This design comes from an exercise in tuning for small area and a short achievable clock period on the open sky130 flow, not from production work.
At most, simulation tests tie the RTL to the original design; equivalence was not proved.
The series may have gaps, and a smaller design here may also do less where the tests do not look.
For runs 2 to 10, only the layout was checked, not whether the RTL still works.
Power is estimated from default activity; no workload was simulated.

==> flow/design.v <==
module alu_reg (
  input clk,
  input [7:0] a,
  input [7:0] b,
  input [3:0] mode,
  output reg [7:0] s,
  output reg cout
);
  reg [7:0] a_q, b_q;
  reg [3:0] mode_q;
  wire [7:0] s_w;
  wire cout_w;
  alu_8_bits alu (.s(s_w), .cout(cout_w), .mode(mode_q), .a(a_q), .b(b_q));
  always @(posedge clk) begin
    a_q <= a;
    b_q <= b;
    mode_q <= mode;
    s <= s_w;
    cout <= cout_w;
  end
endmodule

`timescale 1ns / 1ps
module alu_8_bits(s, cout, mode, a, b);
  input [7:0] a, b;
  input [3:0] mode;
  output [7:0] s;
  output cout;
  reg [8:0] alu_result;  
  assign s = alu_result[7:0];
  assign cout = alu_result[8];
  always @(*) begin
    case(mode)
      4'b0000: alu_result = a + b;
      4'b0001: alu_result = a - b;
      4'b0010: alu_result = a * b;
      4'b0011: alu_result = (b != 0) ? a / b : 9'd0;
      4'b0100: alu_result = a << 1;
      4'b0101: alu_result = a >> 1;
      4'b0110: alu_result = {a[6:0], a[7]};        
      4'b0111: alu_result = {a[0], a[7:1]};        
      4'b1000: alu_result = a & b;
      4'b1001: alu_result = a | b;
      4'b1010: alu_result = a ^ b;
      4'b1011: alu_result = ~(a | b);
      4'b1100: alu_result = ~(a & b);
      4'b1101: alu_result = ~(a ^ b);
      4'b1110: alu_result = (a > b) ? 9'd1 : 9'd0;   
      4'b1111: alu_result = (a == b) ? 9'd1 : 9'd0;  
      default: alu_result = a + b;
    endcase
  end
endmodule
==> flow/run.sh <==
#!/bin/bash
# synth_recipe.tcl (not shown) runs the flow's synth.tcl, then flattens the netlist and writes it again
# the make line also repeats each setting of config.mk as NAME=value (left out here)
make -C /OpenROAD-flow-scripts/flow DESIGN_CONFIG=/design/flow/config.mk WORK_HOME=/design/flow/orfs CLKGATE_MAP_FILE= SYNTH_SCRIPT=/design/flow/synth_recipe.tcl finish
==> flow/config.mk <==
export PLATFORM = sky130hd
export DESIGN_NAME = alu_reg
export DESIGN_NICKNAME = alu_reg
export VERILOG_FILES = /design/flow/design.v
export SDC_FILE = /design/flow/constraint.sdc
export NUM_CORES = 4
export LEC_CHECK = 0
export CAP_MARGIN = 20
export CORE_MARGIN = 2
export CORE_UTILIZATION = 40
export SLEW_MARGIN = 20
==> flow/constraint.sdc <==
create_clock -name core_clock -period 11.0 [get_ports {clk}]
set_input_delay 2.2000 -clock core_clock [delete_from_list [all_inputs] [get_ports {clk}]]
set_output_delay 2.2000 -clock core_clock [all_outputs]
set_load 0.01 [all_outputs]
Run 1, zoomed window:
Window x 45 to 75, y 68 to 98 µm. Cells in grey, sequential cells in the stronger grey; small squares are vias.
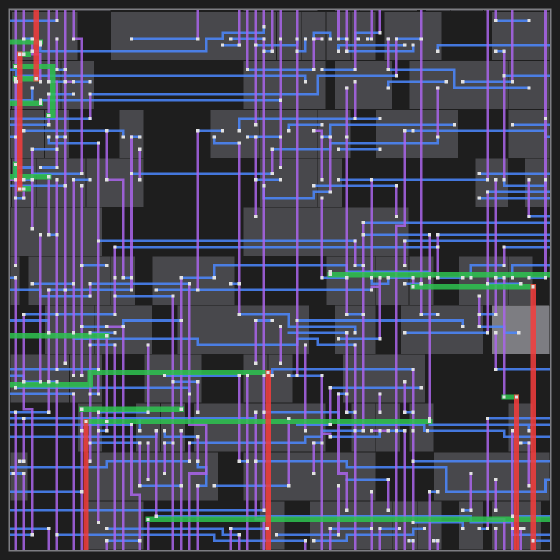
layer	colour
metal 4	red
metal 3	green
metal 1	blue
metal 2	purple
most frequent	nor2_1 (17), ha_1 (10), inv_1 (6)
cells with their middle in the window	70
sequential cells in the window	0

Run 1, cells by drive strength:
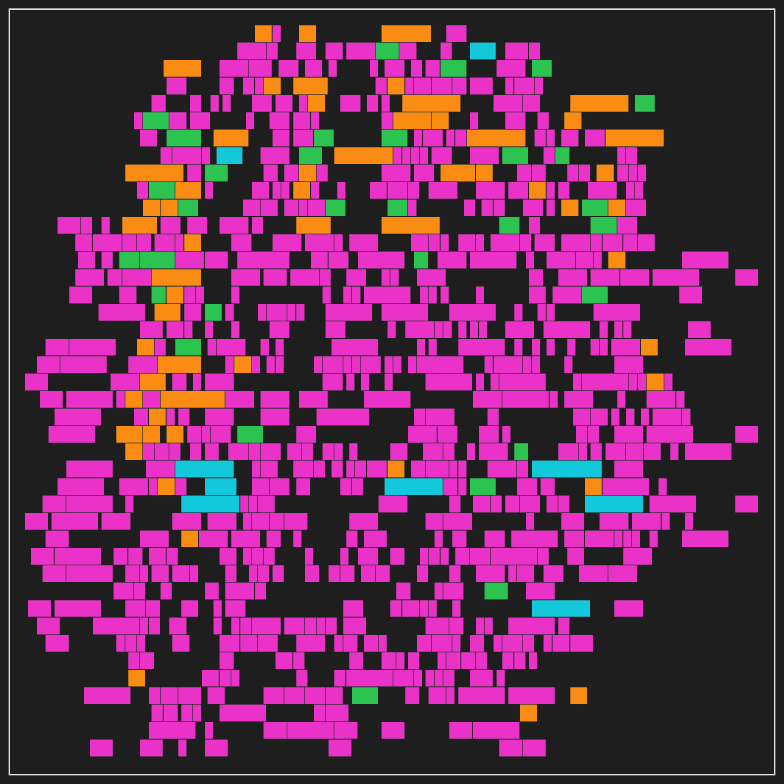
size	colour	cells	share
_2 cells	green	31	4.2%
_3 and _4 cells	orange	57	7.8%
_6 and larger	cyan	9	1.2%
_0 and _1 cells	magenta	634	87%

==> reports/summary.txt, run 1 <==
CTS
----------------------------------------------------------------------------
CTS max path bufs .............................................            2
Number of hold-repair buffers added at the cts stage ..........            0
Clock tree from TritonCTS .....................................         done
Num CTS Buffers ...............................................            5

SYNTH
----------------------------------------------------------------------------
Instance count of the mapped netlist ..........................          687
Netlist area before placement .................................     5320 µm²
Synth Flop Type ...............................................      dfxtp_1
Syn Area/Cell .................................................     7.74 µm²
Post-synthesis sequential element count .......................           29
Number of warning messages in the yosys log ...................            2
List of most frequent post-synthesis cells .................... ha_1 (86), nor2_1 (78), inv_1 (59)
Post-Syn Nets .................................................          814
Share of synthesized registers carrying an async set or reset .           0%

STA
----------------------------------------------------------------------------
Count of endpoints failing setup in the final report ..........            0
Skew final ....................................................      6.62 ps
Peak clock frequency supported by timing ......................     93.9 MHz

MIN PATH
----------------------------------------------------------------------------
Startpoint of the tightest hold check path ....................       a_q[7]
Hold WC Path Type .............................................   reg -> reg

FLOORPLAN
----------------------------------------------------------------------------
Die area ......................................................   14,200 µm²
Number of top-level pins ......................................           30
Die boundary width ............................................       119 µm
Std-Cell Core Area ............................................   13,100 µm²

CELLS AND AREA
----------------------------------------------------------------------------
Number of antenna cells inserted ..............................            0
Final-stage net count .........................................          857
Fraction of final layout cells sized beyond drive strength 1 ..        13.3%

CRITICAL PATH
----------------------------------------------------------------------------
Required time at the endpoint of the critical path ............    11,150 ps
Most used cell, CP ............................................         ha_1
Critical path startpoint ......................................       b_q[6]
Critical Path Max Stage Delay .................................       660 ps

PLACED DESIGN
----------------------------------------------------------------------------
Number of buffers added on ports ..............................           29
Placer's final routability congestion estimate ................        0.897

RUN
----------------------------------------------------------------------------
Max capacitance violation total ...............................            0

ROUTING
----------------------------------------------------------------------------
Detailed Route Iter0 Violations ...............................          472
Post-detailed-route wirelength per cell .......................      19.3 µm
Length of the first detailed-routing pass in iterations .......            8
Detail Route Antenna Nets .....................................            0

GRT
----------------------------------------------------------------------------
Initial antenna violation count ...............................            0
Wire length of the first global-routing pass ..................    27,100 µm

OUTCOME
----------------------------------------------------------------------------
Result of the run .............................................  timing/DRC/antenna clean

Run 1, wires at chosen ports, followed through buffers:
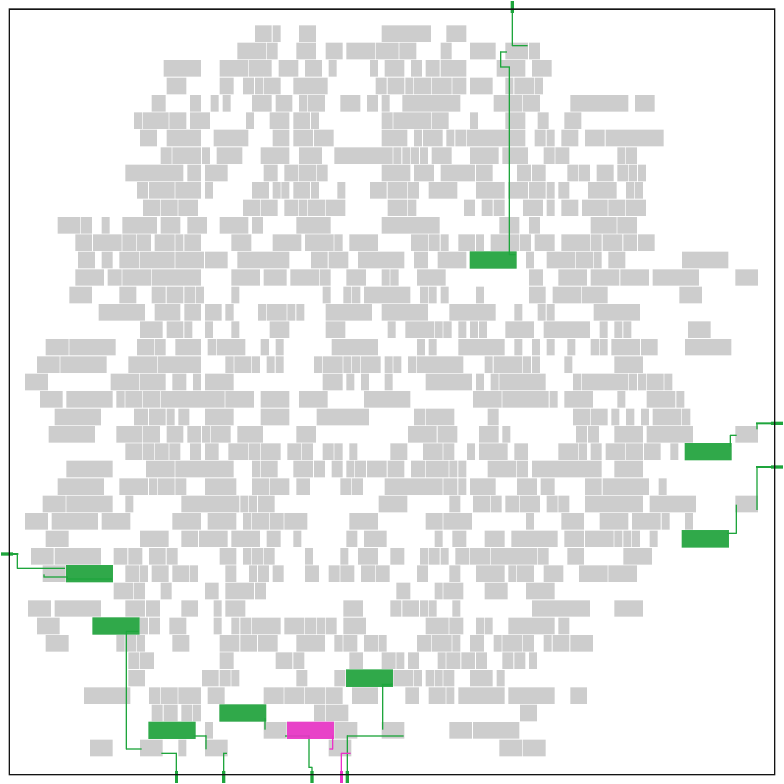
port	colour	bits	direction	edge	end cells	wire
s	green	8	output	4 bottom, 2 right, 1 top, 1 left	8	154 µm
cout	magenta	1	output	bottom	1	6.80 µm

Run 1, cell outlines without signal wires:
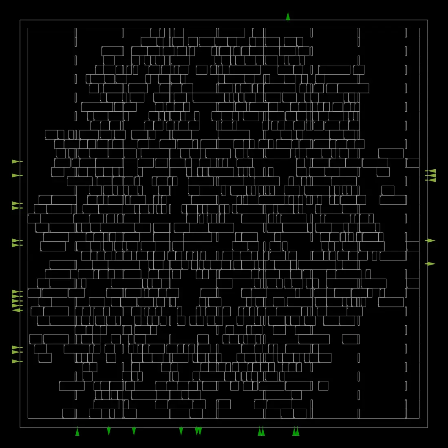
number of inserted filler cells in the final layout: 1,275
cell row count: 42

==> run 1: area by class of cell <==
| cell class | count | area (µm²) | share of cell area, % |
|---|---|---|---|
| well taps | 176 | 220 | 3.44 |
| inverters | 60 | 225 | 3.52 |
| clock inverters | 2 | 37.5 | 0.587 |
| multi-input cells | 569 | 4620 | 72.3 |
| repair buffers | 65 | 568 | 8.89 |
| clock buffers | 6 | 139 | 2.17 |
| flip-flops and latches | 29 | 581 | 9.08 |
==> run 1: registers in the layout (all words and copies together), names as in the netlist <==
name,count
s,8
b_q,8
a_q,8
mode_q,4
cout,1
==> run 1: worst paths after layout <==
path                            slack [ps]  endpoint  depth (start not counted)
worst min register to register         790      cout                          3
worst max-delay path                   360      s[0]                         45
worst min-delay path                   790      cout                          3
worst max register to register         360      s[0]                         45
==> run 1: power breakdown <==
group | internal (mW) | switching, mW | total [mW]
registers | 0.115 | 0.0107 | 0.126
clock network | 0.113 | 0.0527 | 0.166
logic | 0.179 | 0.213 | 0.391
total | 0.406 | 0.276 | 0.683
==> run 1: cells in the final DEF (no fill, tap or decap), types with 4 or more instances in the layout <==
cell             count
a211oi_1             6
a21o_1              15
a21oi_1             37
a21oi_2              5
a221oi_1             4
a22o_1               5
a22oi_1              4
a31oi_1              6
buf_4               34
clkbuf_16            5
clkdlybuf4s50_1     29
dfxtp_1             29
fa_1                20
ha_1                78
ha_4                 7
inv_1               59
mux2_2               8
mux2_4               5
mux2i_1             12
nand2_1             48
nand2b_1            14
nand3_1              8
nor2_1              75
nor2b_1              4
nor3_1              17
nor4_1               4
o211ai_1             9
o21a_1              10
o21ai_0             32
o21bai_1             4
o22ai_1              8
o31ai_1              5
or3_1                9
xnor2_1             17
xor2_1              17
==> run 1: kinds of logic after synthesis <==
| logic type | share of synthesized area, % |
|---|---|
| other cells | 0.0705 |
| buf+inv | 6.57 |
| fa+ha+maj | 27.8 |
| xor+xnor | 6.45 |
| flops | 10.9 |
| compound gates | 25.2 |
| simple gates | 18.0 |
| mux | 5.08 |
==> run 1: repair_timing <==
item / CTS / global route
gates resized for setup: 4 / 40
gates cloned: 0 / 0
hold endpoints to repair: 0 / 0
pin swaps: 1 / 19
buffers inserted: 1 / 16
setup endpoints to repair: 1 / 1
==> run 1: metrics by stage <==
| stage | util (%) | hold WS [ps] | power [mW] | setup slack, ps | TNS, ps |
|---|---|---|---|---|---|
| floorplan | - | 612 | 0.385 | 19.8 | 0 |
| global placement | 44.8 | 794 | 0.478 | 216 | 0 |
| detailed placement | 44.8 | 785 | 0.484 | -228 | -228 |
| CTS | 46.3 | 790 | 0.656 | 11.3 | 0 |
| global route | 48.9 | 803 | 0.732 | -71.1 | -71.1 |
| finish | 48.9 | 790 | 0.683 | 356 | 0 |
==> run 1: metal layers <==
layer	global-route usage, %	part of all wire (%)
met2	39.7	46
met1	31.4	41
met4	7.44	3.6
met5	0	0
met3	4.84	8.6
==> run 1: worst max-delay path, delay by kind of cell, from the launching register on <==
kind,cells,cell delay (ps)
muxes,3,990
AOI/OAI and AO/OA,21,3640
DFF,1,310
buffers and inverters,3,470
adders and majority gates,7,1970
and+or+nand+nor,11,3100
Run 1, clock network drawn from the DEF:
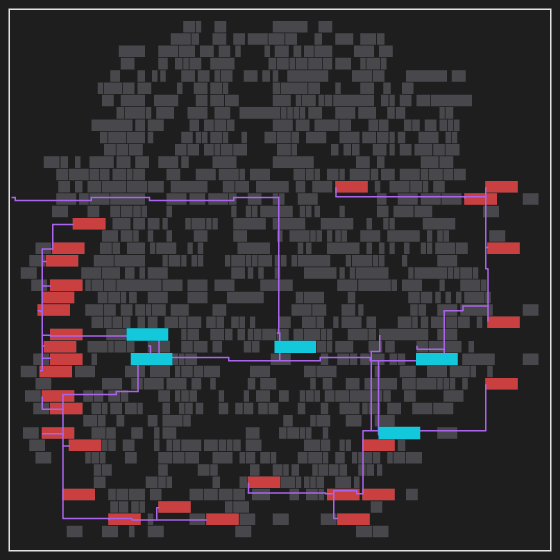

## Run 2: what changed since run 1
==> flow/design.v (replaced) <==
module alu_reg (
  input clk,
  input [7:0] a,
  input [7:0] b,
  input [3:0] mode,
  output reg [7:0] s,
  output reg cout
);
  reg [7:0] a_q, b_q;
  reg [3:0] mode_q;
  wire [7:0] s_w;
  wire cout_w;
  alu_8_bits alu (.s(s_w), .cout(cout_w), .mode(mode_q), .a(a_q), .b(b_q));
  always @(posedge clk) begin
    a_q <= a;
    b_q <= b;
    mode_q <= mode;
    s <= s_w;
    cout <= cout_w;
  end
endmodule

`timescale 1ns / 1ps
module alu_div_step #(parameter W = 1) (t, d, hz, q, r);
  input  [W-1:0] t, d;
  input          hz;
  output         q;
  output [W-1:0] r;
  wire [W:0] diff = {1'b0, t} - {1'b0, d};
  assign q = hz & ~diff[W];
  assign r = q ? diff[W-1:0] : t;
endmodule
module alu_8_bits(s, cout, mode, a, b);
  input [7:0] a, b;
  input [3:0] mode;
  output [7:0] s;
  output cout;
  wire       sub = (mode == 4'd1) | (mode == 4'd14);
  wire [8:0] sum = {1'b0, a} + {sub, b ^ {8{sub}}} + {8'd0, sub};
  wire       eq  = (a == b);
  wire       gt  = ~sum[8] & ~eq;
  wire [8:0] prod = a * b;
  wire [6:0] r7; wire [6:0] r6w;
  wire q7, q6, q5, q4, q3, q2, q1, q0;
  wire [0:0] d7r; wire [1:0] d6r; wire [2:0] d5r; wire [3:0] d4r;
  wire [4:0] d3r; wire [5:0] d2r; wire [6:0] d1r; wire [7:0] d0r;
  alu_div_step #(1) s7 (.t(a[7]),              .d(b[0]),   .hz(b[7:1] == 0), .q(q7), .r(d7r));
  alu_div_step #(2) s6 (.t({d7r, a[6]}),       .d(b[1:0]), .hz(b[7:2] == 0), .q(q6), .r(d6r));
  alu_div_step #(3) s5 (.t({d6r, a[5]}),       .d(b[2:0]), .hz(b[7:3] == 0), .q(q5), .r(d5r));
  alu_div_step #(4) s4 (.t({d5r, a[4]}),       .d(b[3:0]), .hz(b[7:4] == 0), .q(q4), .r(d4r));
  alu_div_step #(5) s3 (.t({d4r, a[3]}),       .d(b[4:0]), .hz(b[7:5] == 0), .q(q3), .r(d3r));
  alu_div_step #(6) s2 (.t({d3r, a[2]}),       .d(b[5:0]), .hz(b[7:6] == 0), .q(q2), .r(d2r));
  alu_div_step #(7) s1 (.t({d2r, a[1]}),       .d(b[6:0]), .hz(b[7] == 0),   .q(q1), .r(d1r));
  alu_div_step #(8) s0 (.t({d1r, a[0]}),       .d(b[7:0]), .hz(1'b1),        .q(q0), .r(d0r));
  wire [7:0] quo = (b != 0) ? {q7, q6, q5, q4, q3, q2, q1, q0} : 8'd0;
  reg [8:0] r;
  assign s = r[7:0];
  assign cout = r[8];
  always @(*) begin
    case (mode)
      4'd0:  r = sum;
      4'd1:  r = sum;
      4'd2:  r = prod;
      4'd3:  r = {1'b0, quo};
      4'd4:  r = {a, 1'b0};
      4'd5:  r = {2'b0, a[7:1]};
      4'd6:  r = {1'b0, a[6:0], a[7]};
      4'd7:  r = {1'b0, a[0], a[7:1]};
      4'd8:  r = {1'b0, a & b};
      4'd9:  r = {1'b0, a | b};
      4'd10: r = {1'b0, a ^ b};
      4'd11: r = {1'b1, ~(a | b)};
      4'd12: r = {1'b1, ~(a & b)};
      4'd13: r = {1'b1, ~(a ^ b)};
      4'd14: r = {8'd0, gt};
      default: r = {8'd0, eq};
    endcase
  end
endmodule
--- a/flow/config.mk
+++ b/flow/config.mk
@@ -5,6 +5,7 @@
 export SDC_FILE = /design/flow/constraint.sdc
 export NUM_CORES = 4
 export LEC_CHECK = 0
+export ABC_AREA = 1
 export CAP_MARGIN = 20
 export CORE_MARGIN = 2
 export CORE_UTILIZATION = 40
Run 2, clock network drawn from the DEF:
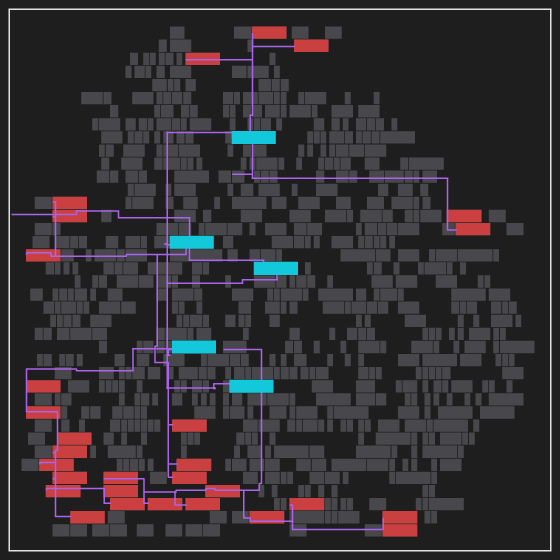
[clock drivers] cyan | count: 5
[clock wires] purple | length: 628 µm
[flip-flops] red | count: 29
routed clock nets	6
flops lie	spread over the die

Run 2, cell outlines without signal wires:
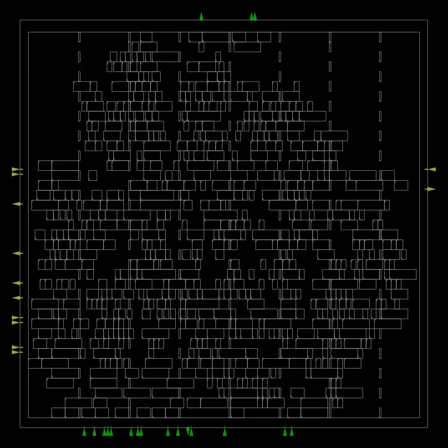
Std-Cell Core Area: 11,400 µm²
proportion of cell area occupied by registers: 11.0%
sequential cell count: 29

==> run 2 against run 1 <==
  * Largest power group unchanged
  * Routed wire length fell by 24%
  * Utilization fell by 2.5 points
  * Critical path type unchanged
  * Worst hold slack got worse by 50 ps
  * Combinational power fell by 26%
  * Largest cell class unchanged
  * Cell area fell by 17%
  * First-iteration DRC count fell by 23%
  * Die area fell by 12%
  * Critical path depth rose by 11
==> reports/summary.txt, run 2 <==
OUTCOME
----------------------------------------------------------------------------
Result of the run .............................................  timing/DRC/antenna clean

GRT
----------------------------------------------------------------------------
GR met3 Demand/Resource .......................................        3.13%   -1.7 points
Wire length of the first global-routing pass ..................    22,400 µm   -17%
Busiest metal layer after global routing ......................         met2
Initial antenna violation count ...............................            0   unchanged
Met2 global-route usage .......................................        36.5%   -3.1 points
Global routing met1 resource utilization ......................        30.8%   -0.56 points

CRITICAL PATH
----------------------------------------------------------------------------
Critical Path Max Stage Delay .................................       560 ps   -100 ps
FF-to-FF path depth ...........................................           56   +24%
CP Buf/Inv Count ..............................................            8   +5
Critical path startpoint category .............................    flip-flop
Reg-to-reg startpoint .........................................       b_q[0]
Kind of cell adding the most delay to the critical path .......  adder cells
Most used cell, CP ............................................      nand2_1
Worst reg2reg setup slack .....................................      1630 ps   +1280 ps
Required time at the endpoint of the critical path ............    11,140 ps   about the same
Endpoint of the worst-slack reg-to-reg timing path ............         s[0]

SYNTH
----------------------------------------------------------------------------
List of most frequent post-synthesis cells .................... inv_1 (126), nand2_1 (123), ha_1 (82)
Post-synthesis sequential element count .......................           29   unchanged
Number of warning messages in the yosys log ...................            2   unchanged
Netlist area before placement .................................     4680 µm²   -12%
Share of synthesized registers carrying an async set or reset .           0%   unchanged
Post-Syn Nets .................................................          772   -5.2%
Syn Area/Cell .................................................     7.26 µm²   -6.1%
Synth Flop Type ...............................................      dfxtp_1

STA
----------------------------------------------------------------------------
Count of endpoints failing setup in the final report ..........            0   unchanged
Transition time at the pin with the least slew margin .........       767 ps
Skew final ....................................................      2.54 ps   -4.08 ps
Peak clock frequency supported by timing ......................      107 MHz   +14%
Share of the cycle needed by the critical path after routing ..        85.1%
Sum Neg Setup Slack ...........................................         0 ps   unchanged

CTS
----------------------------------------------------------------------------
Number of cells upsized or downsized after cts ................            0   -4
Num CTS Buffers ...............................................            5   unchanged
Clock tree from TritonCTS .....................................         done
Setup Fix Bufs, Post-CTS ......................................            0   -1
Number of hold-repair buffers added at the cts stage ..........            0   unchanged
Buffer cell driving the clock tree root .......................    clkbuf_16
CTS max path bufs .............................................            2   unchanged

CELLS AND AREA
----------------------------------------------------------------------------
Final-stage net count .........................................          803   -6.3%
Number of antenna cells inserted ..............................            0   unchanged
Top library cells by usage in the layout, fill and taps aside . inv_1 (126), nand2_1 (123), ha_1 (82)
Most common library cell in the layout ignoring fill and taps .        inv_1
Fraction of final layout cells sized beyond drive strength 1 ..        6.95%   -6.3 points
Registers with the highest flip-flop counts ................... a_q x8, b_q x8, s x8

MIN PATH
----------------------------------------------------------------------------
Startpoint of the tightest hold check path ....................    mode_q[3]
Hold depth ....................................................            4   +1
Hold WC Path Type .............................................   reg -> reg
Hold Crit Endpoint ............................................         s[0]

ROUTING
----------------------------------------------------------------------------
Length of the first detailed-routing pass in iterations .......            5   -3
Detailed Route Iter0 Violations ...............................          362   -23%
Detail Route Antenna Nets .....................................            0   unchanged
Post-detailed-route wirelength per cell .......................      16.2 µm   -16%

PLACED DESIGN
----------------------------------------------------------------------------
Number of buffers added on ports ..............................           29   unchanged
Placer's final routability congestion estimate ................        0.963   +7.4%

RUN
----------------------------------------------------------------------------
Max capacitance violation total ...............................            0   unchanged

FLOORPLAN
----------------------------------------------------------------------------
Die area ......................................................   12,600 µm²   -12%
Number of top-level pins ......................................           30   unchanged
Die boundary width ............................................       112 µm   -6.0%

Run 2, cells by drive strength:
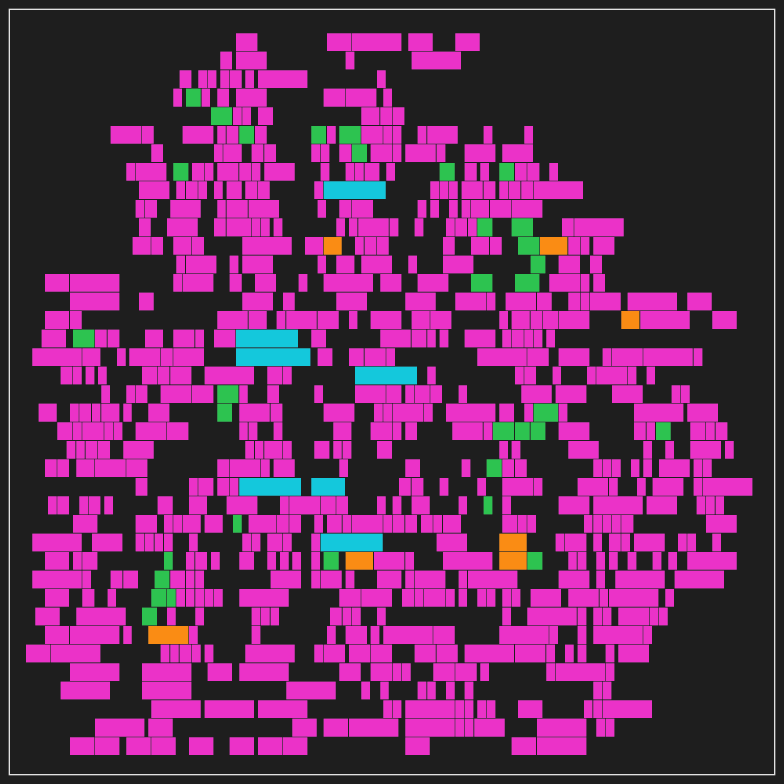
Synth-to-Final Area Change: 13.1%
non-clock buffer total of the final layout: 30
minimum setup slack in the final design: 1630 ps

-- run 2: cell types whose count changed after synthesis, sizes merged, moves of 11 or more --
cell / delta
inv: +71
nand2b: -14
nand3: +14
mux2: -13
nor3: -15
nor2: -41
nand2: +86
clkbuf: -22
mux2i: -11
a21o: -14
-- run 2: cell type report --
| type | count | area (µm²) |
|---|---|---|
| clock buffer | 6 | 139 |
| clock inverter | 2 | 37.5 |
| fill | 1187 | 6130 |
| inverter | 130 | 488 |
| multi-input combinational | 479 | 3570 |
| sequential | 29 | 581 |
| tap | 143 | 179 |
| timing repair buffer | 30 | 298 |
-- run 2: tightest hold or removal path, stage by stage (launching register included) --
cell and delay [ps]:
dfxtp_1 320, nand2_1 110, nor2_2 70, nand3_1 100, a31oi_1 90
-- run 2: logic make-up (layout without fill, tap and decap cells) --
family / Yosys count / in the layout / synth area share [%]
buf+inv: 136 / 168 / 11.3
fa+ha+maj: 107 / 107 / 32.6
compound gates: 121 / 121 / 16.4
flops: 29 / 29 / 12.4
simple gates: 216 / 216 / 20.7
mux: 1 / 1 / 0.214
xor+xnor: 34 / 34 / 6.37
-- run 2: layer usage --
layer / share of wire, % / routed length, µm
met1: 45 / 5990
met2: 46 / 6050
met3: 7.5 / 989
met4: 1.8 / 234
met5: 0 / 0
-- run 2: worst max path at each step --
stage | slack [ps] | to | startpoint | depth (start not counted)
floorplan | 3010 | s[0] | a_q[7] | 57
CTS | 1730 | s[0] | b_q[0] | 56
global route | 710 | s[0] | b_q[0] | 56
detailed placement | 1760 | s[0] | b_q[0] | 55
finish | 1630 | s[0] | b_q[0] | 56
global placement | 2180 | s[0] | a_q[7] | 55
-- run 2: power breakdown --
part | internal, mW | switching [mW] | total (mW)
clock | 0.113 | 0.0567 | 0.170
combinational | 0.124 | 0.166 | 0.290
sequential | 0.115 | 0.0136 | 0.129
total | 0.352 | 0.236 | 0.588
-- run 2: per-stage QoR --
| stage | worst slack [ps] | util, % | cell area, µm² | hold WS [ps] | power, mW |
|---|---|---|---|---|---|
| CTS | 1730 | 46.3 | 5290 | 747 | 0.591 |
| finish | 1630 | 46.3 | 5290 | 740 | 0.588 |
| detailed placement | 1760 | 44.8 | 5110 | 729 | 0.419 |
| global placement | 2180 | 44.8 | 5110 | 721 | 0.416 |
| global route | 706 | 46.3 | 5290 | 801 | 0.644 |
| floorplan | 3010 | - | 4680 | 633 | 0.343 |
## Run 3: what changed since run 2
--- a/flow/config.mk
+++ b/flow/config.mk
@@ -9,4 +9,5 @@
 export CAP_MARGIN = 20
 export CORE_MARGIN = 2
 export CORE_UTILIZATION = 40
+export SETUP_SLACK_MARGIN = 4
 export SLEW_MARGIN = 20
Run 3, cells by drive strength:
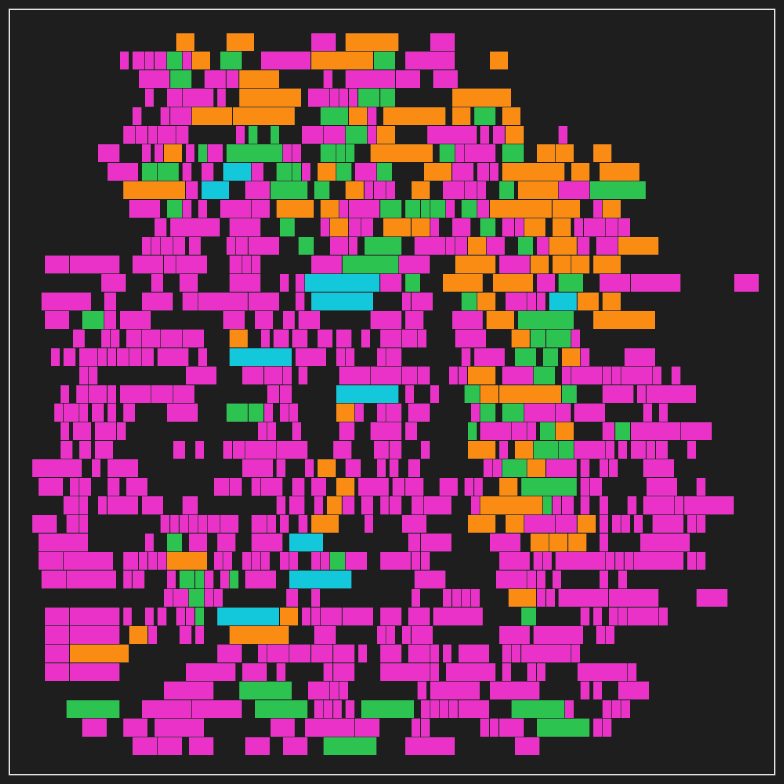
minimum setup slack in the final design: 3010 ps
non-clock buffer total of the final layout: 76
post-route standard cell area excluding fillers: 6090 µm²
Synth-to-Final Area Change: 30.1%

Run 3, clock network drawn from the DEF:
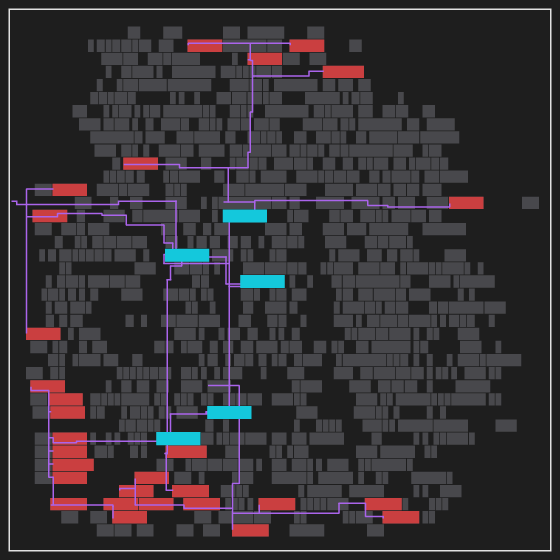
[flip-flops] red | count: 29
[clock drivers] cyan | count: 5
[clock wires] purple | length: 632 µm
routed clock nets	6

Run 3, zoomed window:
Window x 41 to 71, y 64 to 94 µm. Cells in grey, sequential cells in the stronger grey; small squares are vias.
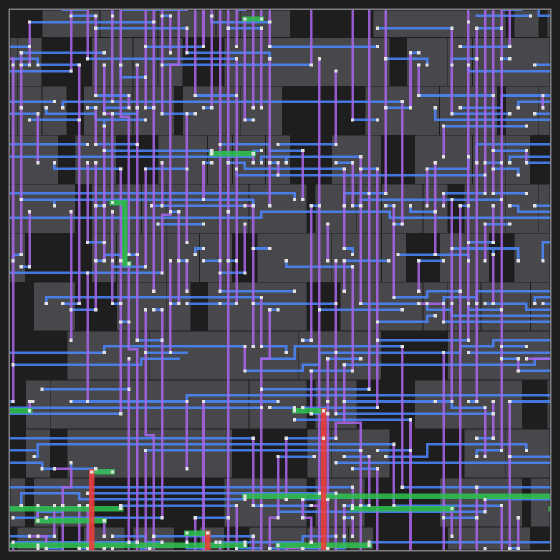
layer	colour
metal 2	purple
metal 3	green
metal 1	blue
metal 4	red
most frequent	nand2_2 (12), nand2_1 (11), buf_4 (9)
cells with their middle in the window	80
sequential cells in the window	0

==> run 3 against run 2 <==
  * Largest power group unchanged
  * Fmax is 17% higher
  * Critical path depth is 2 lower
  * Via count is 5.7% higher
  * Highest routed layer unchanged
  * Routed wire length is 11% higher
==> reports/summary.txt, run 3 <==
STA
----------------------------------------------------------------------------
Share of the cycle needed by the critical path after routing ..        72.7%   -12 points
Sum Neg Setup Slack ...........................................         0 ps   unchanged
Skew final ....................................................      11.4 ps   +8.83 ps
Count of endpoints failing setup in the final report ..........            0   unchanged

CTS
----------------------------------------------------------------------------
CTS max path bufs .............................................            2   unchanged
Num CTS Buffers ...............................................            5   unchanged

CELLS AND AREA
----------------------------------------------------------------------------
Final-stage net count .........................................          851   +6.0%
Area of the multi-input gates .................................     3990 µm²   +12%
Number of antenna cells inserted ..............................            0   unchanged
Combined flip-flop and latch cell area ........................      601 µm²   +3.4%
Top library cells by usage in the layout, fill and taps aside . inv_1 (117), nand2_1 (103), ha_1 (70)

ROUTING
----------------------------------------------------------------------------
Routed length on met2 .........................................      6960 µm   +15%
Detailed Route Iter0 Violations ...............................          320   -12%
Met3 WL post-DR ...............................................       675 µm   -32%
Post-detailed-route wirelength per cell .......................      16.9 µm   +4.5%
Detail Route Antenna Nets .....................................            0   unchanged

FLOORPLAN
----------------------------------------------------------------------------
Number of top-level pins ......................................           30   unchanged

CRITICAL PATH
----------------------------------------------------------------------------
Endpoint of the worst-slack reg-to-reg timing path ............         s[0]
Critical path startpoint category .............................    flip-flop
Worst reg2reg setup slack .....................................      3010 ps   +1370 ps
Critical Path End .............................................         s[0]
Most used cell, CP ............................................      nand2_2

SYNTH
----------------------------------------------------------------------------
Synth Flop Type ...............................................      dfxtp_1
Number of warning messages in the yosys log ...................            2   unchanged
Post-Syn Nets .................................................          772   unchanged

MIN PATH
----------------------------------------------------------------------------
Startpoint of the tightest hold check path ....................    mode_q[3]

POWER AND IR DROP
----------------------------------------------------------------------------
Power, Total ..................................................     0.653 mW   +11%

OUTCOME
----------------------------------------------------------------------------
Result of the run .............................................  timing/DRC/antenna clean

-- run 3: cell counts after synthesis --
Identical to the previous run, type by type.
-- run 3: how the worst min path moves through the flow --
stage               endpoint  slack, ps  cells past startpoint
finish                  s[0]        740                      4
global placement        cout        650                      4
global route            s[0]        790                      4
CTS                     s[0]        740                      4
floorplan               cout        580                      4
detailed placement      cout        660                      4
-- run 3: cell families (layout without fill, tap and decap cells) --
group | Yosys count | after routing | share of synthesized area (%)
adder cells (fa/ha/maj) | 107 | 107 | 32.6
AND/OR/NAND/NOR | 216 | 218 | 20.7
flip-flops | 29 | 29 | 12.4
multiplexers | 1 | 1 | 0.214
XOR/XNOR | 34 | 34 | 6.37
buffers and inverters | 136 | 214 | 11.3
AO/OA/AOI/OAI | 121 | 121 | 16.4
-- run 3: per-layer routing --
| metal | up-vias | GRT usage [%] |
|---|---|---|
| met3 | 32 | 2.97 |
| li1 | 2253 | - |
| met5 | - | 0 |
| met4 | 0 | 8.29 |
| met1 | 2166 | 29.8 |
| met2 | 129 | 39.2 |
-- run 3: area by class of cell --
type                       count  share of cell area [%]
sequential                    29                    9.86
timing repair buffer          76                    10.7
multi-input combinational    481                    65.5
tap                          143                    2.94
clock inverter                 2                   0.617
inverter                     130                    8.06
clock buffer                   6                    2.28
-- run 3: timing repair --
action,CTS,global route
gates resized for setup,40,48
buffers inserted,38,9
hold buffers,0,0
cloned,2,0
pin swaps,43,43
setup endpoints to repair,2,2
-- run 3: power breakdown --
part           switching [mW]  internal [mW]  leakage [nW]  total (mW)
Combinational           0.194          0.159          2.76       0.353
Sequential             0.0133          0.115         0.245       0.128
Clock                  0.0588          0.113        0.0831       0.172
-- run 3: worst max-delay path, delay by kind of cell (launching register included) --
kind,cells,cell delay (ps)
simple gates,24,2500
compound gates,18,2320
fa+ha+maj,8,2310
flops,1,370
buf+inv,3,230
xor+xnor,1,140
-- run 3: stage by stage --
stage | hold WS, ps | cell area [µm²] | setup slack [ps] | std cells | util (%)
3_5_place_dp | 657 | 5210 | 2440 | 810 | 45.6
6_report | 742 | 6090 | 3010 | 867 | 53.3
4_1_cts | 744 | 5810 | 3090 | 858 | 50.9
2_1_floorplan | 579 | 4790 | 3470 | 644 | -
3_3_place_gp | 649 | 5210 | 2820 | 810 | 45.6
5_1_grt | 794 | 6090 | 2470 | 867 | 53.3
## Run 4: what changed since run 3
==> flow/design.v (replaced) <==
module alu_reg (
  input clk,
  input [7:0] a,
  input [7:0] b,
  input [3:0] mode,
  output reg [7:0] s,
  output reg cout
);
  reg [7:0] a_q, b_q;
  reg [3:0] mode_q;
  wire [7:0] s_w;
  wire cout_w;
  alu_8_bits alu (.s(s_w), .cout(cout_w), .mode(mode_q), .a(a_q), .b(b_q));
  always @(posedge clk) begin
    a_q <= a;
    b_q <= b;
    mode_q <= mode;
    s <= s_w;
    cout <= cout_w;
  end
endmodule

`timescale 1ns / 1ps
module alu_md_step #(parameter W = 1) (dv, x, m, d, hz, q, r);
  input          dv;
  input  [W-1:0] x, m, d;
  input          hz;
  output         q;
  output [W-1:0] r;
  wire [W-1:0] op = dv ? ~d : m;
  wire [W:0]   y  = {1'b0, x} + {1'b0, op} + {{W{1'b0}}, dv};
  assign q = hz & y[W];
  assign r = (dv & ~q) ? x : y[W-1:0];
endmodule
module alu_8_bits(s, cout, mode, a, b);
  input [7:0] a, b;
  input [3:0] mode;
  output [7:0] s;
  output cout;
  wire       sub = (mode == 4'd1) | (mode == 4'd14);
  wire [8:0] sum = {1'b0, a} + {sub, b ^ {8{sub}}} + {8'd0, sub};
  wire       eq  = (a == b);
  wire       gt  = ~sum[8] & ~eq;
  wire dv = mode[0];
  wire q7, q6, q5, q4, q3, q2, q1, q0;
  wire [0:0] r7; wire [1:0] r6; wire [2:0] r5; wire [3:0] r4;
  wire [4:0] r3; wire [5:0] r2; wire [6:0] r1; wire [7:0] r0;
  assign q7 = (b[7:1] == 7'd0) & (a[7] | ~b[0]);
  assign r7 = dv ? (a[7] & ~(q7 & b[0])) : (a[1] & b[7]);
  alu_md_step #(2) s6 (.dv(dv), .x({r7, dv ? a[6] : a[0] & b[7]}), .m(a[2:1] & {2{b[6]}}),
                       .d(b[1:0]), .hz(b[7:2] == 6'd0), .q(q6), .r(r6));
  alu_md_step #(3) s5 (.dv(dv), .x({r6, dv ? a[5] : a[0] & b[6]}), .m(a[3:1] & {3{b[5]}}),
                       .d(b[2:0]), .hz(b[7:3] == 5'd0), .q(q5), .r(r5));
  alu_md_step #(4) s4 (.dv(dv), .x({r5, dv ? a[4] : a[0] & b[5]}), .m(a[4:1] & {4{b[4]}}),
                       .d(b[3:0]), .hz(b[7:4] == 4'd0), .q(q4), .r(r4));
  alu_md_step #(5) s3 (.dv(dv), .x({r4, dv ? a[3] : a[0] & b[4]}), .m(a[5:1] & {5{b[3]}}),
                       .d(b[4:0]), .hz(b[7:5] == 3'd0), .q(q3), .r(r3));
  alu_md_step #(6) s2 (.dv(dv), .x({r3, dv ? a[2] : a[0] & b[3]}), .m(a[6:1] & {6{b[2]}}),
                       .d(b[5:0]), .hz(b[7:6] == 2'd0), .q(q2), .r(r2));
  alu_md_step #(7) s1 (.dv(dv), .x({r2, dv ? a[1] : a[0] & b[2]}), .m(a[7:1] & {7{b[1]}}),
                       .d(b[6:0]), .hz(~b[7]), .q(q1), .r(r1));
  alu_md_step #(8) s0 (.dv(dv), .x({r1, dv ? a[0] : a[0] & b[1]}), .m({1'b0, a[7:1]} & {8{b[0]}}),
                       .d(b[7:0]), .hz(1'b1), .q(q0), .r(r0));
  wire [8:0] prod = {r0, a[0] & b[0]};
  wire [7:0] quo  = (b != 8'd0) ? {q7, q6, q5, q4, q3, q2, q1, q0} : 8'd0;
  reg [8:0] r;
  assign s = r[7:0];
  assign cout = r[8];
  always @(*) begin
    case (mode)
      4'd0:  r = sum;
      4'd1:  r = sum;
      4'd2:  r = prod;
      4'd3:  r = {1'b0, quo};
      4'd4:  r = {a, 1'b0};
      4'd5:  r = {2'b0, a[7:1]};
      4'd6:  r = {1'b0, a[6:0], a[7]};
      4'd7:  r = {1'b0, a[0], a[7:1]};
      4'd8:  r = {1'b0, a & b};
      4'd9:  r = {1'b0, a | b};
      4'd10: r = {1'b0, a ^ b};
      4'd11: r = {1'b1, ~(a | b)};
      4'd12: r = {1'b1, ~(a & b)};
      4'd13: r = {1'b1, ~(a ^ b)};
      4'd14: r = {8'd0, gt};
      default: r = {8'd0, eq};
    endcase
  end
endmodule
--- a/flow/config.mk
+++ b/flow/config.mk
@@ -9,5 +9,4 @@
 export CAP_MARGIN = 20
 export CORE_MARGIN = 2
 export CORE_UTILIZATION = 40
-export SETUP_SLACK_MARGIN = 4
 export SLEW_MARGIN = 20
Run 4, clock network drawn from the DEF:
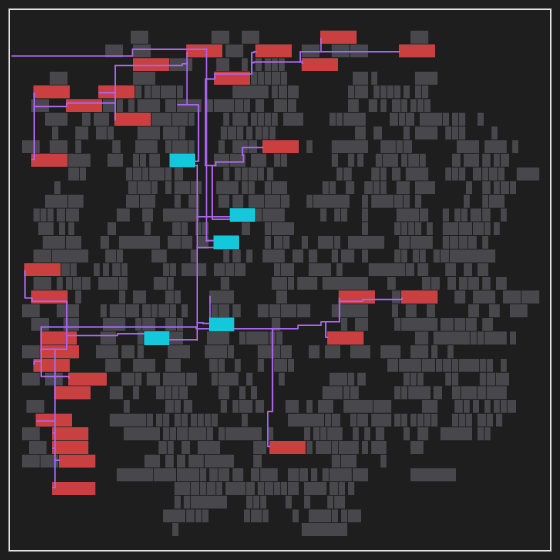
power dissipated in the clock network: 0.104 mW
later-pin clock latency in the skew report: 290 ps

Run 4, cell outlines without signal wires:
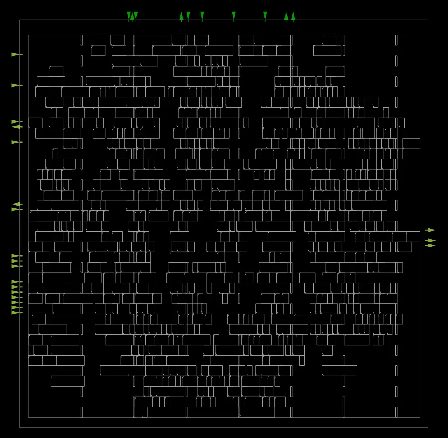
Std-Cell Core Area: 10,400 µm²
Non-Filler Instances: 827
cell row count: 37
number of well taps: 136

==> run 4 against run 3 <==
  * Via count shrank 1.9%
  * First-iteration DRC count rose by 23%
  * Synthesized cell count is 0.16% higher
  * Fmax is 22% lower
  * Area after synthesis shrank 8.6%
  * Critical path depth up 16
  * Critical path type unchanged
  * Largest cell class unchanged
  * Largest power group unchanged
==> reports/summary.txt, run 4 <==
POWER AND IR DROP
----------------------------------------------------------------------------
Portion of total power attributed to combinational logic ......        67.5%   +14 points
Sw Ratio ......................................................        47.9%   +7.1 points
Proportion of power drawn by the clock network ................        14.7%   -12 points
Power, Total ..................................................     0.702 mW   +7.5%
Internal Power ................................................     0.366 mW   -5.4%
Relative contribution of sequential cells to total power ......        17.8%   -1.9 points

ROUTING
----------------------------------------------------------------------------
Detailed Route Iter0 Violations ...............................          394   +23%
Detail Route Antenna Nets .....................................            0   unchanged
Post-detailed-route wirelength per cell .......................      16.8 µm   -0.66%

CELLS AND AREA
----------------------------------------------------------------------------
Final-stage net count .........................................          774   -9.0%
Post-route standard cell area excluding fillers ...............     5080 µm²   -17%
Top library cells by usage in the layout, fill and taps aside . nand2_1 (142), inv_1 (100), nor2_1 (48)
Synth-to-Final Area Change ....................................        18.8%
Number of antenna cells inserted ..............................            0   unchanged

CTS
----------------------------------------------------------------------------
Number of hold-repair buffers added at the cts stage ..........            0   unchanged
CTS max path bufs .............................................            2   unchanged

CRITICAL PATH
----------------------------------------------------------------------------
Critical path startpoint category .............................    flip-flop
Most used cell, CP ............................................      nand2_1

PLACED DESIGN
----------------------------------------------------------------------------
Cell Count Post-Placement .....................................          815   +0.62%
Post-placement setup slack ....................................     -46.3 ps   -2480 ps

STA
----------------------------------------------------------------------------
Share of the cycle needed by the critical path after routing ..        93.1%   +20 points
Hold_ws .......................................................       699 ps   -43.0 ps
Skew final ....................................................      13.7 ps   +2.30 ps

OUTCOME
----------------------------------------------------------------------------
Result of the run .............................................  timing/DRC/antenna clean

SYNTH
----------------------------------------------------------------------------
Post-Syn Nets .................................................          729   -5.6%
Number of warning messages in the yosys log ...................            2   unchanged

Run 4, cells by drive strength:
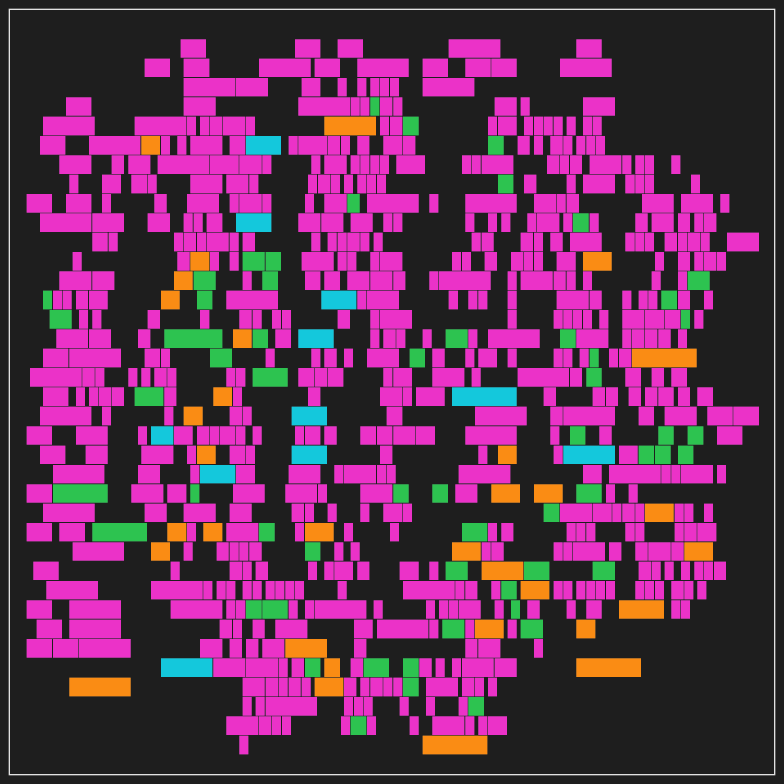
size	colour	cells	share
_0 and _1 cells	magenta	591	86%
_6 and larger	cyan	11	1.6%
_2 cells	green	57	8.2%
_3 and _4 cells	orange	32	4.6%

[run 4: cell types whose count changed after synthesis, moves of 6 or more]
cell / before / now
a21oi_1: 31 / 24
a221oi_1: 1 / 7
fa_1: 25 / 14
ha_1: 82 / 49
inv_1: 126 / 103
nand2_1: 123 / 144
nand2_2: 10 / 17
nand3_1: 20 / 36
nor2_1: 30 / 52
o21ai_0: 25 / 41
xnor2_1: 12 / 5
xor2_1: 22 / 15
[run 4: area by class of cell]
type | instances | area [µm²] | share of cell area, %
tap | 136 | 170 | 3.35
multi-input combinational | 501 | 3370 | 66.4
inverter | 109 | 417 | 8.20
sequential | 29 | 587 | 11.5
timing repair buffer | 44 | 433 | 8.52
clock buffer | 7 | 96.3 | 1.90
clock inverter | 1 | 5.00 | 0.0985
[run 4: through the flow]
| stage | utilization (%) | TNS, ps |
|---|---|---|
| 2_1_floorplan | - | 0 |
| 3_3_place_gp | 46.3 | 0 |
| 3_5_place_dp | 46.3 | -60.5 |
| 4_1_cts | 47.3 | 0 |
| 5_1_grt | 49.0 | -133 |
| 6_report | 49.0 | 0 |
[run 4: cells by family after synthesis]
kind of cell             synth area share, %
AO/OA/AOI/OAI                           17.9
XOR/XNOR                                4.09
adder cells (fa/ha/maj)                 20.9
buffers and inverters                   10.3
flip-flops                              13.6
multiplexers                           0.234
AND/OR/NAND/NOR                         33.0
[run 4: power groups by stage]
stage / logic, mW / clock network, mW / registers, mW
6_report: 0.474 / 0.104 / 0.125
5_1_grt: 0.535 / 0.112 / 0.126
4_1_cts: 0.439 / 0.105 / 0.124
3_5_place_dp: 0.435 / 0 / 0.127
3_3_place_gp: 0.434 / 0 / 0.127
2_1_floorplan: 0.325 / 0 / 0.127
[run 4: per-layer routing]
metal,vias up,wire length (µm),global-route usage (%)
met5,-,0,0
met4,0,197,5.31
met3,21,858,3.39
met2,166,6660,42.1
met1,2093,6190,32.8
li1,2212,-,-
[run 4: critical path: cells and delay by family, from the launching register on]
| kind | cells | cell delay (ps) |
|---|---|---|
| flip-flops | 1 | 400 |
| multiplexers | 1 | 270 |
| AND/OR/NAND/NOR | 32 | 3280 |
| adder cells (fa/ha/maj) | 8 | 2740 |
| AO/OA/AOI/OAI | 20 | 2650 |
| buffers and inverters | 9 | 810 |
[run 4: timing repair]
| item | in CTS | in global routing |
|---|---|---|
| setup endpoints to repair | 3 | 9 |
| buffers inserted | 0 | 3 |
| cloned | 0 | 1 |
| gates resized for setup | 2 | 43 |
| pin swaps | 0 | 4 |
[run 4: worst paths after layout]
| check | from | to | slack (ps) | cells past startpoint |
|---|---|---|---|---|
| min | b_q[7] | s[2] | 700 | 3 |
| min reg2reg | b_q[7] | s[2] | 700 | 3 |
| max reg2reg | mode_q[0] | s[2] | 760 | 70 |
| max | mode_q[0] | s[2] | 760 | 70 |
## Run 5: what changed since run 4
==> flow/design.v (replaced) <==
module alu_reg (
  input clk,
  input [7:0] a,
  input [7:0] b,
  input [3:0] mode,
  output reg [7:0] s,
  output reg cout
);
  reg [7:0] a_q, b_q;
  reg [3:0] mode_q;
  wire [7:0] s_w;
  wire cout_w;
  alu_8_bits alu (.s(s_w), .cout(cout_w), .mode(mode_q), .a(a_q), .b(b_q));
  always @(posedge clk) begin
    a_q <= a;
    b_q <= b;
    mode_q <= mode;
    s <= s_w;
    cout <= cout_w;
  end
endmodule

`timescale 1ns / 1ps
module alu_div4_step #(parameter W = 2) (t, d1, d2, d3, hz1, hz2, hz3, q, r);
  input  [W-1:0] t, d1, d2, d3;
  input          hz1, hz2, hz3;
  output [1:0]   q;
  output [W-1:0] r;
  wire [W:0] y1 = {1'b0, t} - {1'b0, d1};
  wire [W:0] y2 = {1'b0, t} - {1'b0, d2};
  wire [W:0] y3 = {1'b0, t} - {1'b0, d3};
  wire ge1 = hz1 & ~y1[W];
  wire ge2 = hz2 & ~y2[W];
  wire ge3 = hz3 & ~y3[W];
  assign q = {ge2, ge3 | (ge1 & ~ge2)};
  assign r = ge3 ? y3[W-1:0] : ge2 ? y2[W-1:0] : ge1 ? y1[W-1:0] : t;
endmodule
module alu_8_bits(s, cout, mode, a, b);
  input [7:0] a, b;
  input [3:0] mode;
  output [7:0] s;
  output cout;
  wire [15:0] m = 16'd1 << mode;
  wire sub = m[1] | m[14];
  wire [7:0] bb = b ^ {8{sub}};
  wire [7:0] p = a ^ bb;
  wire [8:0] sum0 = {1'b0, a} + {1'b0, bb} + {8'd0, sub};
  wire [8:0] sum = {sum0[8] ^ sub, sum0[7:0]};
  wire eq = ~|p;
  wire gt = sum0[8] & ~&p;
  wire [7:0] g = a & b;
  wire G = m[8] | m[9] | m[11] | m[12];
  wire P = m[9] | m[10] | m[11] | m[13];
  wire inv = m[11] | m[12] | m[13];
  wire lg = m[8] | m[9] | m[10] | inv;
  wire [7:0] f = ((g & {8{G}}) | (p & {8{P}})) ^ {8{inv}};
  wire [8:0] prod = a * b;
  wire [9:0] b3 = {2'b0, b} + {1'b0, b, 1'b0};
  wire [1:0] qa, qb, qc, qd;
  wire [1:0] ra; wire [3:0] rb; wire [5:0] rc; wire [7:0] rd;
  alu_div4_step #(2) d3s (.t(a[7:6]), .d1(b[1:0]), .d2({b[0], 1'b0}), .d3(b3[1:0]),
    .hz1(b[7:2] == 0), .hz2(b[7:1] == 0), .hz3(b3[9:2] == 0), .q(qa), .r(ra));
  alu_div4_step #(4) d2s (.t({ra, a[5:4]}), .d1(b[3:0]), .d2({b[2:0], 1'b0}), .d3(b3[3:0]),
    .hz1(b[7:4] == 0), .hz2(b[7:3] == 0), .hz3(b3[9:4] == 0), .q(qb), .r(rb));
  alu_div4_step #(6) d1s (.t({rb, a[3:2]}), .d1(b[5:0]), .d2({b[4:0], 1'b0}), .d3(b3[5:0]),
    .hz1(b[7:6] == 0), .hz2(b[7:5] == 0), .hz3(b3[9:6] == 0), .q(qc), .r(rc));
  alu_div4_step #(8) d0s (.t({rc, a[1:0]}), .d1(b[7:0]), .d2({b[6:0], 1'b0}), .d3(b3[7:0]),
    .hz1(1'b1), .hz2(~b[7]), .hz3(b3[9:8] == 0), .q(qd), .r(rd));
  wire [7:0] quo = {qa, qb, qc, qd} & {8{|b}};
  wire ar  = m[0] | m[1];
  wire shl = m[4] | m[6];
  wire shr = m[5] | m[7];
  assign s = (sum[7:0] & {8{ar}}) | (prod[7:0] & {8{m[2]}}) | (quo & {8{m[3]}})
           | (f & {8{lg}}) | ({a[6:0], 1'b0} & {8{shl}}) | ({1'b0, a[7:1]} & {8{shr}})
           | {7'd0, (m[6] & a[7]) | (m[14] & gt) | (m[15] & eq)} | {m[7] & a[0], 7'd0};
  assign cout = (ar & sum[8]) | (m[2] & prod[8]) | (m[4] & a[7]) | inv;
endmodule
Run 5, cell outlines without signal wires:
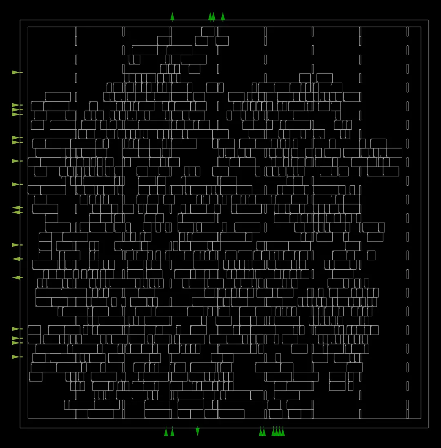
number of inserted filler cells in the final layout: 1,344
cell row count: 42

Run 5, wires at chosen ports, followed through buffers:
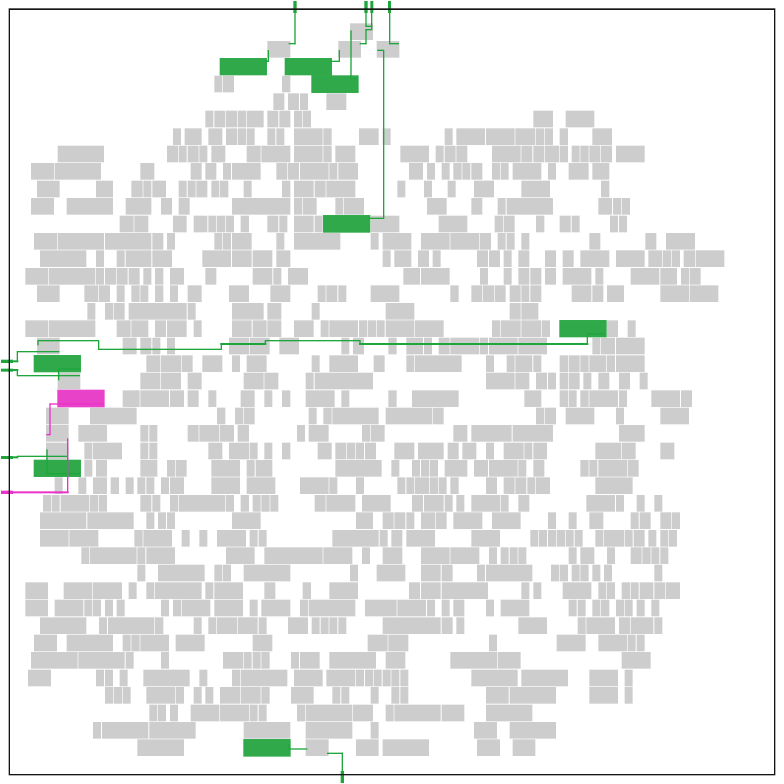
port	colour	bits	direction	edge	end cells	wire
s	green	8	output	4 top, 3 left, 1 bottom	8	210 µm
cout	magenta	1	output	left	1	30.3 µm

==> run 5 against run 4 <==
  * Still clean
  * Critical path type unchanged
  * Clock power grew 45%
  * Worst hold slack gained 86 ps
  * Via count grew 9.2%
  * Cell area grew 17%
  * Sequential cell count is the same
  * Die area grew 23%
  * Cell count grew 14%
  * First-iteration DRC count shrank 20%
  * Combinational power shrank 23%
  * Clock skew is essentially flat
  * Sequential share of layout area shrank 1.8 points
  * Synthesized cell count grew 14%
==> reports/summary.txt, run 5 <==
CTS
----------------------------------------------------------------------------
Number of hold-repair buffers added at the cts stage ..........            0   unchanged
Setup Fix Bufs, Post-CTS ......................................            0   unchanged
Number of cells upsized or downsized after cts ................            0   -2
CTS max path bufs .............................................            2   unchanged
Number of clock sinks .........................................           29
H-tree level count ............................................            2
Num CTS Buffers ...............................................            5
Later-pin clock latency in the skew report ....................       290 ps   about the same

CRITICAL PATH
----------------------------------------------------------------------------
Critical path startpoint category .............................    flip-flop
Reg-to-reg startpoint .........................................       b_q[1]
FF-to-FF path depth ...........................................           42   -40%
Required time at the endpoint of the critical path ............    11,180 ps
Most used cell, CP ............................................      nand2_1
Endpoint of the worst-slack reg-to-reg timing path ............         s[0]
Critical Path End .............................................         s[0]
Critical path startpoint ......................................       b_q[1]
Worst reg2reg setup slack .....................................      3630 ps   +2870 ps
WS Path Type ..................................................   reg -> reg

CELLS AND AREA
----------------------------------------------------------------------------
Non-Filler Instances ..........................................          944   +14%
Final-stage net count .........................................          916   +18%
Registers with the highest flip-flop counts ................... a_q x8, b_q x8, s x8
Area of the multi-input gates .................................     4100 µm²   +21%
Combined flip-flop and latch cell area ........................      581 µm²   -1.1%
Top library cells by usage in the layout, fill and taps aside . nand2_1 (149), inv_1 (144), ha_1 (100)
Synth-to-Final Area Change ....................................        12.2%
Number of antenna cells inserted ..............................            0   unchanged

STA
----------------------------------------------------------------------------
Final Hold Viols ..............................................            0
Final critical-path required period ...........................      7370 ps
Unrepaired setup endpoints after global routing ...............        false
Sum Neg Setup Slack ...........................................         0 ps   unchanged
Skew final ....................................................      13.6 ps   -0.108 ps
Share of the cycle needed by the critical path after routing ..        67.0%   -26 points

OUTCOME
----------------------------------------------------------------------------
Result of the run .............................................  timing/DRC/antenna clean

ROUTING
----------------------------------------------------------------------------
Detailed Route Iter0 Violations ...............................          317   -20%
Detail Route Antenna Nets .....................................            0   unchanged
Post-detailed-route wirelength per cell .......................      16.2 µm   -3.9%
Final routed wirelength across all metal layers ...............    15,300 µm
Length of the first detailed-routing pass in iterations .......            7

POWER AND IR DROP
----------------------------------------------------------------------------
Power per standard cell area ..................................   110 nW/µm²
Static leakage power ..........................................      3.22 nW

GRT
----------------------------------------------------------------------------
Largest net degree at the start of global routing .............           16
GR Overflow Total .............................................            0

FLOORPLAN
----------------------------------------------------------------------------
Starting utilization of the core area .........................        40.4%
Std-Cell Core Area ............................................   13,100 µm²   +26%

SYNTH
----------------------------------------------------------------------------
Post-Syn Nets .................................................          885   +21%
Netlist area before placement .................................     5290 µm²
Number of warning messages in the yosys log ...................            1   -1

MIN PATH
----------------------------------------------------------------------------
Hold depth ....................................................            3   unchanged

PLACED DESIGN
----------------------------------------------------------------------------
Cell Count Post-Placement .....................................          936   +15%

Run 5, cells by drive strength:
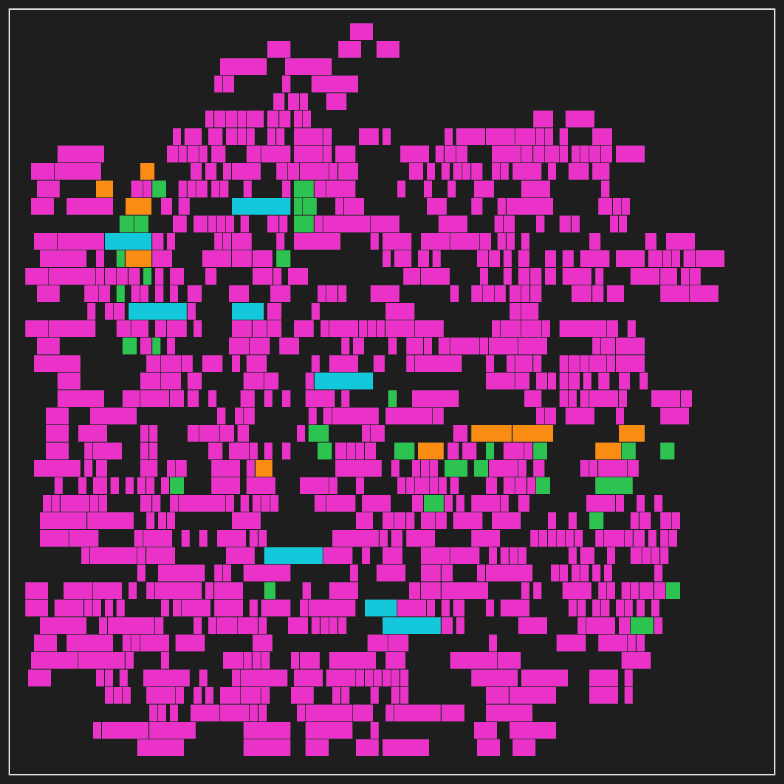
size	colour	cells	share
_0 and _1 cells	magenta	719	94%
_2 cells	green	31	4.0%
_3 and _4 cells	orange	10	1.3%
_6 and larger	cyan	8	1.0%

run 5: area by class of cell:
type	count	share of cell area, %
Timing Repair Buffer	31	5.14
Clock inverter	1	0.0843
Tap cell	176	3.71
Multi-Input combinational cell	548	69.0
Sequential cell	29	9.78
Clock buffer	7	2.57
Inverter	152	9.66
run 5: worst min path at each step:
stage                         start   end  slack (ps)
after CTS                 mode_q[0]  cout         780
final                     mode_q[0]  cout         780
after global routing      mode_q[0]  cout         840
after global placement    mode_q[0]  cout         760
after detailed placement  mode_q[0]  cout         740
after floorplan           mode_q[1]  s[7]         630
run 5: routing by layer:
| metal | wire [µm] | vias to the layer above | GRT usage, % |
|---|---|---|---|
| met1 | 6960 | 2246 | 28.9 |
| met2 | 6990 | 162 | 36.5 |
| li1 | - | 2451 | - |
| met3 | 702 | 47 | 2.54 |
| met5 | 0 | - | 0 |
| met4 | 611 | 0 | 9.23 |
run 5: where the power goes:
group | switching [mW] | internal [mW]
clock network | 0.0550 | 0.0958
registers | 0.0157 | 0.117
logic | 0.217 | 0.150
run 5: logic make-up (layout without fill, tap and decap cells):
kind of cell    after synthesis  after routing  synth area share (%)
flops                        29             29                  11.0
compound gates              119            119                  13.4
buf+inv                     159            191                  11.5
xor+xnor                     44             44                  7.43
fa+ha+maj                   128            128                  34.3
simple gates                257            257                  22.4
run 5: worst max-delay path, delay by kind of cell (launching register included):
| kind | cells | cell delay [ps] |
|---|---|---|
| DFF | 1 | 660 |
| and+or+nand+nor | 21 | 2370 |
| adders and majority gates | 4 | 1510 |
| AOI/OAI and AO/OA | 12 | 1720 |
| buffers and inverters | 4 | 810 |
| xor gates and xnor gates | 1 | 200 |
run 5: metrics by stage:
stage / setup slack [ps] / hold WS, ps / total power [mW] / instance area, µm² / util, %
final: 3630 / 785 / 0.650 / 5930 / 45.4
after global routing: 2960 / 838 / 0.705 / 5930 / 45.4
after CTS: 3740 / 779 / 0.651 / 5930 / 45.4
after detailed placement: 3780 / 745 / 0.497 / 5780 / 44.1
after global placement: 4010 / 763 / 0.490 / 5780 / 44.1
after floorplan: 4950 / 631 / 0.392 / 5290 / -
## Run 6: what changed since run 5
==> flow/design.v (replaced) <==
module alu_reg (
  input clk,
  input [7:0] a,
  input [7:0] b,
  input [3:0] mode,
  output reg [7:0] s,
  output reg cout
);
  reg [7:0] a_q, b_q;
  reg [3:0] mode_q;
  wire [7:0] s_w;
  wire cout_w;
  alu_8_bits alu (.s(s_w), .cout(cout_w), .mode(mode_q), .a(a_q), .b(b_q));
  always @(posedge clk) begin
    a_q <= a;
    b_q <= b;
    mode_q <= mode;
    s <= s_w;
    cout <= cout_w;
  end
endmodule

`timescale 1ns / 1ps
module alu_rca #(parameter W = 2) (x, y, sum, co);
  input  [W-1:0] x, y;
  output [W-1:0] sum;
  output         co;
  wire [W:0] c;
  assign c[0] = 1'b0;
  genvar i;
  generate for (i = 0; i < W; i = i + 1) begin : bit_
    assign c[i+1] = (x[i] & y[i]) | ((x[i] | y[i]) & c[i]);
  end endgenerate
  assign sum = x ^ y ^ c[W-1:0];
  assign co = c[W];
endmodule
module alu_div4_step #(parameter W = 2) (t, n1, n2, n3, hz1, hz2, hz3, q, r);
  input  [W-1:0] t, n1, n2, n3;
  input          hz1, hz2, hz3;
  output [1:0]   q;
  output [W-1:0] r;
  wire [W-1:0] y1, y2, y3;
  wire c1, c2, c3;
  alu_rca #(W) u1 (.x(t), .y(n1), .sum(y1), .co(c1));
  alu_rca #(W) u2 (.x(t), .y(n2), .sum(y2), .co(c2));
  alu_rca #(W) u3 (.x(t), .y(n3), .sum(y3), .co(c3));
  wire ge1 = hz1 & c1;
  wire ge2 = hz2 & c2;
  wire ge3 = hz3 & c3;
  assign q = {ge2, ge3 | (ge1 & ~ge2)};
  assign r = ge3 ? y3 : ge2 ? y2 : ge1 ? y1 : t;
endmodule
module alu_8_bits(s, cout, mode, a, b);
  input [7:0] a, b;
  input [3:0] mode;
  output [7:0] s;
  output cout;
  wire [15:0] m = 16'd1 << mode;
  wire sub = m[1] | m[14];
  wire [7:0] bb = b ^ {8{sub}};
  wire [7:0] p = a ^ bb;
  wire [8:0] c;
  assign c[0] = sub;
  genvar j;
  generate for (j = 0; j < 8; j = j + 1) begin : add_
    assign c[j+1] = (a[j] & bb[j]) | (p[j] & c[j]);
  end endgenerate
  wire [8:0] sum = {c[8] ^ sub, p ^ c[7:0]};
  wire eq = ~|p;
  wire gt = c[8] & ~&p;
  wire [7:0] g = a & b;
  wire G = m[8] | m[9] | m[11] | m[12];
  wire P = m[9] | m[10] | m[11] | m[13];
  wire inv = m[11] | m[12] | m[13];
  wire lg = m[8] | m[9] | m[10] | inv;
  wire [7:0] f = ((g & {8{G}}) | (p & {8{P}})) ^ {8{inv}};
  wire [8:0] prod = a * b;
  wire [9:0] b3 = {2'b0, b} + {1'b0, b, 1'b0};
  wire [7:0] n1 = ~b + 8'd1;
  wire [7:0] n2 = {n1[6:0], 1'b0};
  wire [7:0] n3 = ~b3[7:0] + 8'd1;
  wire [1:0] qa, qb, qc, qd;
  wire [1:0] ra; wire [3:0] rb; wire [5:0] rc; wire [7:0] rd;
  alu_div4_step #(2) d3s (.t(a[7:6]), .n1(n1[1:0]), .n2(n2[1:0]), .n3(n3[1:0]),
    .hz1(b[7:2] == 0), .hz2(b[7:1] == 0), .hz3(b3[9:2] == 0), .q(qa), .r(ra));
  alu_div4_step #(4) d2s (.t({ra, a[5:4]}), .n1(n1[3:0]), .n2(n2[3:0]), .n3(n3[3:0]),
    .hz1(b[7:4] == 0), .hz2(b[7:3] == 0), .hz3(b3[9:4] == 0), .q(qb), .r(rb));
  alu_div4_step #(6) d1s (.t({rb, a[3:2]}), .n1(n1[5:0]), .n2(n2[5:0]), .n3(n3[5:0]),
    .hz1(b[7:6] == 0), .hz2(b[7:5] == 0), .hz3(b3[9:6] == 0), .q(qc), .r(rc));
  alu_div4_step #(8) d0s (.t({rc, a[1:0]}), .n1(n1[7:0]), .n2(n2[7:0]), .n3(n3[7:0]),
    .hz1(1'b1), .hz2(~b[7]), .hz3(b3[9:8] == 0), .q(qd), .r(rd));
  wire [7:0] quo = {qa, qb, qc, qd} & {8{|b}};
  wire ar  = m[0] | m[1];
  wire shl = m[4] | m[6];
  wire shr = m[5] | m[7];
  assign s = (sum[7:0] & {8{ar}}) | (prod[7:0] & {8{m[2]}}) | (quo & {8{m[3]}})
           | (f & {8{lg}}) | ({a[6:0], 1'b0} & {8{shl}}) | ({1'b0, a[7:1]} & {8{shr}})
           | {7'd0, (m[6] & a[7]) | (m[14] & gt) | (m[15] & eq)} | {m[7] & a[0], 7'd0};
  assign cout = (ar & sum[8]) | (m[2] & prod[8]) | (m[4] & a[7]) | inv;
endmodule
Run 6, cells by drive strength:
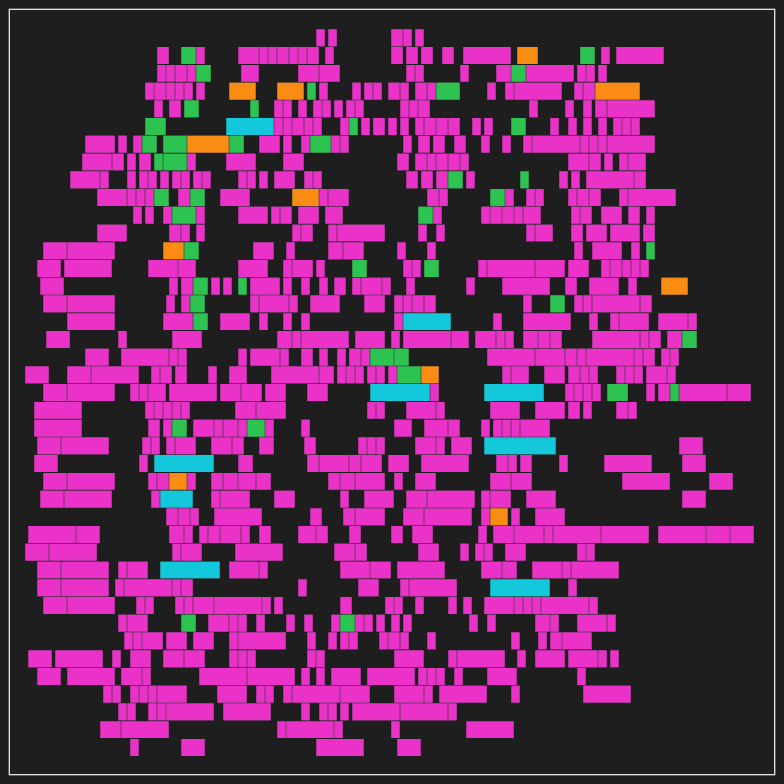
size	colour	cells	share
_3 and _4 cells	orange	11	1.5%
_2 cells	green	43	5.7%
_6 and larger	cyan	9	1.2%
_0 and _1 cells	magenta	691	92%

Run 6, cell outlines without signal wires:
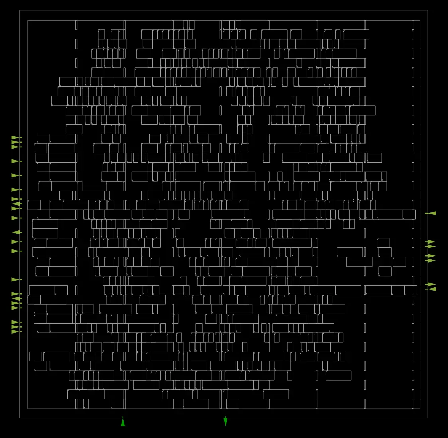
cell row count: 41
Non-Filler Instances: 926
number of inserted filler cells in the final layout: 1,277
proportion of cell area occupied by registers: 10.1%

Run 6, zoomed window:
Window x 44 to 74, y 67 to 97 µm. Cells in grey, sequential cells in the stronger grey; small squares are vias.
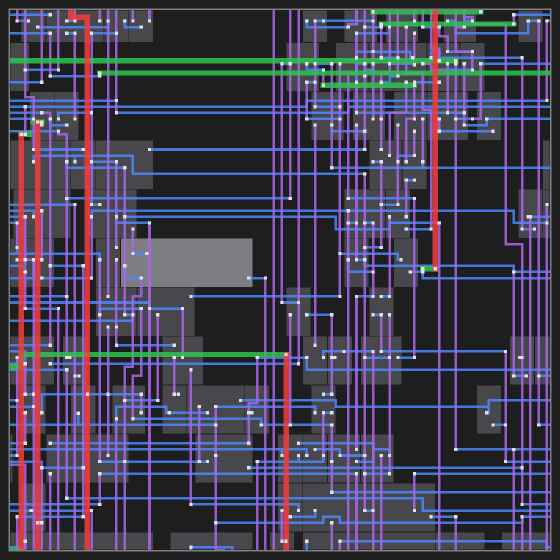
layer	colour
metal 3	green
metal 4	red
metal 2	purple
metal 1	blue
netlist names of flops here include	s (1)
most frequent	nand2_1 (18), inv_1 (13), nand3_1 (12)
sequential cells in the window	1
cells with their middle in the window	65

==> run 6 against run 5 <==
  * Clock power increased by 15%
  * Cell area decreased by 2.8%
  * Cell count decreased by 1.9%
  * Global-route usage increased by 0.69 points
  * Area after synthesis decreased by 3.2%
  * Critical path type unchanged
  * Critical endpoint unchanged
  * Largest cell class unchanged
==> reports/summary.txt, run 6 <==
OUTCOME
----------------------------------------------------------------------------
Result of the run .............................................  timing/DRC/antenna clean

GRT
----------------------------------------------------------------------------
Largest net degree at the start of global routing .............           15   -1
GR Overflow Total .............................................            0   unchanged

SYNTH
----------------------------------------------------------------------------
Post-Syn Nets .................................................          844   -4.6%
Number of warning messages in the yosys log ...................            1   unchanged

CRITICAL PATH
----------------------------------------------------------------------------
Most used cell, CP ............................................      nand2_1
Reg-to-reg startpoint .........................................       b_q[0]
Worst reg2reg setup slack .....................................      3640 ps   about the same
WS Path Type ..................................................   reg -> reg
Critical path startpoint ......................................       b_q[0]
Critical Path End .............................................         s[0]
Critical path startpoint category .............................    flip-flop
Required time at the endpoint of the critical path ............    11,170 ps   about the same
Endpoint of the worst-slack reg-to-reg timing path ............         s[0]

FLOORPLAN
----------------------------------------------------------------------------
Starting utilization of the core area .........................        40.7%   +0.33 points
Std-Cell Core Area ............................................   12,600 µm²   -3.9%

STA
----------------------------------------------------------------------------
Final Hold Viols ..............................................            0   unchanged
Sum Neg Setup Slack ...........................................         0 ps   unchanged
Hold_ws .......................................................       738 ps   -46.4 ps
Unrepaired setup endpoints after global routing ...............        false

ROUTING
----------------------------------------------------------------------------
Final routed wirelength across all metal layers ...............    14,800 µm   -2.8%
Post-detailed-route wirelength per cell .......................      16.0 µm   -0.87%
Detailed Route Iter0 Violations ...............................          401   +26%
Length of the first detailed-routing pass in iterations .......            5   -2

MIN PATH
----------------------------------------------------------------------------
Startpoint of the tightest hold check path ....................       a_q[4]

CTS
----------------------------------------------------------------------------
Number of clock sinks .........................................           29   unchanged
H-tree level count ............................................            2   unchanged
Num CTS Buffers ...............................................            5   unchanged
Number of hold-repair buffers added at the cts stage ..........            0   unchanged
Setup Fix Bufs, Post-CTS ......................................            0   unchanged
Later-pin clock latency in the skew report ....................       300 ps   about the same
CTS max path bufs .............................................            2   unchanged

CELLS AND AREA
----------------------------------------------------------------------------
Synth-to-Final Area Change ....................................        12.6%
Registers with the highest flip-flop counts ................... a_q x8, b_q x8, s x8
Final-stage net count .........................................          871   -4.9%
Top library cells by usage in the layout, fill and taps aside . nand2_1 (173), inv_1 (144), ha_1 (53)
Post-route standard cell area excluding fillers ...............     5770 µm²   -2.8%

POWER AND IR DROP
----------------------------------------------------------------------------
Power per standard cell area ..................................   114 nW/µm²   +4.4%

PLACED DESIGN
----------------------------------------------------------------------------
Area after detailed placement .................................     5590 µm²   -3.2%
Cell Count Post-Placement .....................................          918   -1.9%
Post-placement setup slack ....................................      3720 ps   -68.1 ps

[run 6: worst min-delay path by stage]
| stage | slack (ps) | depth (start not counted) | end |
|---|---|---|---|
| after floorplan | 580 | 3 | s[7] |
| after global placement | 670 | 3 | cout |
| after detailed placement | 690 | 3 | cout |
| after CTS | 730 | 3 | cout |
| after global routing | 780 | 3 | cout |
| final | 740 | 2 | s[3] |
[run 6: layer usage]
layer	global-route usage (%)	share of wire, %	up-vias
li1	-	-	2313
met1	32.1	48	2179
met2	36.7	44	139
met3	3.50	5.2	20
met4	4.71	2.1	0
met5	0	0	-
[run 6: cells by family after synthesis]
| logic type | after synthesis | share of synthesized area (%) |
|---|---|---|
| adders and majority gates | 97 | 30.1 |
| and+or+nand+nor | 312 | 28.6 |
| DFF | 29 | 11.3 |
| AOI/OAI and AO/OA | 73 | 9.19 |
| buffers and inverters | 166 | 12.4 |
| muxes | 1 | 0.195 |
| xor gates and xnor gates | 48 | 8.21 |
[run 6: where the power goes]
part	internal [mW]	switching, mW	total [mW]
Combinational	0.143	0.210	0.353
Clock	0.113	0.0610	0.174
Sequential	0.116	0.0169	0.133
[run 6: area by class of cell]
| cell class | instances | area (µm²) |
|---|---|---|
| repair buffers | 31 | 305 |
| clock buffers | 6 | 139 |
| well taps | 172 | 215 |
| flip-flops and latches | 29 | 581 |
| clock inverters | 2 | 37.5 |
| inverters | 155 | 582 |
| fillers | 1277 | 6800 |
| multi-input cells | 531 | 3910 |
[run 6: worst max-delay path: cells and delay by family (launching register included)]
kind                       cells  cell delay (ps)
xor gates and xnor gates       1              260
buffers and inverters         10             1150
AOI/OAI and AO/OA              5              670
and+or+nand+nor               26             2320
DFF                            1              730
adders and majority gates      6             2100
[run 6: metrics by stage]
stage / total power, mW / utilization [%]
6_report: 0.660 / 45.9
5_1_grt: 0.715 / 45.9
4_1_cts: 0.661 / 45.9
3_5_place_dp: 0.486 / 44.5
3_3_place_gp: 0.483 / 44.5
2_1_floorplan: 0.390 / -
--- run 7 (changed files replaced; the others as in run 6) ---
==> flow/design.v <==
module alu_reg (
  input clk,
  input [7:0] a,
  input [7:0] b,
  input [3:0] mode,
  output reg [7:0] s,
  output reg cout
);
  reg [7:0] a_q, b_q;
  reg [3:0] mode_q;
  wire [7:0] s_w;
  wire cout_w;
  alu_8_bits alu (.s(s_w), .cout(cout_w), .mode(mode_q), .a(a_q), .b(b_q));
  always @(posedge clk) begin
    a_q <= a;
    b_q <= b;
    mode_q <= mode;
    s <= s_w;
    cout <= cout_w;
  end
endmodule

`timescale 1ns / 1ps
module alu_rcs #(parameter W = 2) (x, y, dif, nb);
  input  [W-1:0] x, y;
  output [W-1:0] dif;
  output         nb;
  wire [W:0] c;
  wire [W-1:0] yn = ~y;
  assign c[0] = 1'b1;
  genvar i;
  generate for (i = 0; i < W; i = i + 1) begin : bit_
    assign c[i+1] = (x[i] & yn[i]) | ((x[i] | yn[i]) & c[i]);
  end endgenerate
  assign dif = x ^ yn ^ c[W-1:0];
  assign nb = c[W];
endmodule
module alu_div4_step #(parameter W = 2) (t, d1, d2, d3, hz1, hz2, hz3, q, r);
  input  [W-1:0] t, d1, d2, d3;
  input          hz1, hz2, hz3;
  output [1:0]   q;
  output [W-1:0] r;
  wire [W-1:0] y1, y2, y3;
  wire c1, c2, c3;
  alu_rcs #(W) u1 (.x(t), .y(d1), .dif(y1), .nb(c1));
  alu_rcs #(W) u2 (.x(t), .y(d2), .dif(y2), .nb(c2));
  alu_rcs #(W) u3 (.x(t), .y(d3), .dif(y3), .nb(c3));
  wire ge1 = hz1 & c1;
  wire ge2 = hz2 & c2;
  wire ge3 = hz3 & c3;
  assign q = {ge2, ge3 | (ge1 & ~ge2)};
  assign r = ge3 ? y3 : ge2 ? y2 : ge1 ? y1 : t;
endmodule
module alu_mul9(a, b, p);
  input [7:0] a, b;
  output [8:0] p;
  wire mw1 = (a[0] & b[6]) ^ (a[1] & b[5]);
  wire mw2 = (a[0] & b[6]) & (a[1] & b[5]);
  wire mw3 = (a[0] & b[7]) ^ (a[1] & b[6]) ^ (a[2] & b[5]);
  wire mw4 = ((a[0] & b[7]) & (a[1] & b[6])) | ((a[0] & b[7]) & (a[2] & b[5])) | ((a[1] & b[6]) & (a[2] & b[5]));
  wire mw5 = (a[3] & b[4]) ^ (a[4] & b[3]);
  wire mw6 = (a[3] & b[4]) & (a[4] & b[3]);
  wire mw7 = (a[0] & b[4]) ^ (a[1] & b[3]);
  wire mw8 = (a[0] & b[4]) & (a[1] & b[3]);
  wire mw9 = (a[0] & b[5]) ^ (a[1] & b[4]) ^ (a[2] & b[3]);
  wire mw10 = ((a[0] & b[5]) & (a[1] & b[4])) | ((a[0] & b[5]) & (a[2] & b[3])) | ((a[1] & b[4]) & (a[2] & b[3]));
  wire mw11 = (a[3] & b[2]) ^ (a[4] & b[1]);
  wire mw12 = (a[3] & b[2]) & (a[4] & b[1]);
  wire mw13 = (a[2] & b[4]) ^ (a[3] & b[3]) ^ (a[4] & b[2]);
  wire mw14 = ((a[2] & b[4]) & (a[3] & b[3])) | ((a[2] & b[4]) & (a[4] & b[2])) | ((a[3] & b[3]) & (a[4] & b[2]));
  wire mw15 = (a[5] & b[1]) ^ (a[6] & b[0]) ^ mw1;
  wire mw16 = ((a[5] & b[1]) & (a[6] & b[0])) | ((a[5] & b[1]) & mw1) | ((a[6] & b[0]) & mw1);
  wire mw17 = (a[5] & b[2]) ^ (a[6] & b[1]) ^ (a[7] & b[0]);
  wire mw18 = ((a[5] & b[2]) & (a[6] & b[1])) | ((a[5] & b[2]) & (a[7] & b[0])) | ((a[6] & b[1]) & (a[7] & b[0]));
  wire mw19 = mw3 ^ mw5 ^ mw2;
  wire mw20 = (mw3 & mw5) | (mw3 & mw2) | (mw5 & mw2);
  wire mw21 = (a[0] & b[3]) ^ (a[1] & b[2]);
  wire mw22 = (a[0] & b[3]) & (a[1] & b[2]);
  wire mw23 = (a[2] & b[2]) ^ (a[3] & b[1]) ^ (a[4] & b[0]);
  wire mw24 = ((a[2] & b[2]) & (a[3] & b[1])) | ((a[2] & b[2]) & (a[4] & b[0])) | ((a[3] & b[1]) & (a[4] & b[0]));
  wire mw25 = (a[5] & b[0]) ^ mw9 ^ mw11;
  wire mw26 = ((a[5] & b[0]) & mw9) | ((a[5] & b[0]) & mw11) | (mw9 & mw11);
  wire mw27 = mw13 ^ mw15 ^ mw10;
  wire mw28 = (mw13 & mw15) | (mw13 & mw10) | (mw15 & mw10);
  wire mw29 = mw17 ^ mw19 ^ mw14;
  wire mw30 = (mw17 & mw19) | (mw17 & mw14) | (mw19 & mw14);
  wire mw31 = (a[0] & b[2]) ^ (a[1] & b[1]);
  wire mw32 = (a[0] & b[2]) & (a[1] & b[1]);
  wire mw33 = (a[2] & b[1]) ^ (a[3] & b[0]) ^ mw21;
  wire mw34 = ((a[2] & b[1]) & (a[3] & b[0])) | ((a[2] & b[1]) & mw21) | ((a[3] & b[0]) & mw21);
  wire mw35 = mw7 ^ mw23 ^ mw22;
  wire mw36 = (mw7 & mw23) | (mw7 & mw22) | (mw23 & mw22);
  wire mw37 = mw8 ^ mw25 ^ mw24;
  wire mw38 = (mw8 & mw25) | (mw8 & mw24) | (mw25 & mw24);
  wire mw39 = mw12 ^ mw27 ^ mw26;
  wire mw40 = (mw12 & mw27) | (mw12 & mw26) | (mw27 & mw26);
  wire mw41 = mw16 ^ mw29 ^ mw28;
  wire mw42 = (mw16 & mw29) | (mw16 & mw28) | (mw29 & mw28);
  wire mw43 = (a[0] & b[1]) ^ (a[1] & b[0]);
  wire mw44 = (a[0] & b[1]) & (a[1] & b[0]);
  wire mw45 = (a[2] & b[0]) ^ mw31 ^ mw44;
  wire mw46 = ((a[2] & b[0]) & mw31) | ((a[2] & b[0]) & mw44) | (mw31 & mw44);
  wire mw47 = mw33 ^ mw32 ^ mw46;
  wire mw48 = (mw33 & mw32) | (mw33 & mw46) | (mw32 & mw46);
  wire mw49 = mw35 ^ mw34 ^ mw48;
  wire mw50 = (mw35 & mw34) | (mw35 & mw48) | (mw34 & mw48);
  wire mw51 = mw37 ^ mw36 ^ mw50;
  wire mw52 = (mw37 & mw36) | (mw37 & mw50) | (mw36 & mw50);
  wire mw53 = mw39 ^ mw38 ^ mw52;
  wire mw54 = (mw39 & mw38) | (mw39 & mw52) | (mw38 & mw52);
  wire mw55 = mw41 ^ mw40 ^ mw54;
  wire mw56 = (mw41 & mw40) | (mw41 & mw54) | (mw40 & mw54);
  wire mw57 = (a[1] & b[7]) ^ (a[2] & b[6]) ^ (a[3] & b[5]) ^ (a[4] & b[4]) ^ (a[5] & b[3]) ^ (a[6] & b[2]) ^ (a[7] & b[1]) ^ mw4 ^ mw6 ^ mw18 ^ mw20 ^ mw30 ^ mw42 ^ mw56;
  assign p = {mw57, mw55, mw53, mw51, mw49, mw47, mw45, mw43, (a[0] & b[0])};
endmodule
module alu_8_bits(s, cout, mode, a, b);
  input [7:0] a, b;
  input [3:0] mode;
  output [7:0] s;
  output cout;
  wire [15:0] m = 16'd1 << mode;
  wire sub = m[1] | m[14];
  wire [7:0] bb = b ^ {8{sub}};
  wire [7:0] p = a ^ bb;
  wire [8:0] c;
  assign c[0] = sub;
  genvar j;
  generate for (j = 0; j < 8; j = j + 1) begin : add_
    assign c[j+1] = (a[j] & bb[j]) | (p[j] & c[j]);
  end endgenerate
  wire [8:0] sum = {c[8] ^ sub, p ^ c[7:0]};
  wire eq = ~|p;
  wire gt = c[8] & ~&p;
  wire [7:0] g = a & b;
  wire G = m[8] | m[9] | m[11] | m[12];
  wire P = m[9] | m[10] | m[11] | m[13];
  wire inv = m[11] | m[12] | m[13];
  wire lg = m[8] | m[9] | m[10] | inv;
  wire [7:0] f = ((g & {8{G}}) | (p & {8{P}})) ^ {8{inv}};
  wire [8:0] prod;
  alu_mul9 mul (.a(a), .b(b), .p(prod));
  wire [9:0] b3 = {2'b0, b} + {1'b0, b, 1'b0};
  wire [1:0] qa, qb, qc, qd;
  wire [1:0] ra; wire [3:0] rb; wire [5:0] rc; wire [7:0] rd;
  alu_div4_step #(2) d3s (.t(a[7:6]), .d1(b[1:0]), .d2({b[0], 1'b0}), .d3(b3[1:0]),
    .hz1(b[7:2] == 0), .hz2(b[7:1] == 0), .hz3(b <= 8'd1), .q(qa), .r(ra));
  alu_div4_step #(4) d2s (.t({ra, a[5:4]}), .d1(b[3:0]), .d2({b[2:0], 1'b0}), .d3(b3[3:0]),
    .hz1(b[7:4] == 0), .hz2(b[7:3] == 0), .hz3(b <= 8'd5), .q(qb), .r(rb));
  alu_div4_step #(6) d1s (.t({rb, a[3:2]}), .d1(b[5:0]), .d2({b[4:0], 1'b0}), .d3(b3[5:0]),
    .hz1(b[7:6] == 0), .hz2(b[7:5] == 0), .hz3(b <= 8'd21), .q(qc), .r(rc));
  alu_div4_step #(8) d0s (.t({rc, a[1:0]}), .d1(b[7:0]), .d2({b[6:0], 1'b0}), .d3(b3[7:0]),
    .hz1(1'b1), .hz2(~b[7]), .hz3(b <= 8'd85), .q(qd), .r(rd));
  wire [7:0] quo = {qa, qb, qc, qd} & {8{|b}};
  wire ar  = m[0] | m[1];
  wire shl = m[4] | m[6];
  wire shr = m[5] | m[7];
  assign s = (sum[7:0] & {8{ar}}) | (prod[7:0] & {8{m[2]}}) | (quo & {8{m[3]}})
           | (f & {8{lg}}) | ({a[6:0], 1'b0} & {8{shl}}) | ({1'b0, a[7:1]} & {8{shr}})
           | {7'd0, (m[6] & a[7]) | (m[14] & gt) | (m[15] & eq)} | {m[7] & a[0], 7'd0};
  assign cout = (ar & sum[8]) | (m[2] & prod[8]) | (m[4] & a[7]) | inv;
endmodule
Run 7, zoomed window:
Window x 41 to 71, y 64 to 94 µm. Cells in grey, sequential cells in the stronger grey; small squares are vias.
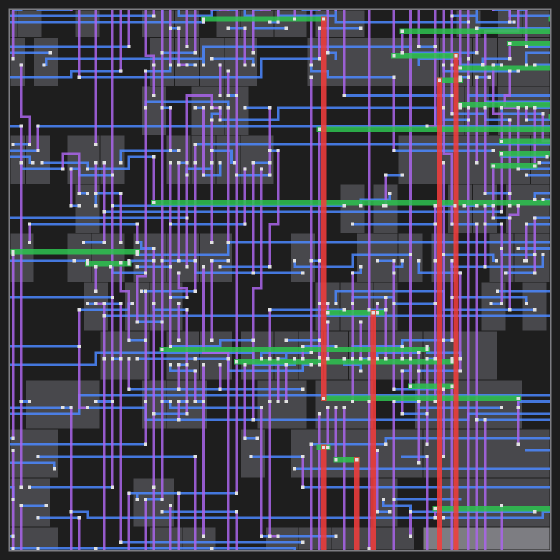
layer	colour
metal 4	red
metal 3	green
metal 1	blue
metal 2	purple
sequential cells in the window	0
cells with their middle in the window	87
most frequent	nand2_1 (32), nand3_1 (15), inv_1 (13)

Run 7, cells by drive strength:
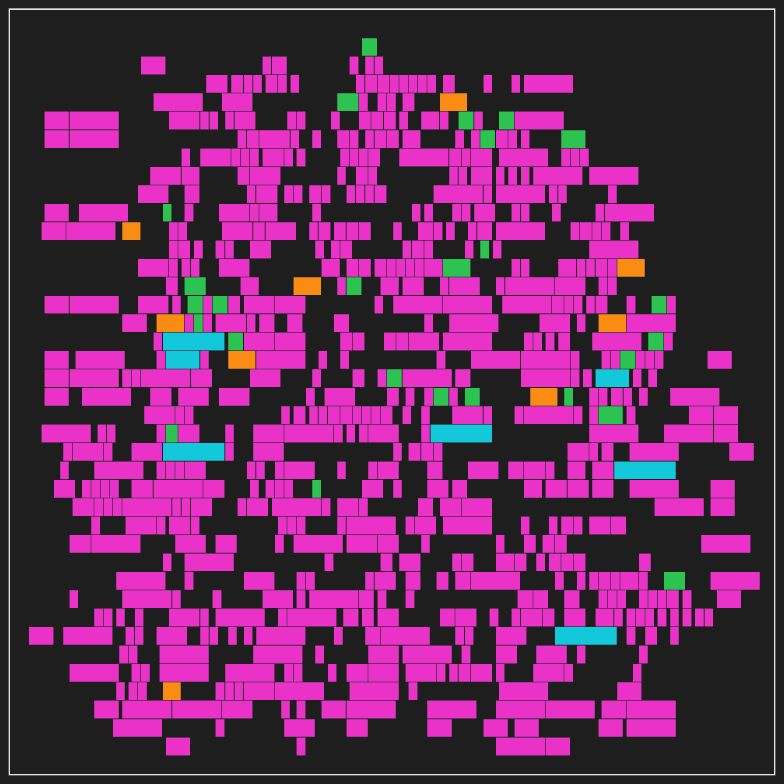
non-clock buffer total of the final layout: 31
minimum setup slack in the final design: 4190 ps
post-route standard cell area excluding fillers: 5350 µm²
Synth-to-Final Area Change: 12.7%

==> run 7 against run 6 <==
  * Worst hold slack better by 47 ps
  * Combinational power decreased by about 10%
  * Power is 9.6% lower
  * Via count is 8.8% lower
  * Non-clock buffer count did not move
  * Die area is 7.1% lower
  * Critical endpoint is now s[1]
==> reports/summary.txt, run 7 <==
CELLS AND AREA
----------------------------------------------------------------------------
Registers with the highest flip-flop counts ................... a_q x8, b_q x8, s x8
Final-stage net count .........................................          795   -8.7%
Most common library cell in the layout ignoring fill and taps .      nand2_1
Top library cells by usage in the layout, fill and taps aside . nand2_1 (145), inv_1 (137), fa_1 (53)
Number of inserted filler cells in the final layout ...........        1,161   -9.1%
Post-Route Utilization ........................................        46.4%   +0.55 points

ROUTING
----------------------------------------------------------------------------
Post-detailed-route wirelength per cell .......................      17.2 µm   +7.5%
Highest signal layer in the routed design .....................         met4
Detailed Route Iter0 Violations ...............................          405   +1.0%
Final routed wirelength across all metal layers ...............    14,000 µm   -5.6%
Met3 WL post-DR ...............................................      1040 µm   +34%
Length of the first detailed-routing pass in iterations .......           26   +21
Via count .....................................................        4,241
Post-detailed-route DRC marker count ..........................            0
Met1 WL .......................................................      6120 µm   -15%
Via density ...................................................         5.22
Routed length on met2 .........................................      6440 µm   -2.3%

CRITICAL PATH
----------------------------------------------------------------------------
Critical path startpoint category .............................    flip-flop
WS Path Type ..................................................   reg -> reg
Required time at the endpoint of the critical path ............    11,190 ps   +20 ps
Worst-path maximum fanout .....................................           15
Most used cell, CP ............................................      nand2_1

PLACED DESIGN
----------------------------------------------------------------------------
DPL Wire Length ...............................................    11,200 µm
Post-placement setup slack ....................................      4220 ps   +502 ps

MIN PATH
----------------------------------------------------------------------------
Hold WC Path Type .............................................   reg -> reg

CTS
----------------------------------------------------------------------------
Setup Fix Bufs, Post-CTS ......................................            0   unchanged
CTS max path bufs .............................................            2   unchanged
Number of cells upsized or downsized after cts ................            0
Number of hold-repair buffers added at the cts stage ..........            0   unchanged
H-tree level count ............................................            2   unchanged
Buffer cell driving the clock tree root .......................    clkbuf_16
Later-pin clock latency in the skew report ....................       290 ps   about the same
Number of clock sinks .........................................           29   unchanged
Num CTS Buffers ...............................................            5   unchanged

STA
----------------------------------------------------------------------------
Unrepaired setup endpoints after global routing ...............        false
Peak clock frequency supported by timing ......................      147 MHz
Sum Neg Setup Slack ...........................................         0 ps   unchanged
Final Hold Viols ..............................................            0   unchanged

SYNTH
----------------------------------------------------------------------------
List of most frequent post-synthesis cells .................... nand2_1 (145), inv_1 (137), fa_1 (53)
Number of warning messages in the yosys log ...................            1   unchanged
Post-Syn Nets .................................................          766   -9.2%
Proportion of synthesized chip area in sequential cells .......        12.2%

GRT
----------------------------------------------------------------------------
GR Overflow Total .............................................            0   unchanged
Largest net degree at the start of global routing .............           22   +7

POWER AND IR DROP
----------------------------------------------------------------------------
Peak VDD IR ...................................................    0.0556 mV
Power, Total ..................................................     0.597 mW   -9.6%
Power per standard cell area ..................................   112 nW/µm²   -2.5%

FLOORPLAN
----------------------------------------------------------------------------
Std-Cell Core Area ............................................   11,500 µm²   -8.4%
Starting utilization of the core area .........................        41.2%   +0.45 points
Cell row count ................................................           39   -4.9%

OUTCOME
----------------------------------------------------------------------------
Result of the run .............................................  timing/DRC/antenna clean

Run 7, wires at chosen ports, followed through buffers:
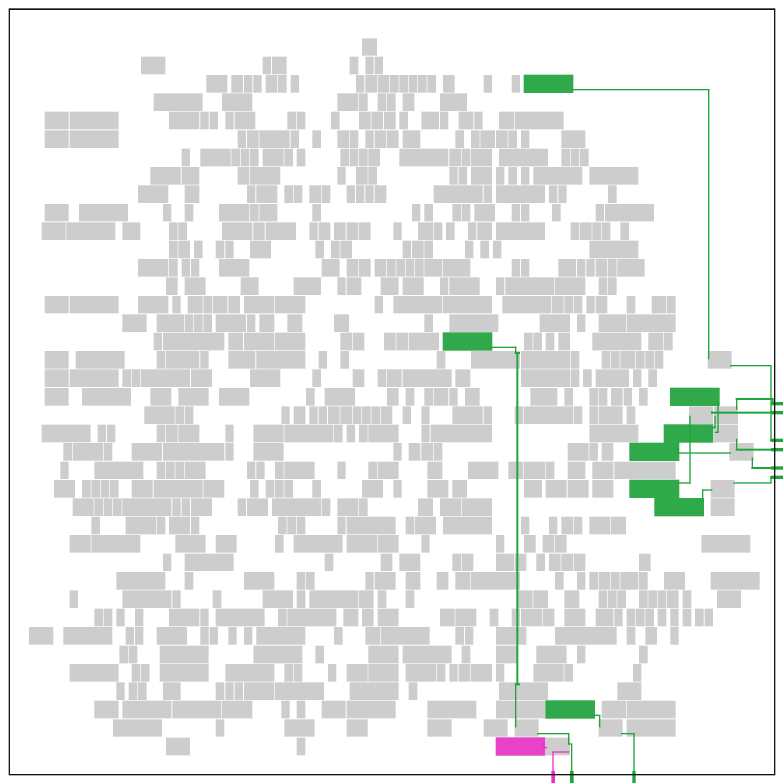
number of buffers added on ports: 29
number of top-level pins: 30

## run 7: changes by cell type after synthesis, moves of 5 or more
cell,before,now
inv_1,144,137
nand2_1,173,145
o22ai_1,2,11
o21ai_1,6,1
a21oi_1,18,12
fa_1,44,53
xnor2_1,12,6
nand3_1,52,38
nand3_2,6,1
nor2_2,5,0
xor2_1,36,28
## run 7: final cells by class
type,count,area [µm²],area share [%]
clock inverters,1,5.00,0.0936
inverters,144,541,10.1
flip-flops and latches,29,581,10.9
clock buffers,7,153,2.85
well taps,143,179,3.35
multi-input cells,458,3580,67.0
repair buffers,31,305,5.71
## run 7: routing by layer
layer	vias to the layer above	track usage (%)
li1	2026	-
met1	2021	31.4
met2	170	38.2
met3	24	3.75
met4	0	7.64
met5	-	0
## run 7: kinds of logic (layout without fill, tap and decap cells)
kind of cell / after synthesis / in the layout / synth area share [%]
simple gates: 252 / 252 / 24.1
fa+ha+maj: 105 / 105 / 36.1
xor+xnor: 34 / 34 / 6.28
flops: 29 / 29 / 12.2
buf+inv: 153 / 183 / 12.2
compound gates: 67 / 67 / 9.13
## run 7: final timing paths
path	cells past startpoint	slack [ps]	start	end
setup reg to reg	37	4190	b_q[1]	s[1]
hold / removal	3	790	mode_q[0]	cout
hold reg to reg	3	790	mode_q[0]	cout
setup / recovery	37	4190	b_q[1]	s[1]
## run 7: critical path: cells and delay by family, from the launching register on
family / cells / cell delay [ps]
adders and majority gates: 8 / 2650
AOI/OAI and AO/OA: 3 / 490
buffers and inverters: 7 / 810
DFF: 1 / 720
and+or+nand+nor: 19 / 2040
## run 7: power by group
group | switching (mW) | internal, mW
Clock | 0.0516 | 0.0957
Combinational | 0.188 | 0.129
Sequential | 0.0166 | 0.116
Total | 0.256 | 0.341
## run 7: through the flow
stage | hold WS, ps | instance area [µm²] | std cells
final | 785 | 5350 | 813
after global routing | 818 | 5350 | 813
after CTS | 758 | 5350 | 813
after detailed placement | 745 | 5190 | 805
after global placement | 741 | 5190 | 805
after floorplan | 625 | 4740 | 640
## Run 8: what changed since run 7
--- a/flow/config.mk
+++ b/flow/config.mk
@@ -9,4 +9,6 @@
 export CAP_MARGIN = 20
 export CORE_MARGIN = 2
 export CORE_UTILIZATION = 40
+export SETUP_SLACK_MARGIN = 5
 export SLEW_MARGIN = 20
+export TNS_END_PERCENT = 0
Run 8, zoomed window:
Window x 41 to 71, y 64 to 94 µm. Cells in grey, sequential cells in the stronger grey; small squares are vias.
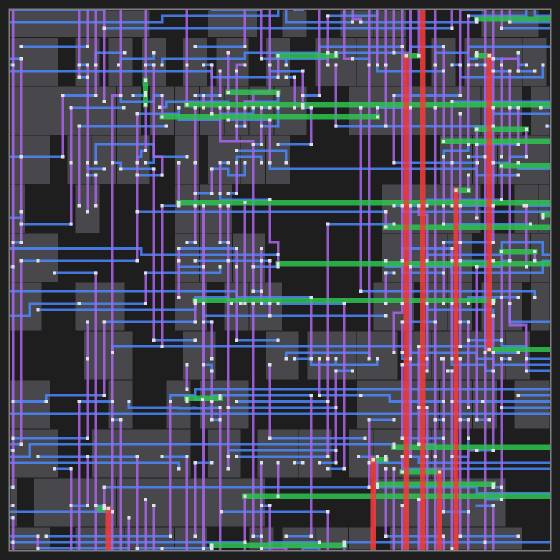
layer	colour
metal 4	red
metal 3	green
metal 2	purple
metal 1	blue
sequential cells in the window	0
cells with their middle in the window	91
most frequent	nand2_1 (26), nand3_1 (15), inv_1 (9)

Run 8, cell outlines without signal wires:
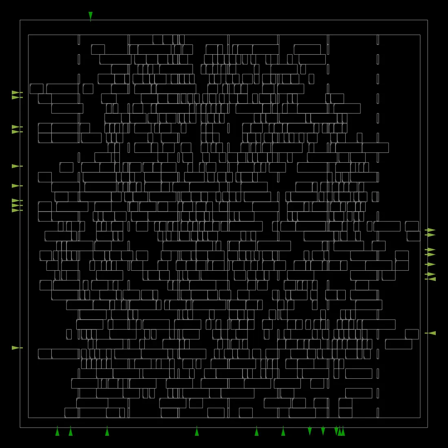
proportion of cell area occupied by registers: 10.4%
Std-Cell Core Area: 11,500 µm²
Non-Filler Instances: 847
number of well taps: 143
Post-Route Utilization: 50.9%

==> run 8 against run 7 <==
  * Worst hold slack worse by 110 ps
  * Power grew 8.0%
  * Clock power grew 14%
  * Critical endpoint is now s[0]
  * Die area did not move
  * Cell area up 9.6%
  * Area after synthesis unchanged
  * Register-to-register slack better by 1100 ps
==> reports/summary.txt, run 8 <==
CRITICAL PATH
----------------------------------------------------------------------------
WS Path Type ..................................................   reg -> reg
CP Buf/Inv Count ..............................................           10   +3
Worst-path maximum fanout .....................................            9   -6
Arrival time reported for the critical path endpoint ..........      5860 ps
FF-to-FF path depth ...........................................           48   +30%
Required time at the endpoint of the critical path ............    11,180 ps   about the same
Endpoint of the worst-slack reg-to-reg timing path ............         s[0]
Kind of cell adding the most delay to the critical path ....... simple AND/OR/NAND/NOR gates
Most used cell, CP ............................................      nand2_1
Reg-to-reg startpoint .........................................       b_q[1]
Critical path startpoint category .............................    flip-flop
Worst reg2reg setup slack .....................................      5320 ps   +1140 ps

CELLS AND AREA
----------------------------------------------------------------------------
Synth-to-Final Area Change ....................................        23.5%
Final-stage net count .........................................          829   +4.3%
Most common library cell in the layout ignoring fill and taps .      nand2_1
Top library cells by usage in the layout, fill and taps aside . nand2_1 (134), inv_1 (122), ha_1 (47)
Post-route standard cell area excluding fillers ...............     5860 µm²   +9.6%
Registers with the highest flip-flop counts ................... a_q x8, b_q x8, s x8

ROUTING
----------------------------------------------------------------------------
Post-detailed-route DRC marker count ..........................            0   unchanged
Via count .....................................................        4,408   +3.9%
Detailed Route Iter0 Violations ...............................          260   -36%
Post-detailed-route wirelength per cell .......................      17.0 µm   -1.1%
Length of the first detailed-routing pass in iterations .......           16   -38%
Via density ...................................................         5.20   -0.23%
Final routed wirelength across all metal layers ...............    14,400 µm   +3.0%

POWER AND IR DROP
----------------------------------------------------------------------------
Peak VDD IR ...................................................    0.0705 mV   +27%
Power per standard cell area ..................................   110 nW/µm²   -1.5%
Static leakage power ..........................................      2.99 nW

GRT
----------------------------------------------------------------------------
Largest net degree at the start of global routing .............           22   unchanged
Number of global-route vias before repair .....................        4,320
GR Overflow Total .............................................            0   unchanged

SYNTH
----------------------------------------------------------------------------
Number of warning messages in the yosys log ...................            1   unchanged
Post-Syn Nets .................................................          766   unchanged
Most common cell in the netlist ...............................      nand2_1
Proportion of synthesized chip area in sequential cells .......        12.2%   unchanged
List of most frequent post-synthesis cells .................... nand2_1 (145), inv_1 (137), fa_1 (53)

PLACED DESIGN
----------------------------------------------------------------------------
Placer's final routability congestion estimate ................         1.01
Number of buffers added on ports ..............................           29   unchanged
Area after detailed placement .................................     5200 µm²   +0.14%
DPL Wire Length ...............................................    11,000 µm   -2.0%

OUTCOME
----------------------------------------------------------------------------
Result of the run .............................................  timing/DRC/antenna clean

STA
----------------------------------------------------------------------------
Pins over their slew limit ....................................            0
Hold_ws .......................................................       675 ps   -110 ps
Sum Neg Setup Slack ...........................................         0 ps   unchanged
Final critical-path required period ...........................      5680 ps
Peak clock frequency supported by timing ......................      176 MHz   +20%
Final Hold Viols ..............................................            0   unchanged
Unrepaired setup endpoints after global routing ...............        false

CTS
----------------------------------------------------------------------------
Number of hold-repair buffers added at the cts stage ..........            0   unchanged
Number of clock sinks .........................................           29   unchanged
Buffer cell driving the clock tree root .......................    clkbuf_16
CTS max path bufs .............................................            2   unchanged
H-tree level count ............................................            2   unchanged
Later-pin clock latency in the skew report ....................       300 ps   about the same
Num CTS Buffers ...............................................            5   unchanged

MIN PATH
----------------------------------------------------------------------------
Hold Crit Endpoint ............................................         s[5]
Startpoint of the tightest hold check path ....................       a_q[6]

FLOORPLAN
----------------------------------------------------------------------------
Cell row count ................................................           39   unchanged
Number of top-level pins ......................................           30   unchanged
Starting utilization of the core area .........................        41.2%   unchanged

Run 8, clock network drawn from the DEF:
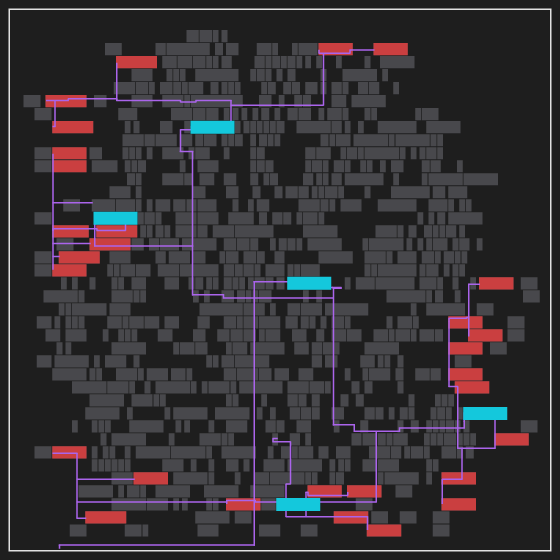
[clock wires] purple | length: 677 µm
[flip-flops] red | count: 29
[clock drivers] cyan | count: 5
routed clock nets	6

## run 8: cell types whose count changed in the layout (fill, tap and decap cells not counted), moves of 8 or more
| cell | before | now |
|---|---|---|
| nand2_1 | 145 | 134 |
| inv_1 | 137 | 122 |
| dfxtp_1 | 29 | 21 |
| buf_4 | 2 | 33 |
| nand2_2 | 12 | 20 |
| fa_1 | 53 | 43 |
| fa_2 | 0 | 10 |
## run 8: report_power, final
part	switching [mW]	internal, mW	leakage, nW
Sequential	0.0140	0.116	0.247
Clock	0.0539	0.113	0.0841
Combinational	0.201	0.147	2.66
## run 8: through the flow
| step | instances | setup slack, ps | power [mW] |
|---|---|---|---|
| floorplan | 640 | 5100 | 0.348 |
| global placement | 806 | 4570 | 0.447 |
| detailed placement | 806 | 4250 | 0.449 |
| CTS | 820 | 5010 | 0.625 |
| global route | 847 | 4880 | 0.697 |
| finish | 847 | 5320 | 0.644 |
## run 8: what timing repair did
action | CTS | global route
endpoints found under the hold margin | 0 | 0
resized for setup | 20 | 58
endpoints found under the setup margin | 3 | 3
pin swaps | 0 | 21
buffers inserted | 6 | 26
cloned | 0 | 1
## run 8: worst max-delay path by stage
stage	startpoint	end	cells after the start
after floorplan	b_q[1]	s[0]	41
after global placement	b_q[1]	s[0]	40
after detailed placement	b_q[1]	s[0]	40
after CTS	a_q[6]	s[0]	46
after global routing	b_q[1]	s[0]	48
final	b_q[1]	s[0]	48
## run 8: per-layer routing
| layer | up-vias | global-route usage, % | wire length [µm] |
|---|---|---|---|
| met4 | 0 | 10.0 | 622 |
| met2 | 204 | 36.6 | 6490 |
| met1 | 2062 | 30.8 | 6180 |
| met3 | 39 | 5.62 | 1130 |
| li1 | 2103 | - | - |
| met5 | - | 0 | 0 |
## run 8: cell type report
cell class                      instances  area [µm²]  share of cell area, %
Clock buffer                            7         143                   2.43
Clock inverter                          1        30.0                  0.512
Inverter                              144         579                   9.88
Multi-Input combinational cell        458        3720                   63.5
Sequential cell                        29         608                   10.4
Tap cell                              143         179                   3.05
Timing Repair Buffer                   65         598                   10.2
## run 8: tightest hold or removal path: cells and delay by family (launching register included)
kind                   cells  cell delay (ps)
AO/OA/AOI/OAI              1              170
flip-flops                 1              380
buffers and inverters      1               80
## run 8: cells by family after synthesis
family / Yosys count / synth area share, %
XOR/XNOR: 34 / 6.28
flip-flops: 29 / 12.2
buffers and inverters: 153 / 12.2
AO/OA/AOI/OAI: 67 / 9.13
adder cells (fa/ha/maj): 105 / 36.1
AND/OR/NAND/NOR: 252 / 24.1
## Run 9: what changed since run 8
==> flow/flow/run.sh (new file) <==
#!/bin/bash
set -euo pipefail
sed -e 's/SETUP_SLACK_MARGIN=[-0-9.]*/SETUP_SLACK_MARGIN=$MARGIN/' standard.sh > margin.sh
bash standard.sh synth > make_synth.log 2>&1
MARGIN=8 bash margin.sh > make_finish.log 2>&1
==> flow/standard.sh (new file) <==
#!/bin/bash
# synth_recipe.tcl (not shown) runs the flow's synth.tcl, then flattens the netlist and writes it again
# the make line also repeats each setting of config.mk as NAME=value (left out here)
make -C /OpenROAD-flow-scripts/flow DESIGN_CONFIG=/design/flow/config.mk WORK_HOME=/design/flow/orfs CLKGATE_MAP_FILE= SYNTH_SCRIPT=/design/flow/synth_recipe.tcl "${@:-finish}"
removed: flow/run.sh
==> run 9 against run 8 <==
  * Critical endpoint unchanged
  * Still clean
  * Power grew 2.3%
  * Fmax grew 2.1%
  * Area after synthesis is the same
==> reports/summary.txt, run 9 <==
OUTCOME
----------------------------------------------------------------------------
Result of the run .............................................  timing/DRC/antenna clean

CELLS AND AREA
----------------------------------------------------------------------------
Synth-to-Final Area Change ....................................        26.3%
Post-route standard cell area excluding fillers ...............     5990 µm²   +2.3%
Area of the multi-input gates .................................     3740 µm²   +0.57%
Registers with the highest flip-flop counts ................... a_q x8, b_q x8, s x8
Combined flip-flop and latch cell area ........................      612 µm²   +0.62%
Final-stage net count .........................................          846   +2.1%
Top library cells by usage in the layout, fill and taps aside . nand2_1 (133), inv_1 (116), buf_4 (51)

SYNTH
----------------------------------------------------------------------------
List of most frequent post-synthesis cells .................... nand2_1 (145), inv_1 (137), fa_1 (53)
Number of warning messages in the yosys log ...................            1   unchanged
Most common cell in the netlist ...............................      nand2_1
Post-Syn Nets .................................................          766   unchanged

CTS
----------------------------------------------------------------------------
Buffer cell driving the clock tree root .......................    clkbuf_16
Later-pin clock latency in the skew report ....................       280 ps   -20 ps
Number of clock sinks .........................................           29   unchanged
Num CTS Buffers ...............................................            5   unchanged

ROUTING
----------------------------------------------------------------------------
Length of the first detailed-routing pass in iterations .......           18   +2
Detailed Route Iter0 Violations ...............................          451   +73%
Post-detailed-route wirelength per cell .......................      17.7 µm   +3.8%
Via density ...................................................         5.28   +1.5%
Post-detailed-route DRC marker count ..........................            0   unchanged
Final routed wirelength across all metal layers ...............    15,300 µm   +5.9%

FLOORPLAN
----------------------------------------------------------------------------
Starting utilization of the core area .........................        41.2%   unchanged
Number of top-level pins ......................................           30   unchanged

PLACED DESIGN
----------------------------------------------------------------------------
Post-placement setup slack ....................................      4820 ps   +569 ps
DPL Wire Length ...............................................    11,200 µm   +1.9%
Placer's final routability congestion estimate ................         1.00   -0.86%
Number of buffers added on ports ..............................           29   unchanged

CRITICAL PATH
----------------------------------------------------------------------------
Most used cell, CP ............................................      nand2_1
Critical path startpoint category .............................    flip-flop
Worst-path maximum fanout .....................................            7   -2
Arrival time reported for the critical path endpoint ..........      5730 ps   -130 ps
Worst reg2reg setup slack .....................................      5440 ps   +120 ps
WS Path Type ..................................................   reg -> reg
Required time at the endpoint of the critical path ............    11,170 ps   about the same
Kind of cell adding the most delay to the critical path ....... simple AND/OR/NAND/NOR gates

POWER AND IR DROP
----------------------------------------------------------------------------
Power per standard cell area ..................................   110 nW/µm²   about the same

GRT
----------------------------------------------------------------------------
Largest net degree at the start of global routing .............           18   -18%
Number of global-route vias before repair .....................        4,597   +6.4%
GR Overflow Total .............................................            0   unchanged

STA
----------------------------------------------------------------------------
Final Hold Viols ..............................................            0   unchanged
Peak clock frequency supported by timing ......................      180 MHz   +2.1%
Sum Neg Setup Slack ...........................................         0 ps   unchanged
Final critical-path required period ...........................      5560 ps   -117 ps

==> run 9: cell types whose count changed in the layout (fill, tap and decap cells not counted), sizes merged <==
cell	before	now
inv	135	136
buf	35	53
clkbuf	8	6
==> run 9: layout make-up <==
class / instances / area share [%]
Clock buffer: 6 / 2.32
Timing Repair Buffer: 82 / 11.8
Multi-Input combinational cell: 458 / 62.5
Clock inverter: 2 / 0.626
Sequential cell: 29 / 10.2
Tap cell: 143 / 2.98
Inverter: 144 / 9.64
==> run 9: metrics by stage <==
stage | total power [mW] | instances | hold slack, ps
floorplan | 0.354 | 640 | 616
global placement | 0.452 | 806 | 713
detailed placement | 0.456 | 806 | 711
CTS | 0.657 | 860 | 724
global route | 0.712 | 864 | 771
finish | 0.659 | 864 | 728
==> run 9: worst paths after layout <==
kind / startpoint / cells past startpoint / endpoint
worst max-delay path: a_q[7] / 42 / s[0]
worst min-delay path: mode_q[0] / 3 / cout
worst min register to register: mode_q[0] / 3 / cout
worst max register to register: a_q[7] / 42 / s[0]
==> run 9: logic make-up (layout without fill, tap and decap cells) <==
logic type | after synthesis | after routing | share of synthesized area, %
xor gates and xnor gates | 34 | 34 | 6.28
adders and majority gates | 105 | 105 | 36.1
and+or+nand+nor | 252 | 252 | 24.1
DFF | 29 | 29 | 12.2
buffers and inverters | 153 | 234 | 12.2
AOI/OAI and AO/OA | 67 | 67 | 9.13
==> run 9: repair_timing <==
action                     4_1_cts  5_1_grt
pin swaps                       30        3
gates resized for setup         61        7
setup endpoints to repair       18       18
hold endpoints to repair         0        0
buffers inserted                46        4
==> run 9: routing by layer <==
layer | vias to the layer above | part of all wire (%) | GRT usage (%)
met5 | - | 0 | 0
met3 | 39 | 8.5 | 4.87
met4 | 0 | 2.6 | 7.56
met2 | 232 | 46 | 40.6
li1 | 2138 | - | -
met1 | 2154 | 43 | 32.6
==> run 9: tightest hold or removal path, delay by kind of cell (launching register included) <==
| kind | cells | cell delay [ps] |
|---|---|---|
| flops | 1 | 370 |
| compound gates | 2 | 170 |
| simple gates | 1 | 150 |
==> run 9: report_power, final <==
part / internal (mW) / switching (mW) / total [mW] / leakage, nW
logic: 0.154 / 0.211 / 0.365 / 2.73
clock network: 0.113 / 0.0533 / 0.166 / 0.0831
registers: 0.116 / 0.0123 / 0.128 / 0.247
Run 9, wires at chosen ports, followed through buffers:
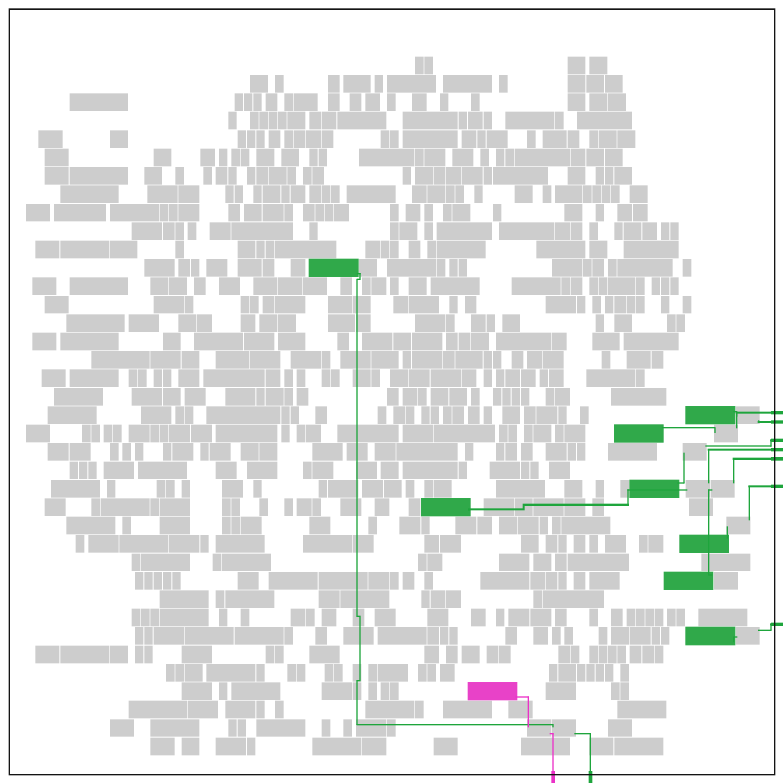
port	colour	bits	direction	edge	end cells	wire
cout	magenta	1	output	bottom	1	12.3 µm
s	green	8	output	7 right, 1 bottom	8	228 µm

Run 9, cell outlines without signal wires:
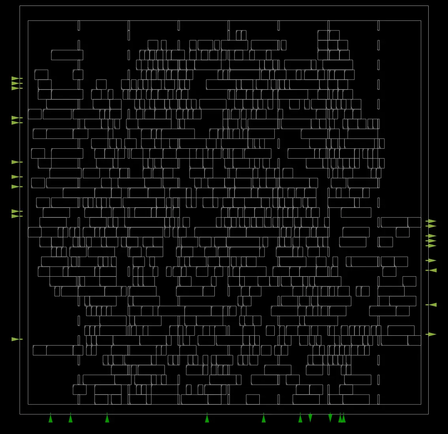
proportion of cell area occupied by registers: 10.2%
cell row count: 39
number of inserted filler cells in the final layout: 1,080
Non-Filler Instances: 864

Run 9, cells by drive strength:
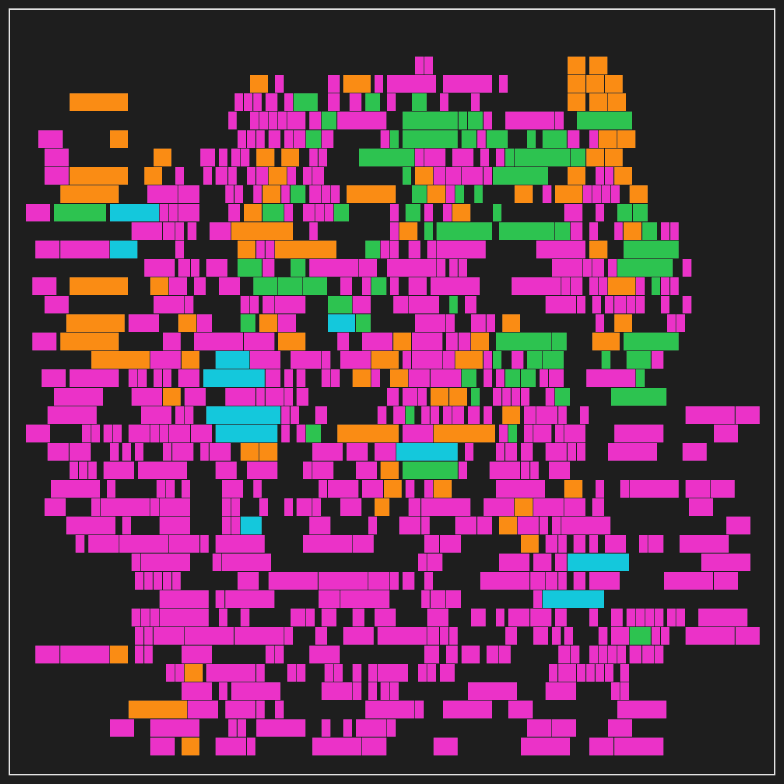
size	colour	cells	share
_3 and _4 cells	orange	79	11%
_2 cells	green	71	9.8%
_0 and _1 cells	magenta	560	78%
_6 and larger	cyan	11	1.5%

## Run 10: what changed since run 9
--- a/flow/design.v
+++ b/flow/design.v
@@ -25,15 +25,27 @@
   input  [W-1:0] x, y;
   output [W-1:0] dif;
   output         nb;
-  wire [W:0] c;
+  localparam L = (W <= 1) ? 1 : $clog2(W);
   wire [W-1:0] yn = ~y;
-  assign c[0] = 1'b1;
-  genvar i;
-  generate for (i = 0; i < W; i = i + 1) begin : bit_
-    assign c[i+1] = (x[i] & yn[i]) | ((x[i] | yn[i]) & c[i]);
+  wire [W-1:0] g [0:L];
+  wire [W-1:0] p [0:L];
+  assign g[0] = (x & yn) | {{(W-1){1'b0}}, x[0] | yn[0]};
+  assign p[0] = x | yn;
+  genvar l, i;
+  generate for (l = 0; l < L; l = l + 1) begin : lvl
+    for (i = 0; i < W; i = i + 1) begin : bit_
+      if ((i >> l) & 1) begin : join_
+        localparam integer J = ((i >> l) << l) - 1;
+        assign g[l+1][i] = g[l][i] | (p[l][i] & g[l][J]);
+        assign p[l+1][i] = p[l][i] & p[l][J];
+      end else begin : pass_
+        assign g[l+1][i] = g[l][i];
+        assign p[l+1][i] = p[l][i];
+      end
+    end
   end endgenerate
-  assign dif = x ^ yn ^ c[W-1:0];
-  assign nb = c[W];
+  assign dif = x ^ yn ^ {g[L][W-2:0], 1'b1};
+  assign nb = g[L][W-1];
 endmodule
 module alu_div4_step #(parameter W = 2) (t, d1, d2, d3, hz1, hz2, hz3, q, r);
   input  [W-1:0] t, d1, d2, d3;
==> flow/run.sh (new file) <==
#!/bin/bash
# synth_recipe.tcl (not shown) runs the flow's synth.tcl, then flattens the netlist and writes it again
# the make line also repeats each setting of config.mk as NAME=value (left out here)
make -C /OpenROAD-flow-scripts/flow DESIGN_CONFIG=/design/flow/config.mk WORK_HOME=/design/flow/orfs CLKGATE_MAP_FILE= SYNTH_SCRIPT=/design/flow/synth_recipe.tcl finish
--- a/flow/config.mk
+++ b/flow/config.mk
@@ -9,6 +9,4 @@
 export CAP_MARGIN = 20
 export CORE_MARGIN = 2
 export CORE_UTILIZATION = 40
-export SETUP_SLACK_MARGIN = 5
 export SLEW_MARGIN = 20
-export TNS_END_PERCENT = 0
removed: flow/flow/run.sh
removed: flow/standard.sh
==> run 10 against run 9 <==
  * Cell area shrank 2.1%
  * Die area grew 9.1%
  * Area after synthesis grew 9.4%
  * Sequential cell count is the same
  * First-iteration DRC count shrank 13%
  * Fmax shrank 11%
  * Routed wire length shrank 0.23%
  * Critical path type unchanged
  * Critical endpoint unchanged
==> reports/summary.txt, run 10 <==
STA
----------------------------------------------------------------------
Final critical-path required period .....................      6270 ps   +711 ps

SYNTH
----------------------------------------------------------------------
List of most frequent post-synthesis cells .............. nand2_1 (138), inv_1 (134), ha_1 (79)
Number of warning messages in the yosys log .............            5   +4
Adder and majority gate portion of the synthesized area .        34.1%   -2.0 points
Complex-gate fraction of the synthesized area ...........        10.6%   +1.5 points

CELLS AND AREA
----------------------------------------------------------------------
Area of the multi-input gates ...........................     4050 µm²   +8.2%
Non-Filler Instances ....................................          908   +5.1%
Final-stage net count ...................................          874   +3.3%

POWER AND IR DROP
----------------------------------------------------------------------
Internal Power ..........................................     0.381 mW   -0.34%
Proportion of power drawn by the clock network ..........        25.4%   +0.2 points

FLOORPLAN
----------------------------------------------------------------------
Starting utilization of the core area ...................        41.0%   -0.23 points

CRITICAL PATH
----------------------------------------------------------------------
Reg-to-reg startpoint ...................................       b_q[1]
Arrival time reported for the critical path endpoint ....      6460 ps   +730 ps
Required time at the endpoint of the critical path ......    11,190 ps   +20 ps
Critical path startpoint ................................       b_q[1]

PLACED DESIGN
----------------------------------------------------------------------
Placer's final routability congestion estimate ..........        0.975   -2.5%
Cell Count Post-Placement ...............................          900   +12%

OUTCOME
----------------------------------------------------------------------
Result of the run .......................................  timing/DRC/antenna clean

CTS
----------------------------------------------------------------------
Buffer cell driving the clock tree root .................    clkbuf_16
Num CTS Buffers .........................................            5   unchanged

run 10: cell types whose count changed after synthesis, sizes merged, moves of 6 or more:
| cell | before | now |
|---|---|---|
| a21oi | 12 | 24 |
| fa | 53 | 39 |
| ha | 52 | 79 |
| nand2 | 161 | 171 |
| nand3 | 39 | 60 |
| o21ai | 19 | 28 |
| xnor2 | 6 | 12 |
run 10: final timing paths:
kind,endpoint,slack [ps],cells after the start
worst max-delay path,s[0],4730,29
worst min-delay path,cout,620,2
worst min register to register,cout,620,2
worst max register to register,s[0],4730,29
run 10: per-layer routing:
metal  track usage, %  up-vias  part of all wire (%)
li1                 -     2283                     -
met1             28.0     2196                    43
met2             37.5      186                    46
met3             4.41       40                   6.5
met4             11.0        0                   4.2
met5                0        -                     0
run 10: layout make-up:
cell class | instances | share of cell area, %
multi-input cells | 527 | 69.0
well taps | 172 | 3.67
clock inverters | 2 | 0.640
flip-flops and latches | 29 | 9.89
inverters | 138 | 8.83
clock buffers | 6 | 2.37
repair buffers | 34 | 5.59
run 10: power by group through the flow:
stage | sequential, mW | clock, mW | combinational (mW)
after floorplan | 0.131 | 0 | 0.264
after global placement | 0.132 | 0 | 0.373
after detailed placement | 0.132 | 0 | 0.377
after CTS | 0.130 | 0.179 | 0.379
after global routing | 0.131 | 0.184 | 0.426
final | 0.130 | 0.173 | 0.379
Run 10, zoomed window:
Window x 44 to 74, y 68 to 98 µm. Cells in grey, sequential cells in the stronger grey; small squares are vias.
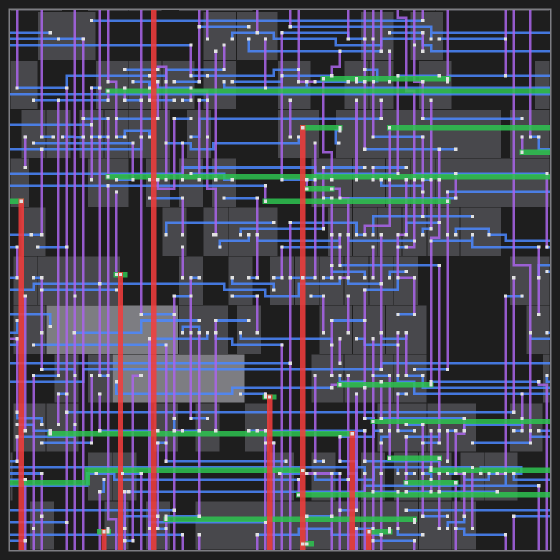
layer	colour
metal 2	purple
metal 1	blue
metal 4	red
metal 3	green
netlist names of flops here include	s (2)
most frequent	nand2_1 (31), nand3_1 (15), nand2_2 (8)
cells with their middle in the window	90
sequential cells in the window	2

Run 10, clock network drawn from the DEF:
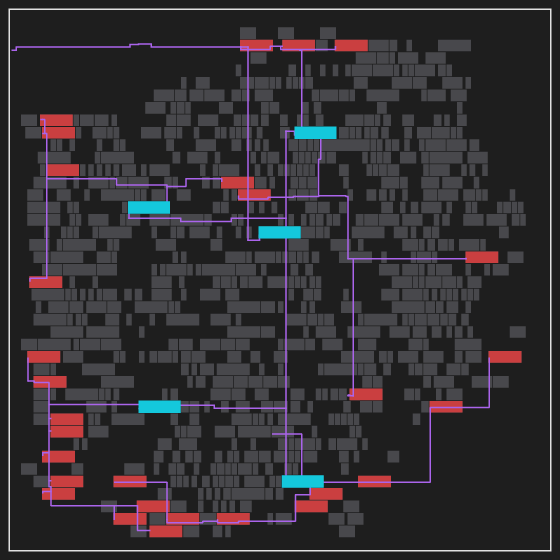
[clock drivers] cyan | count: 5
[flip-flops] red | count: 29
[clock wires] purple | length: 744 µm
flops lie	spread over the die
routed clock nets	6

Run 10, cell outlines without signal wires:
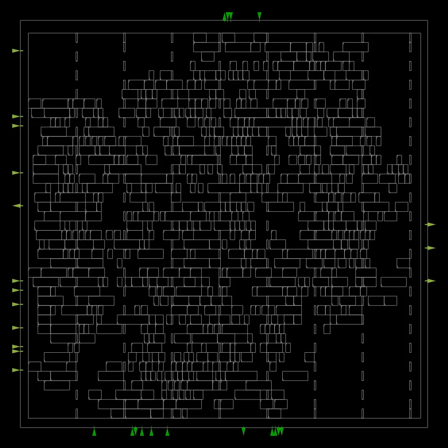
Std-Cell Core Area: 12,700 µm²
number of inserted filler cells in the final layout: 1,305


==> notes/layouts.md <==
Pictures saved along the way, in no particular order.

Wires at chosen ports, followed through buffers.
picture 1
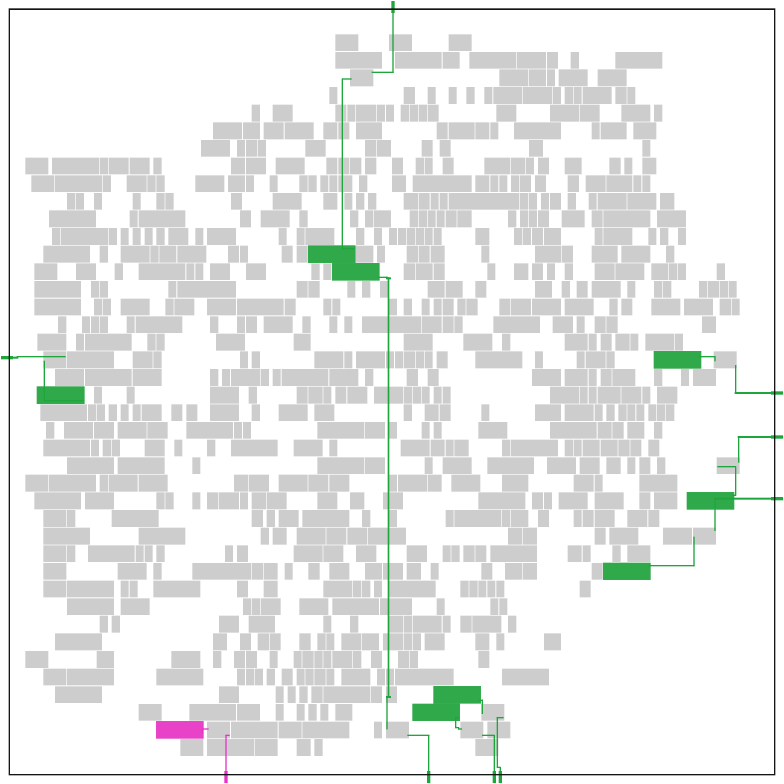
picture 2
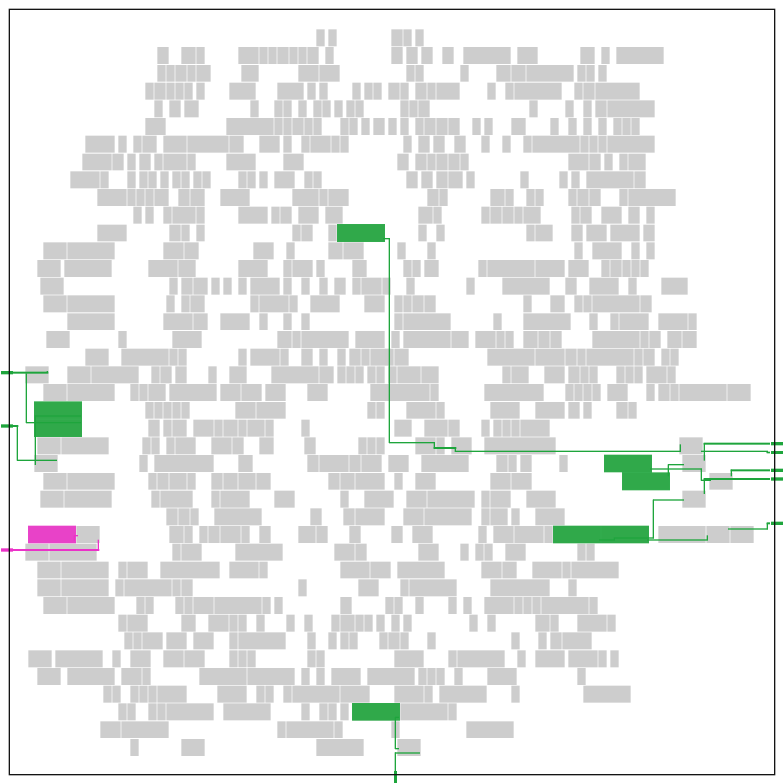
picture 3
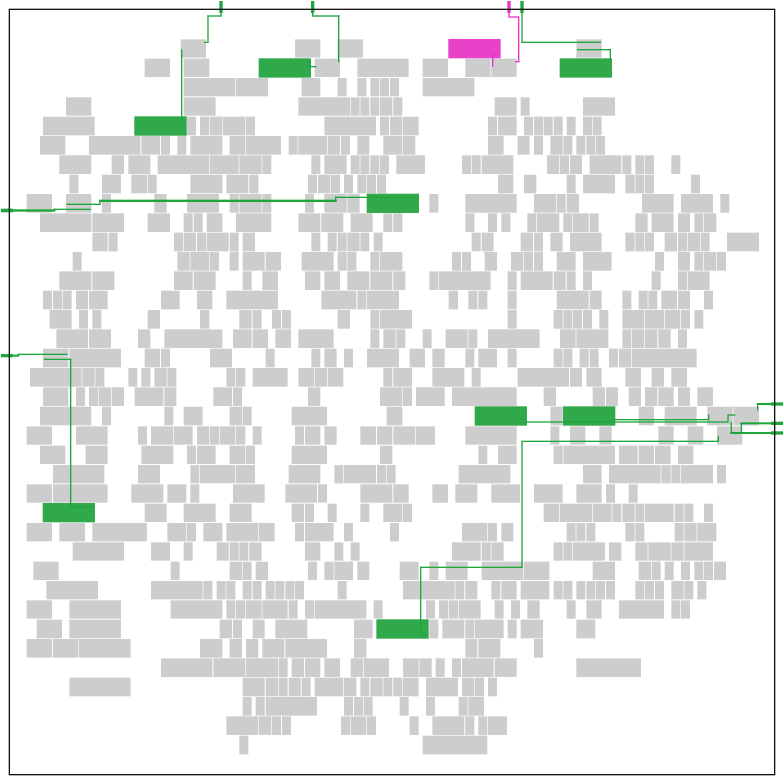
picture 4
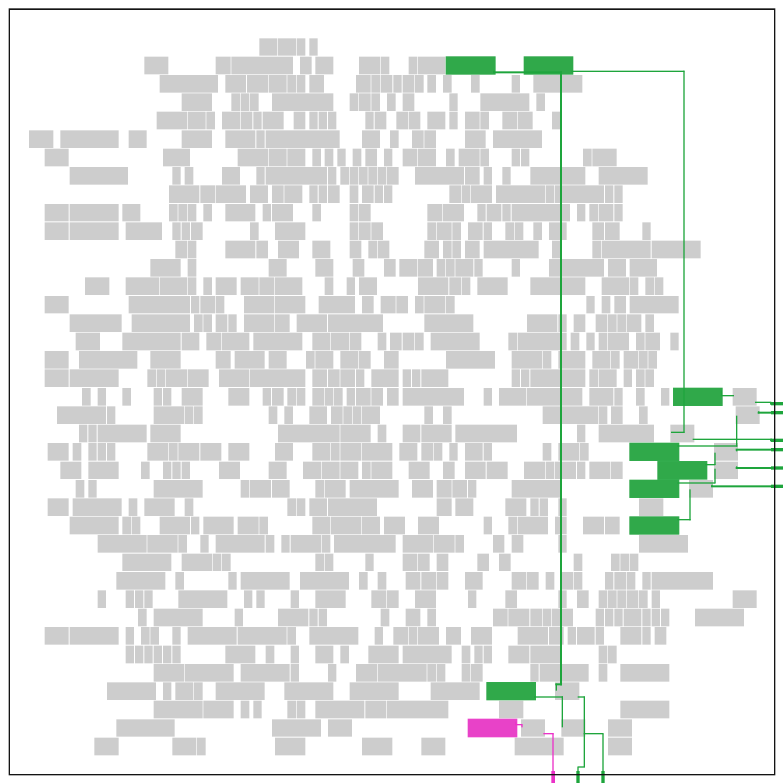
run 10: picture 1
run 6: picture 2
run 4: picture 3
run 8: picture 4

-- afterwards: timing with drivers on the ports --
How much do the figures lean on ideal ports? The routed layouts below were timed once more, with nothing changed but the port constraints. Step 1 (the two cells are an assumption about what drives the block):
set clk [get_ports {clk}]
set_driving_cell -lib_cell sky130_fd_sc_hd__clkbuf_16 $clk
set_driving_cell -lib_cell sky130_fd_sc_hd__buf_2 [delete_from_list [all_inputs] $clk]
Step 2, shift: input delay + t, output delay - t, t = (earliest + latest rising clock arrival at the registers) / 2. This alone moves slack from input paths to output paths. Three values: ideal ports, drivers, drivers and shift; two values: the first two.
run	shift t [ns]	setup WS [ns]	worst register clock-pin slew, ns
run 1	0.320	0.356 / 0.356 / 0.356	0.06 / 0.06
run 2	0.318	1.634 / 1.634 / 1.634	0.06 / 0.06
run 3	0.317	3.007 / 3.007 / 3.007	0.06 / 0.06
run 4	0.317	0.762 / 0.762 / 0.762	0.08 / 0.08
run 5	0.326	3.631 / 3.631 / 3.631	0.06 / 0.06
run 6	0.327	3.637 / 3.637 / 3.637	0.07 / 0.07
run 7	0.322	4.186 / 4.186 / 4.186	0.06 / 0.06
run 8	0.333	5.323 / 5.323 / 5.323	0.06 / 0.06
run 9	0.319	5.441 / 5.441 / 5.441	0.05 / 0.05
run 10	0.331	4.730 / 4.730 / 4.730	0.06 / 0.06
After both steps every run listed still meets setup and hold.
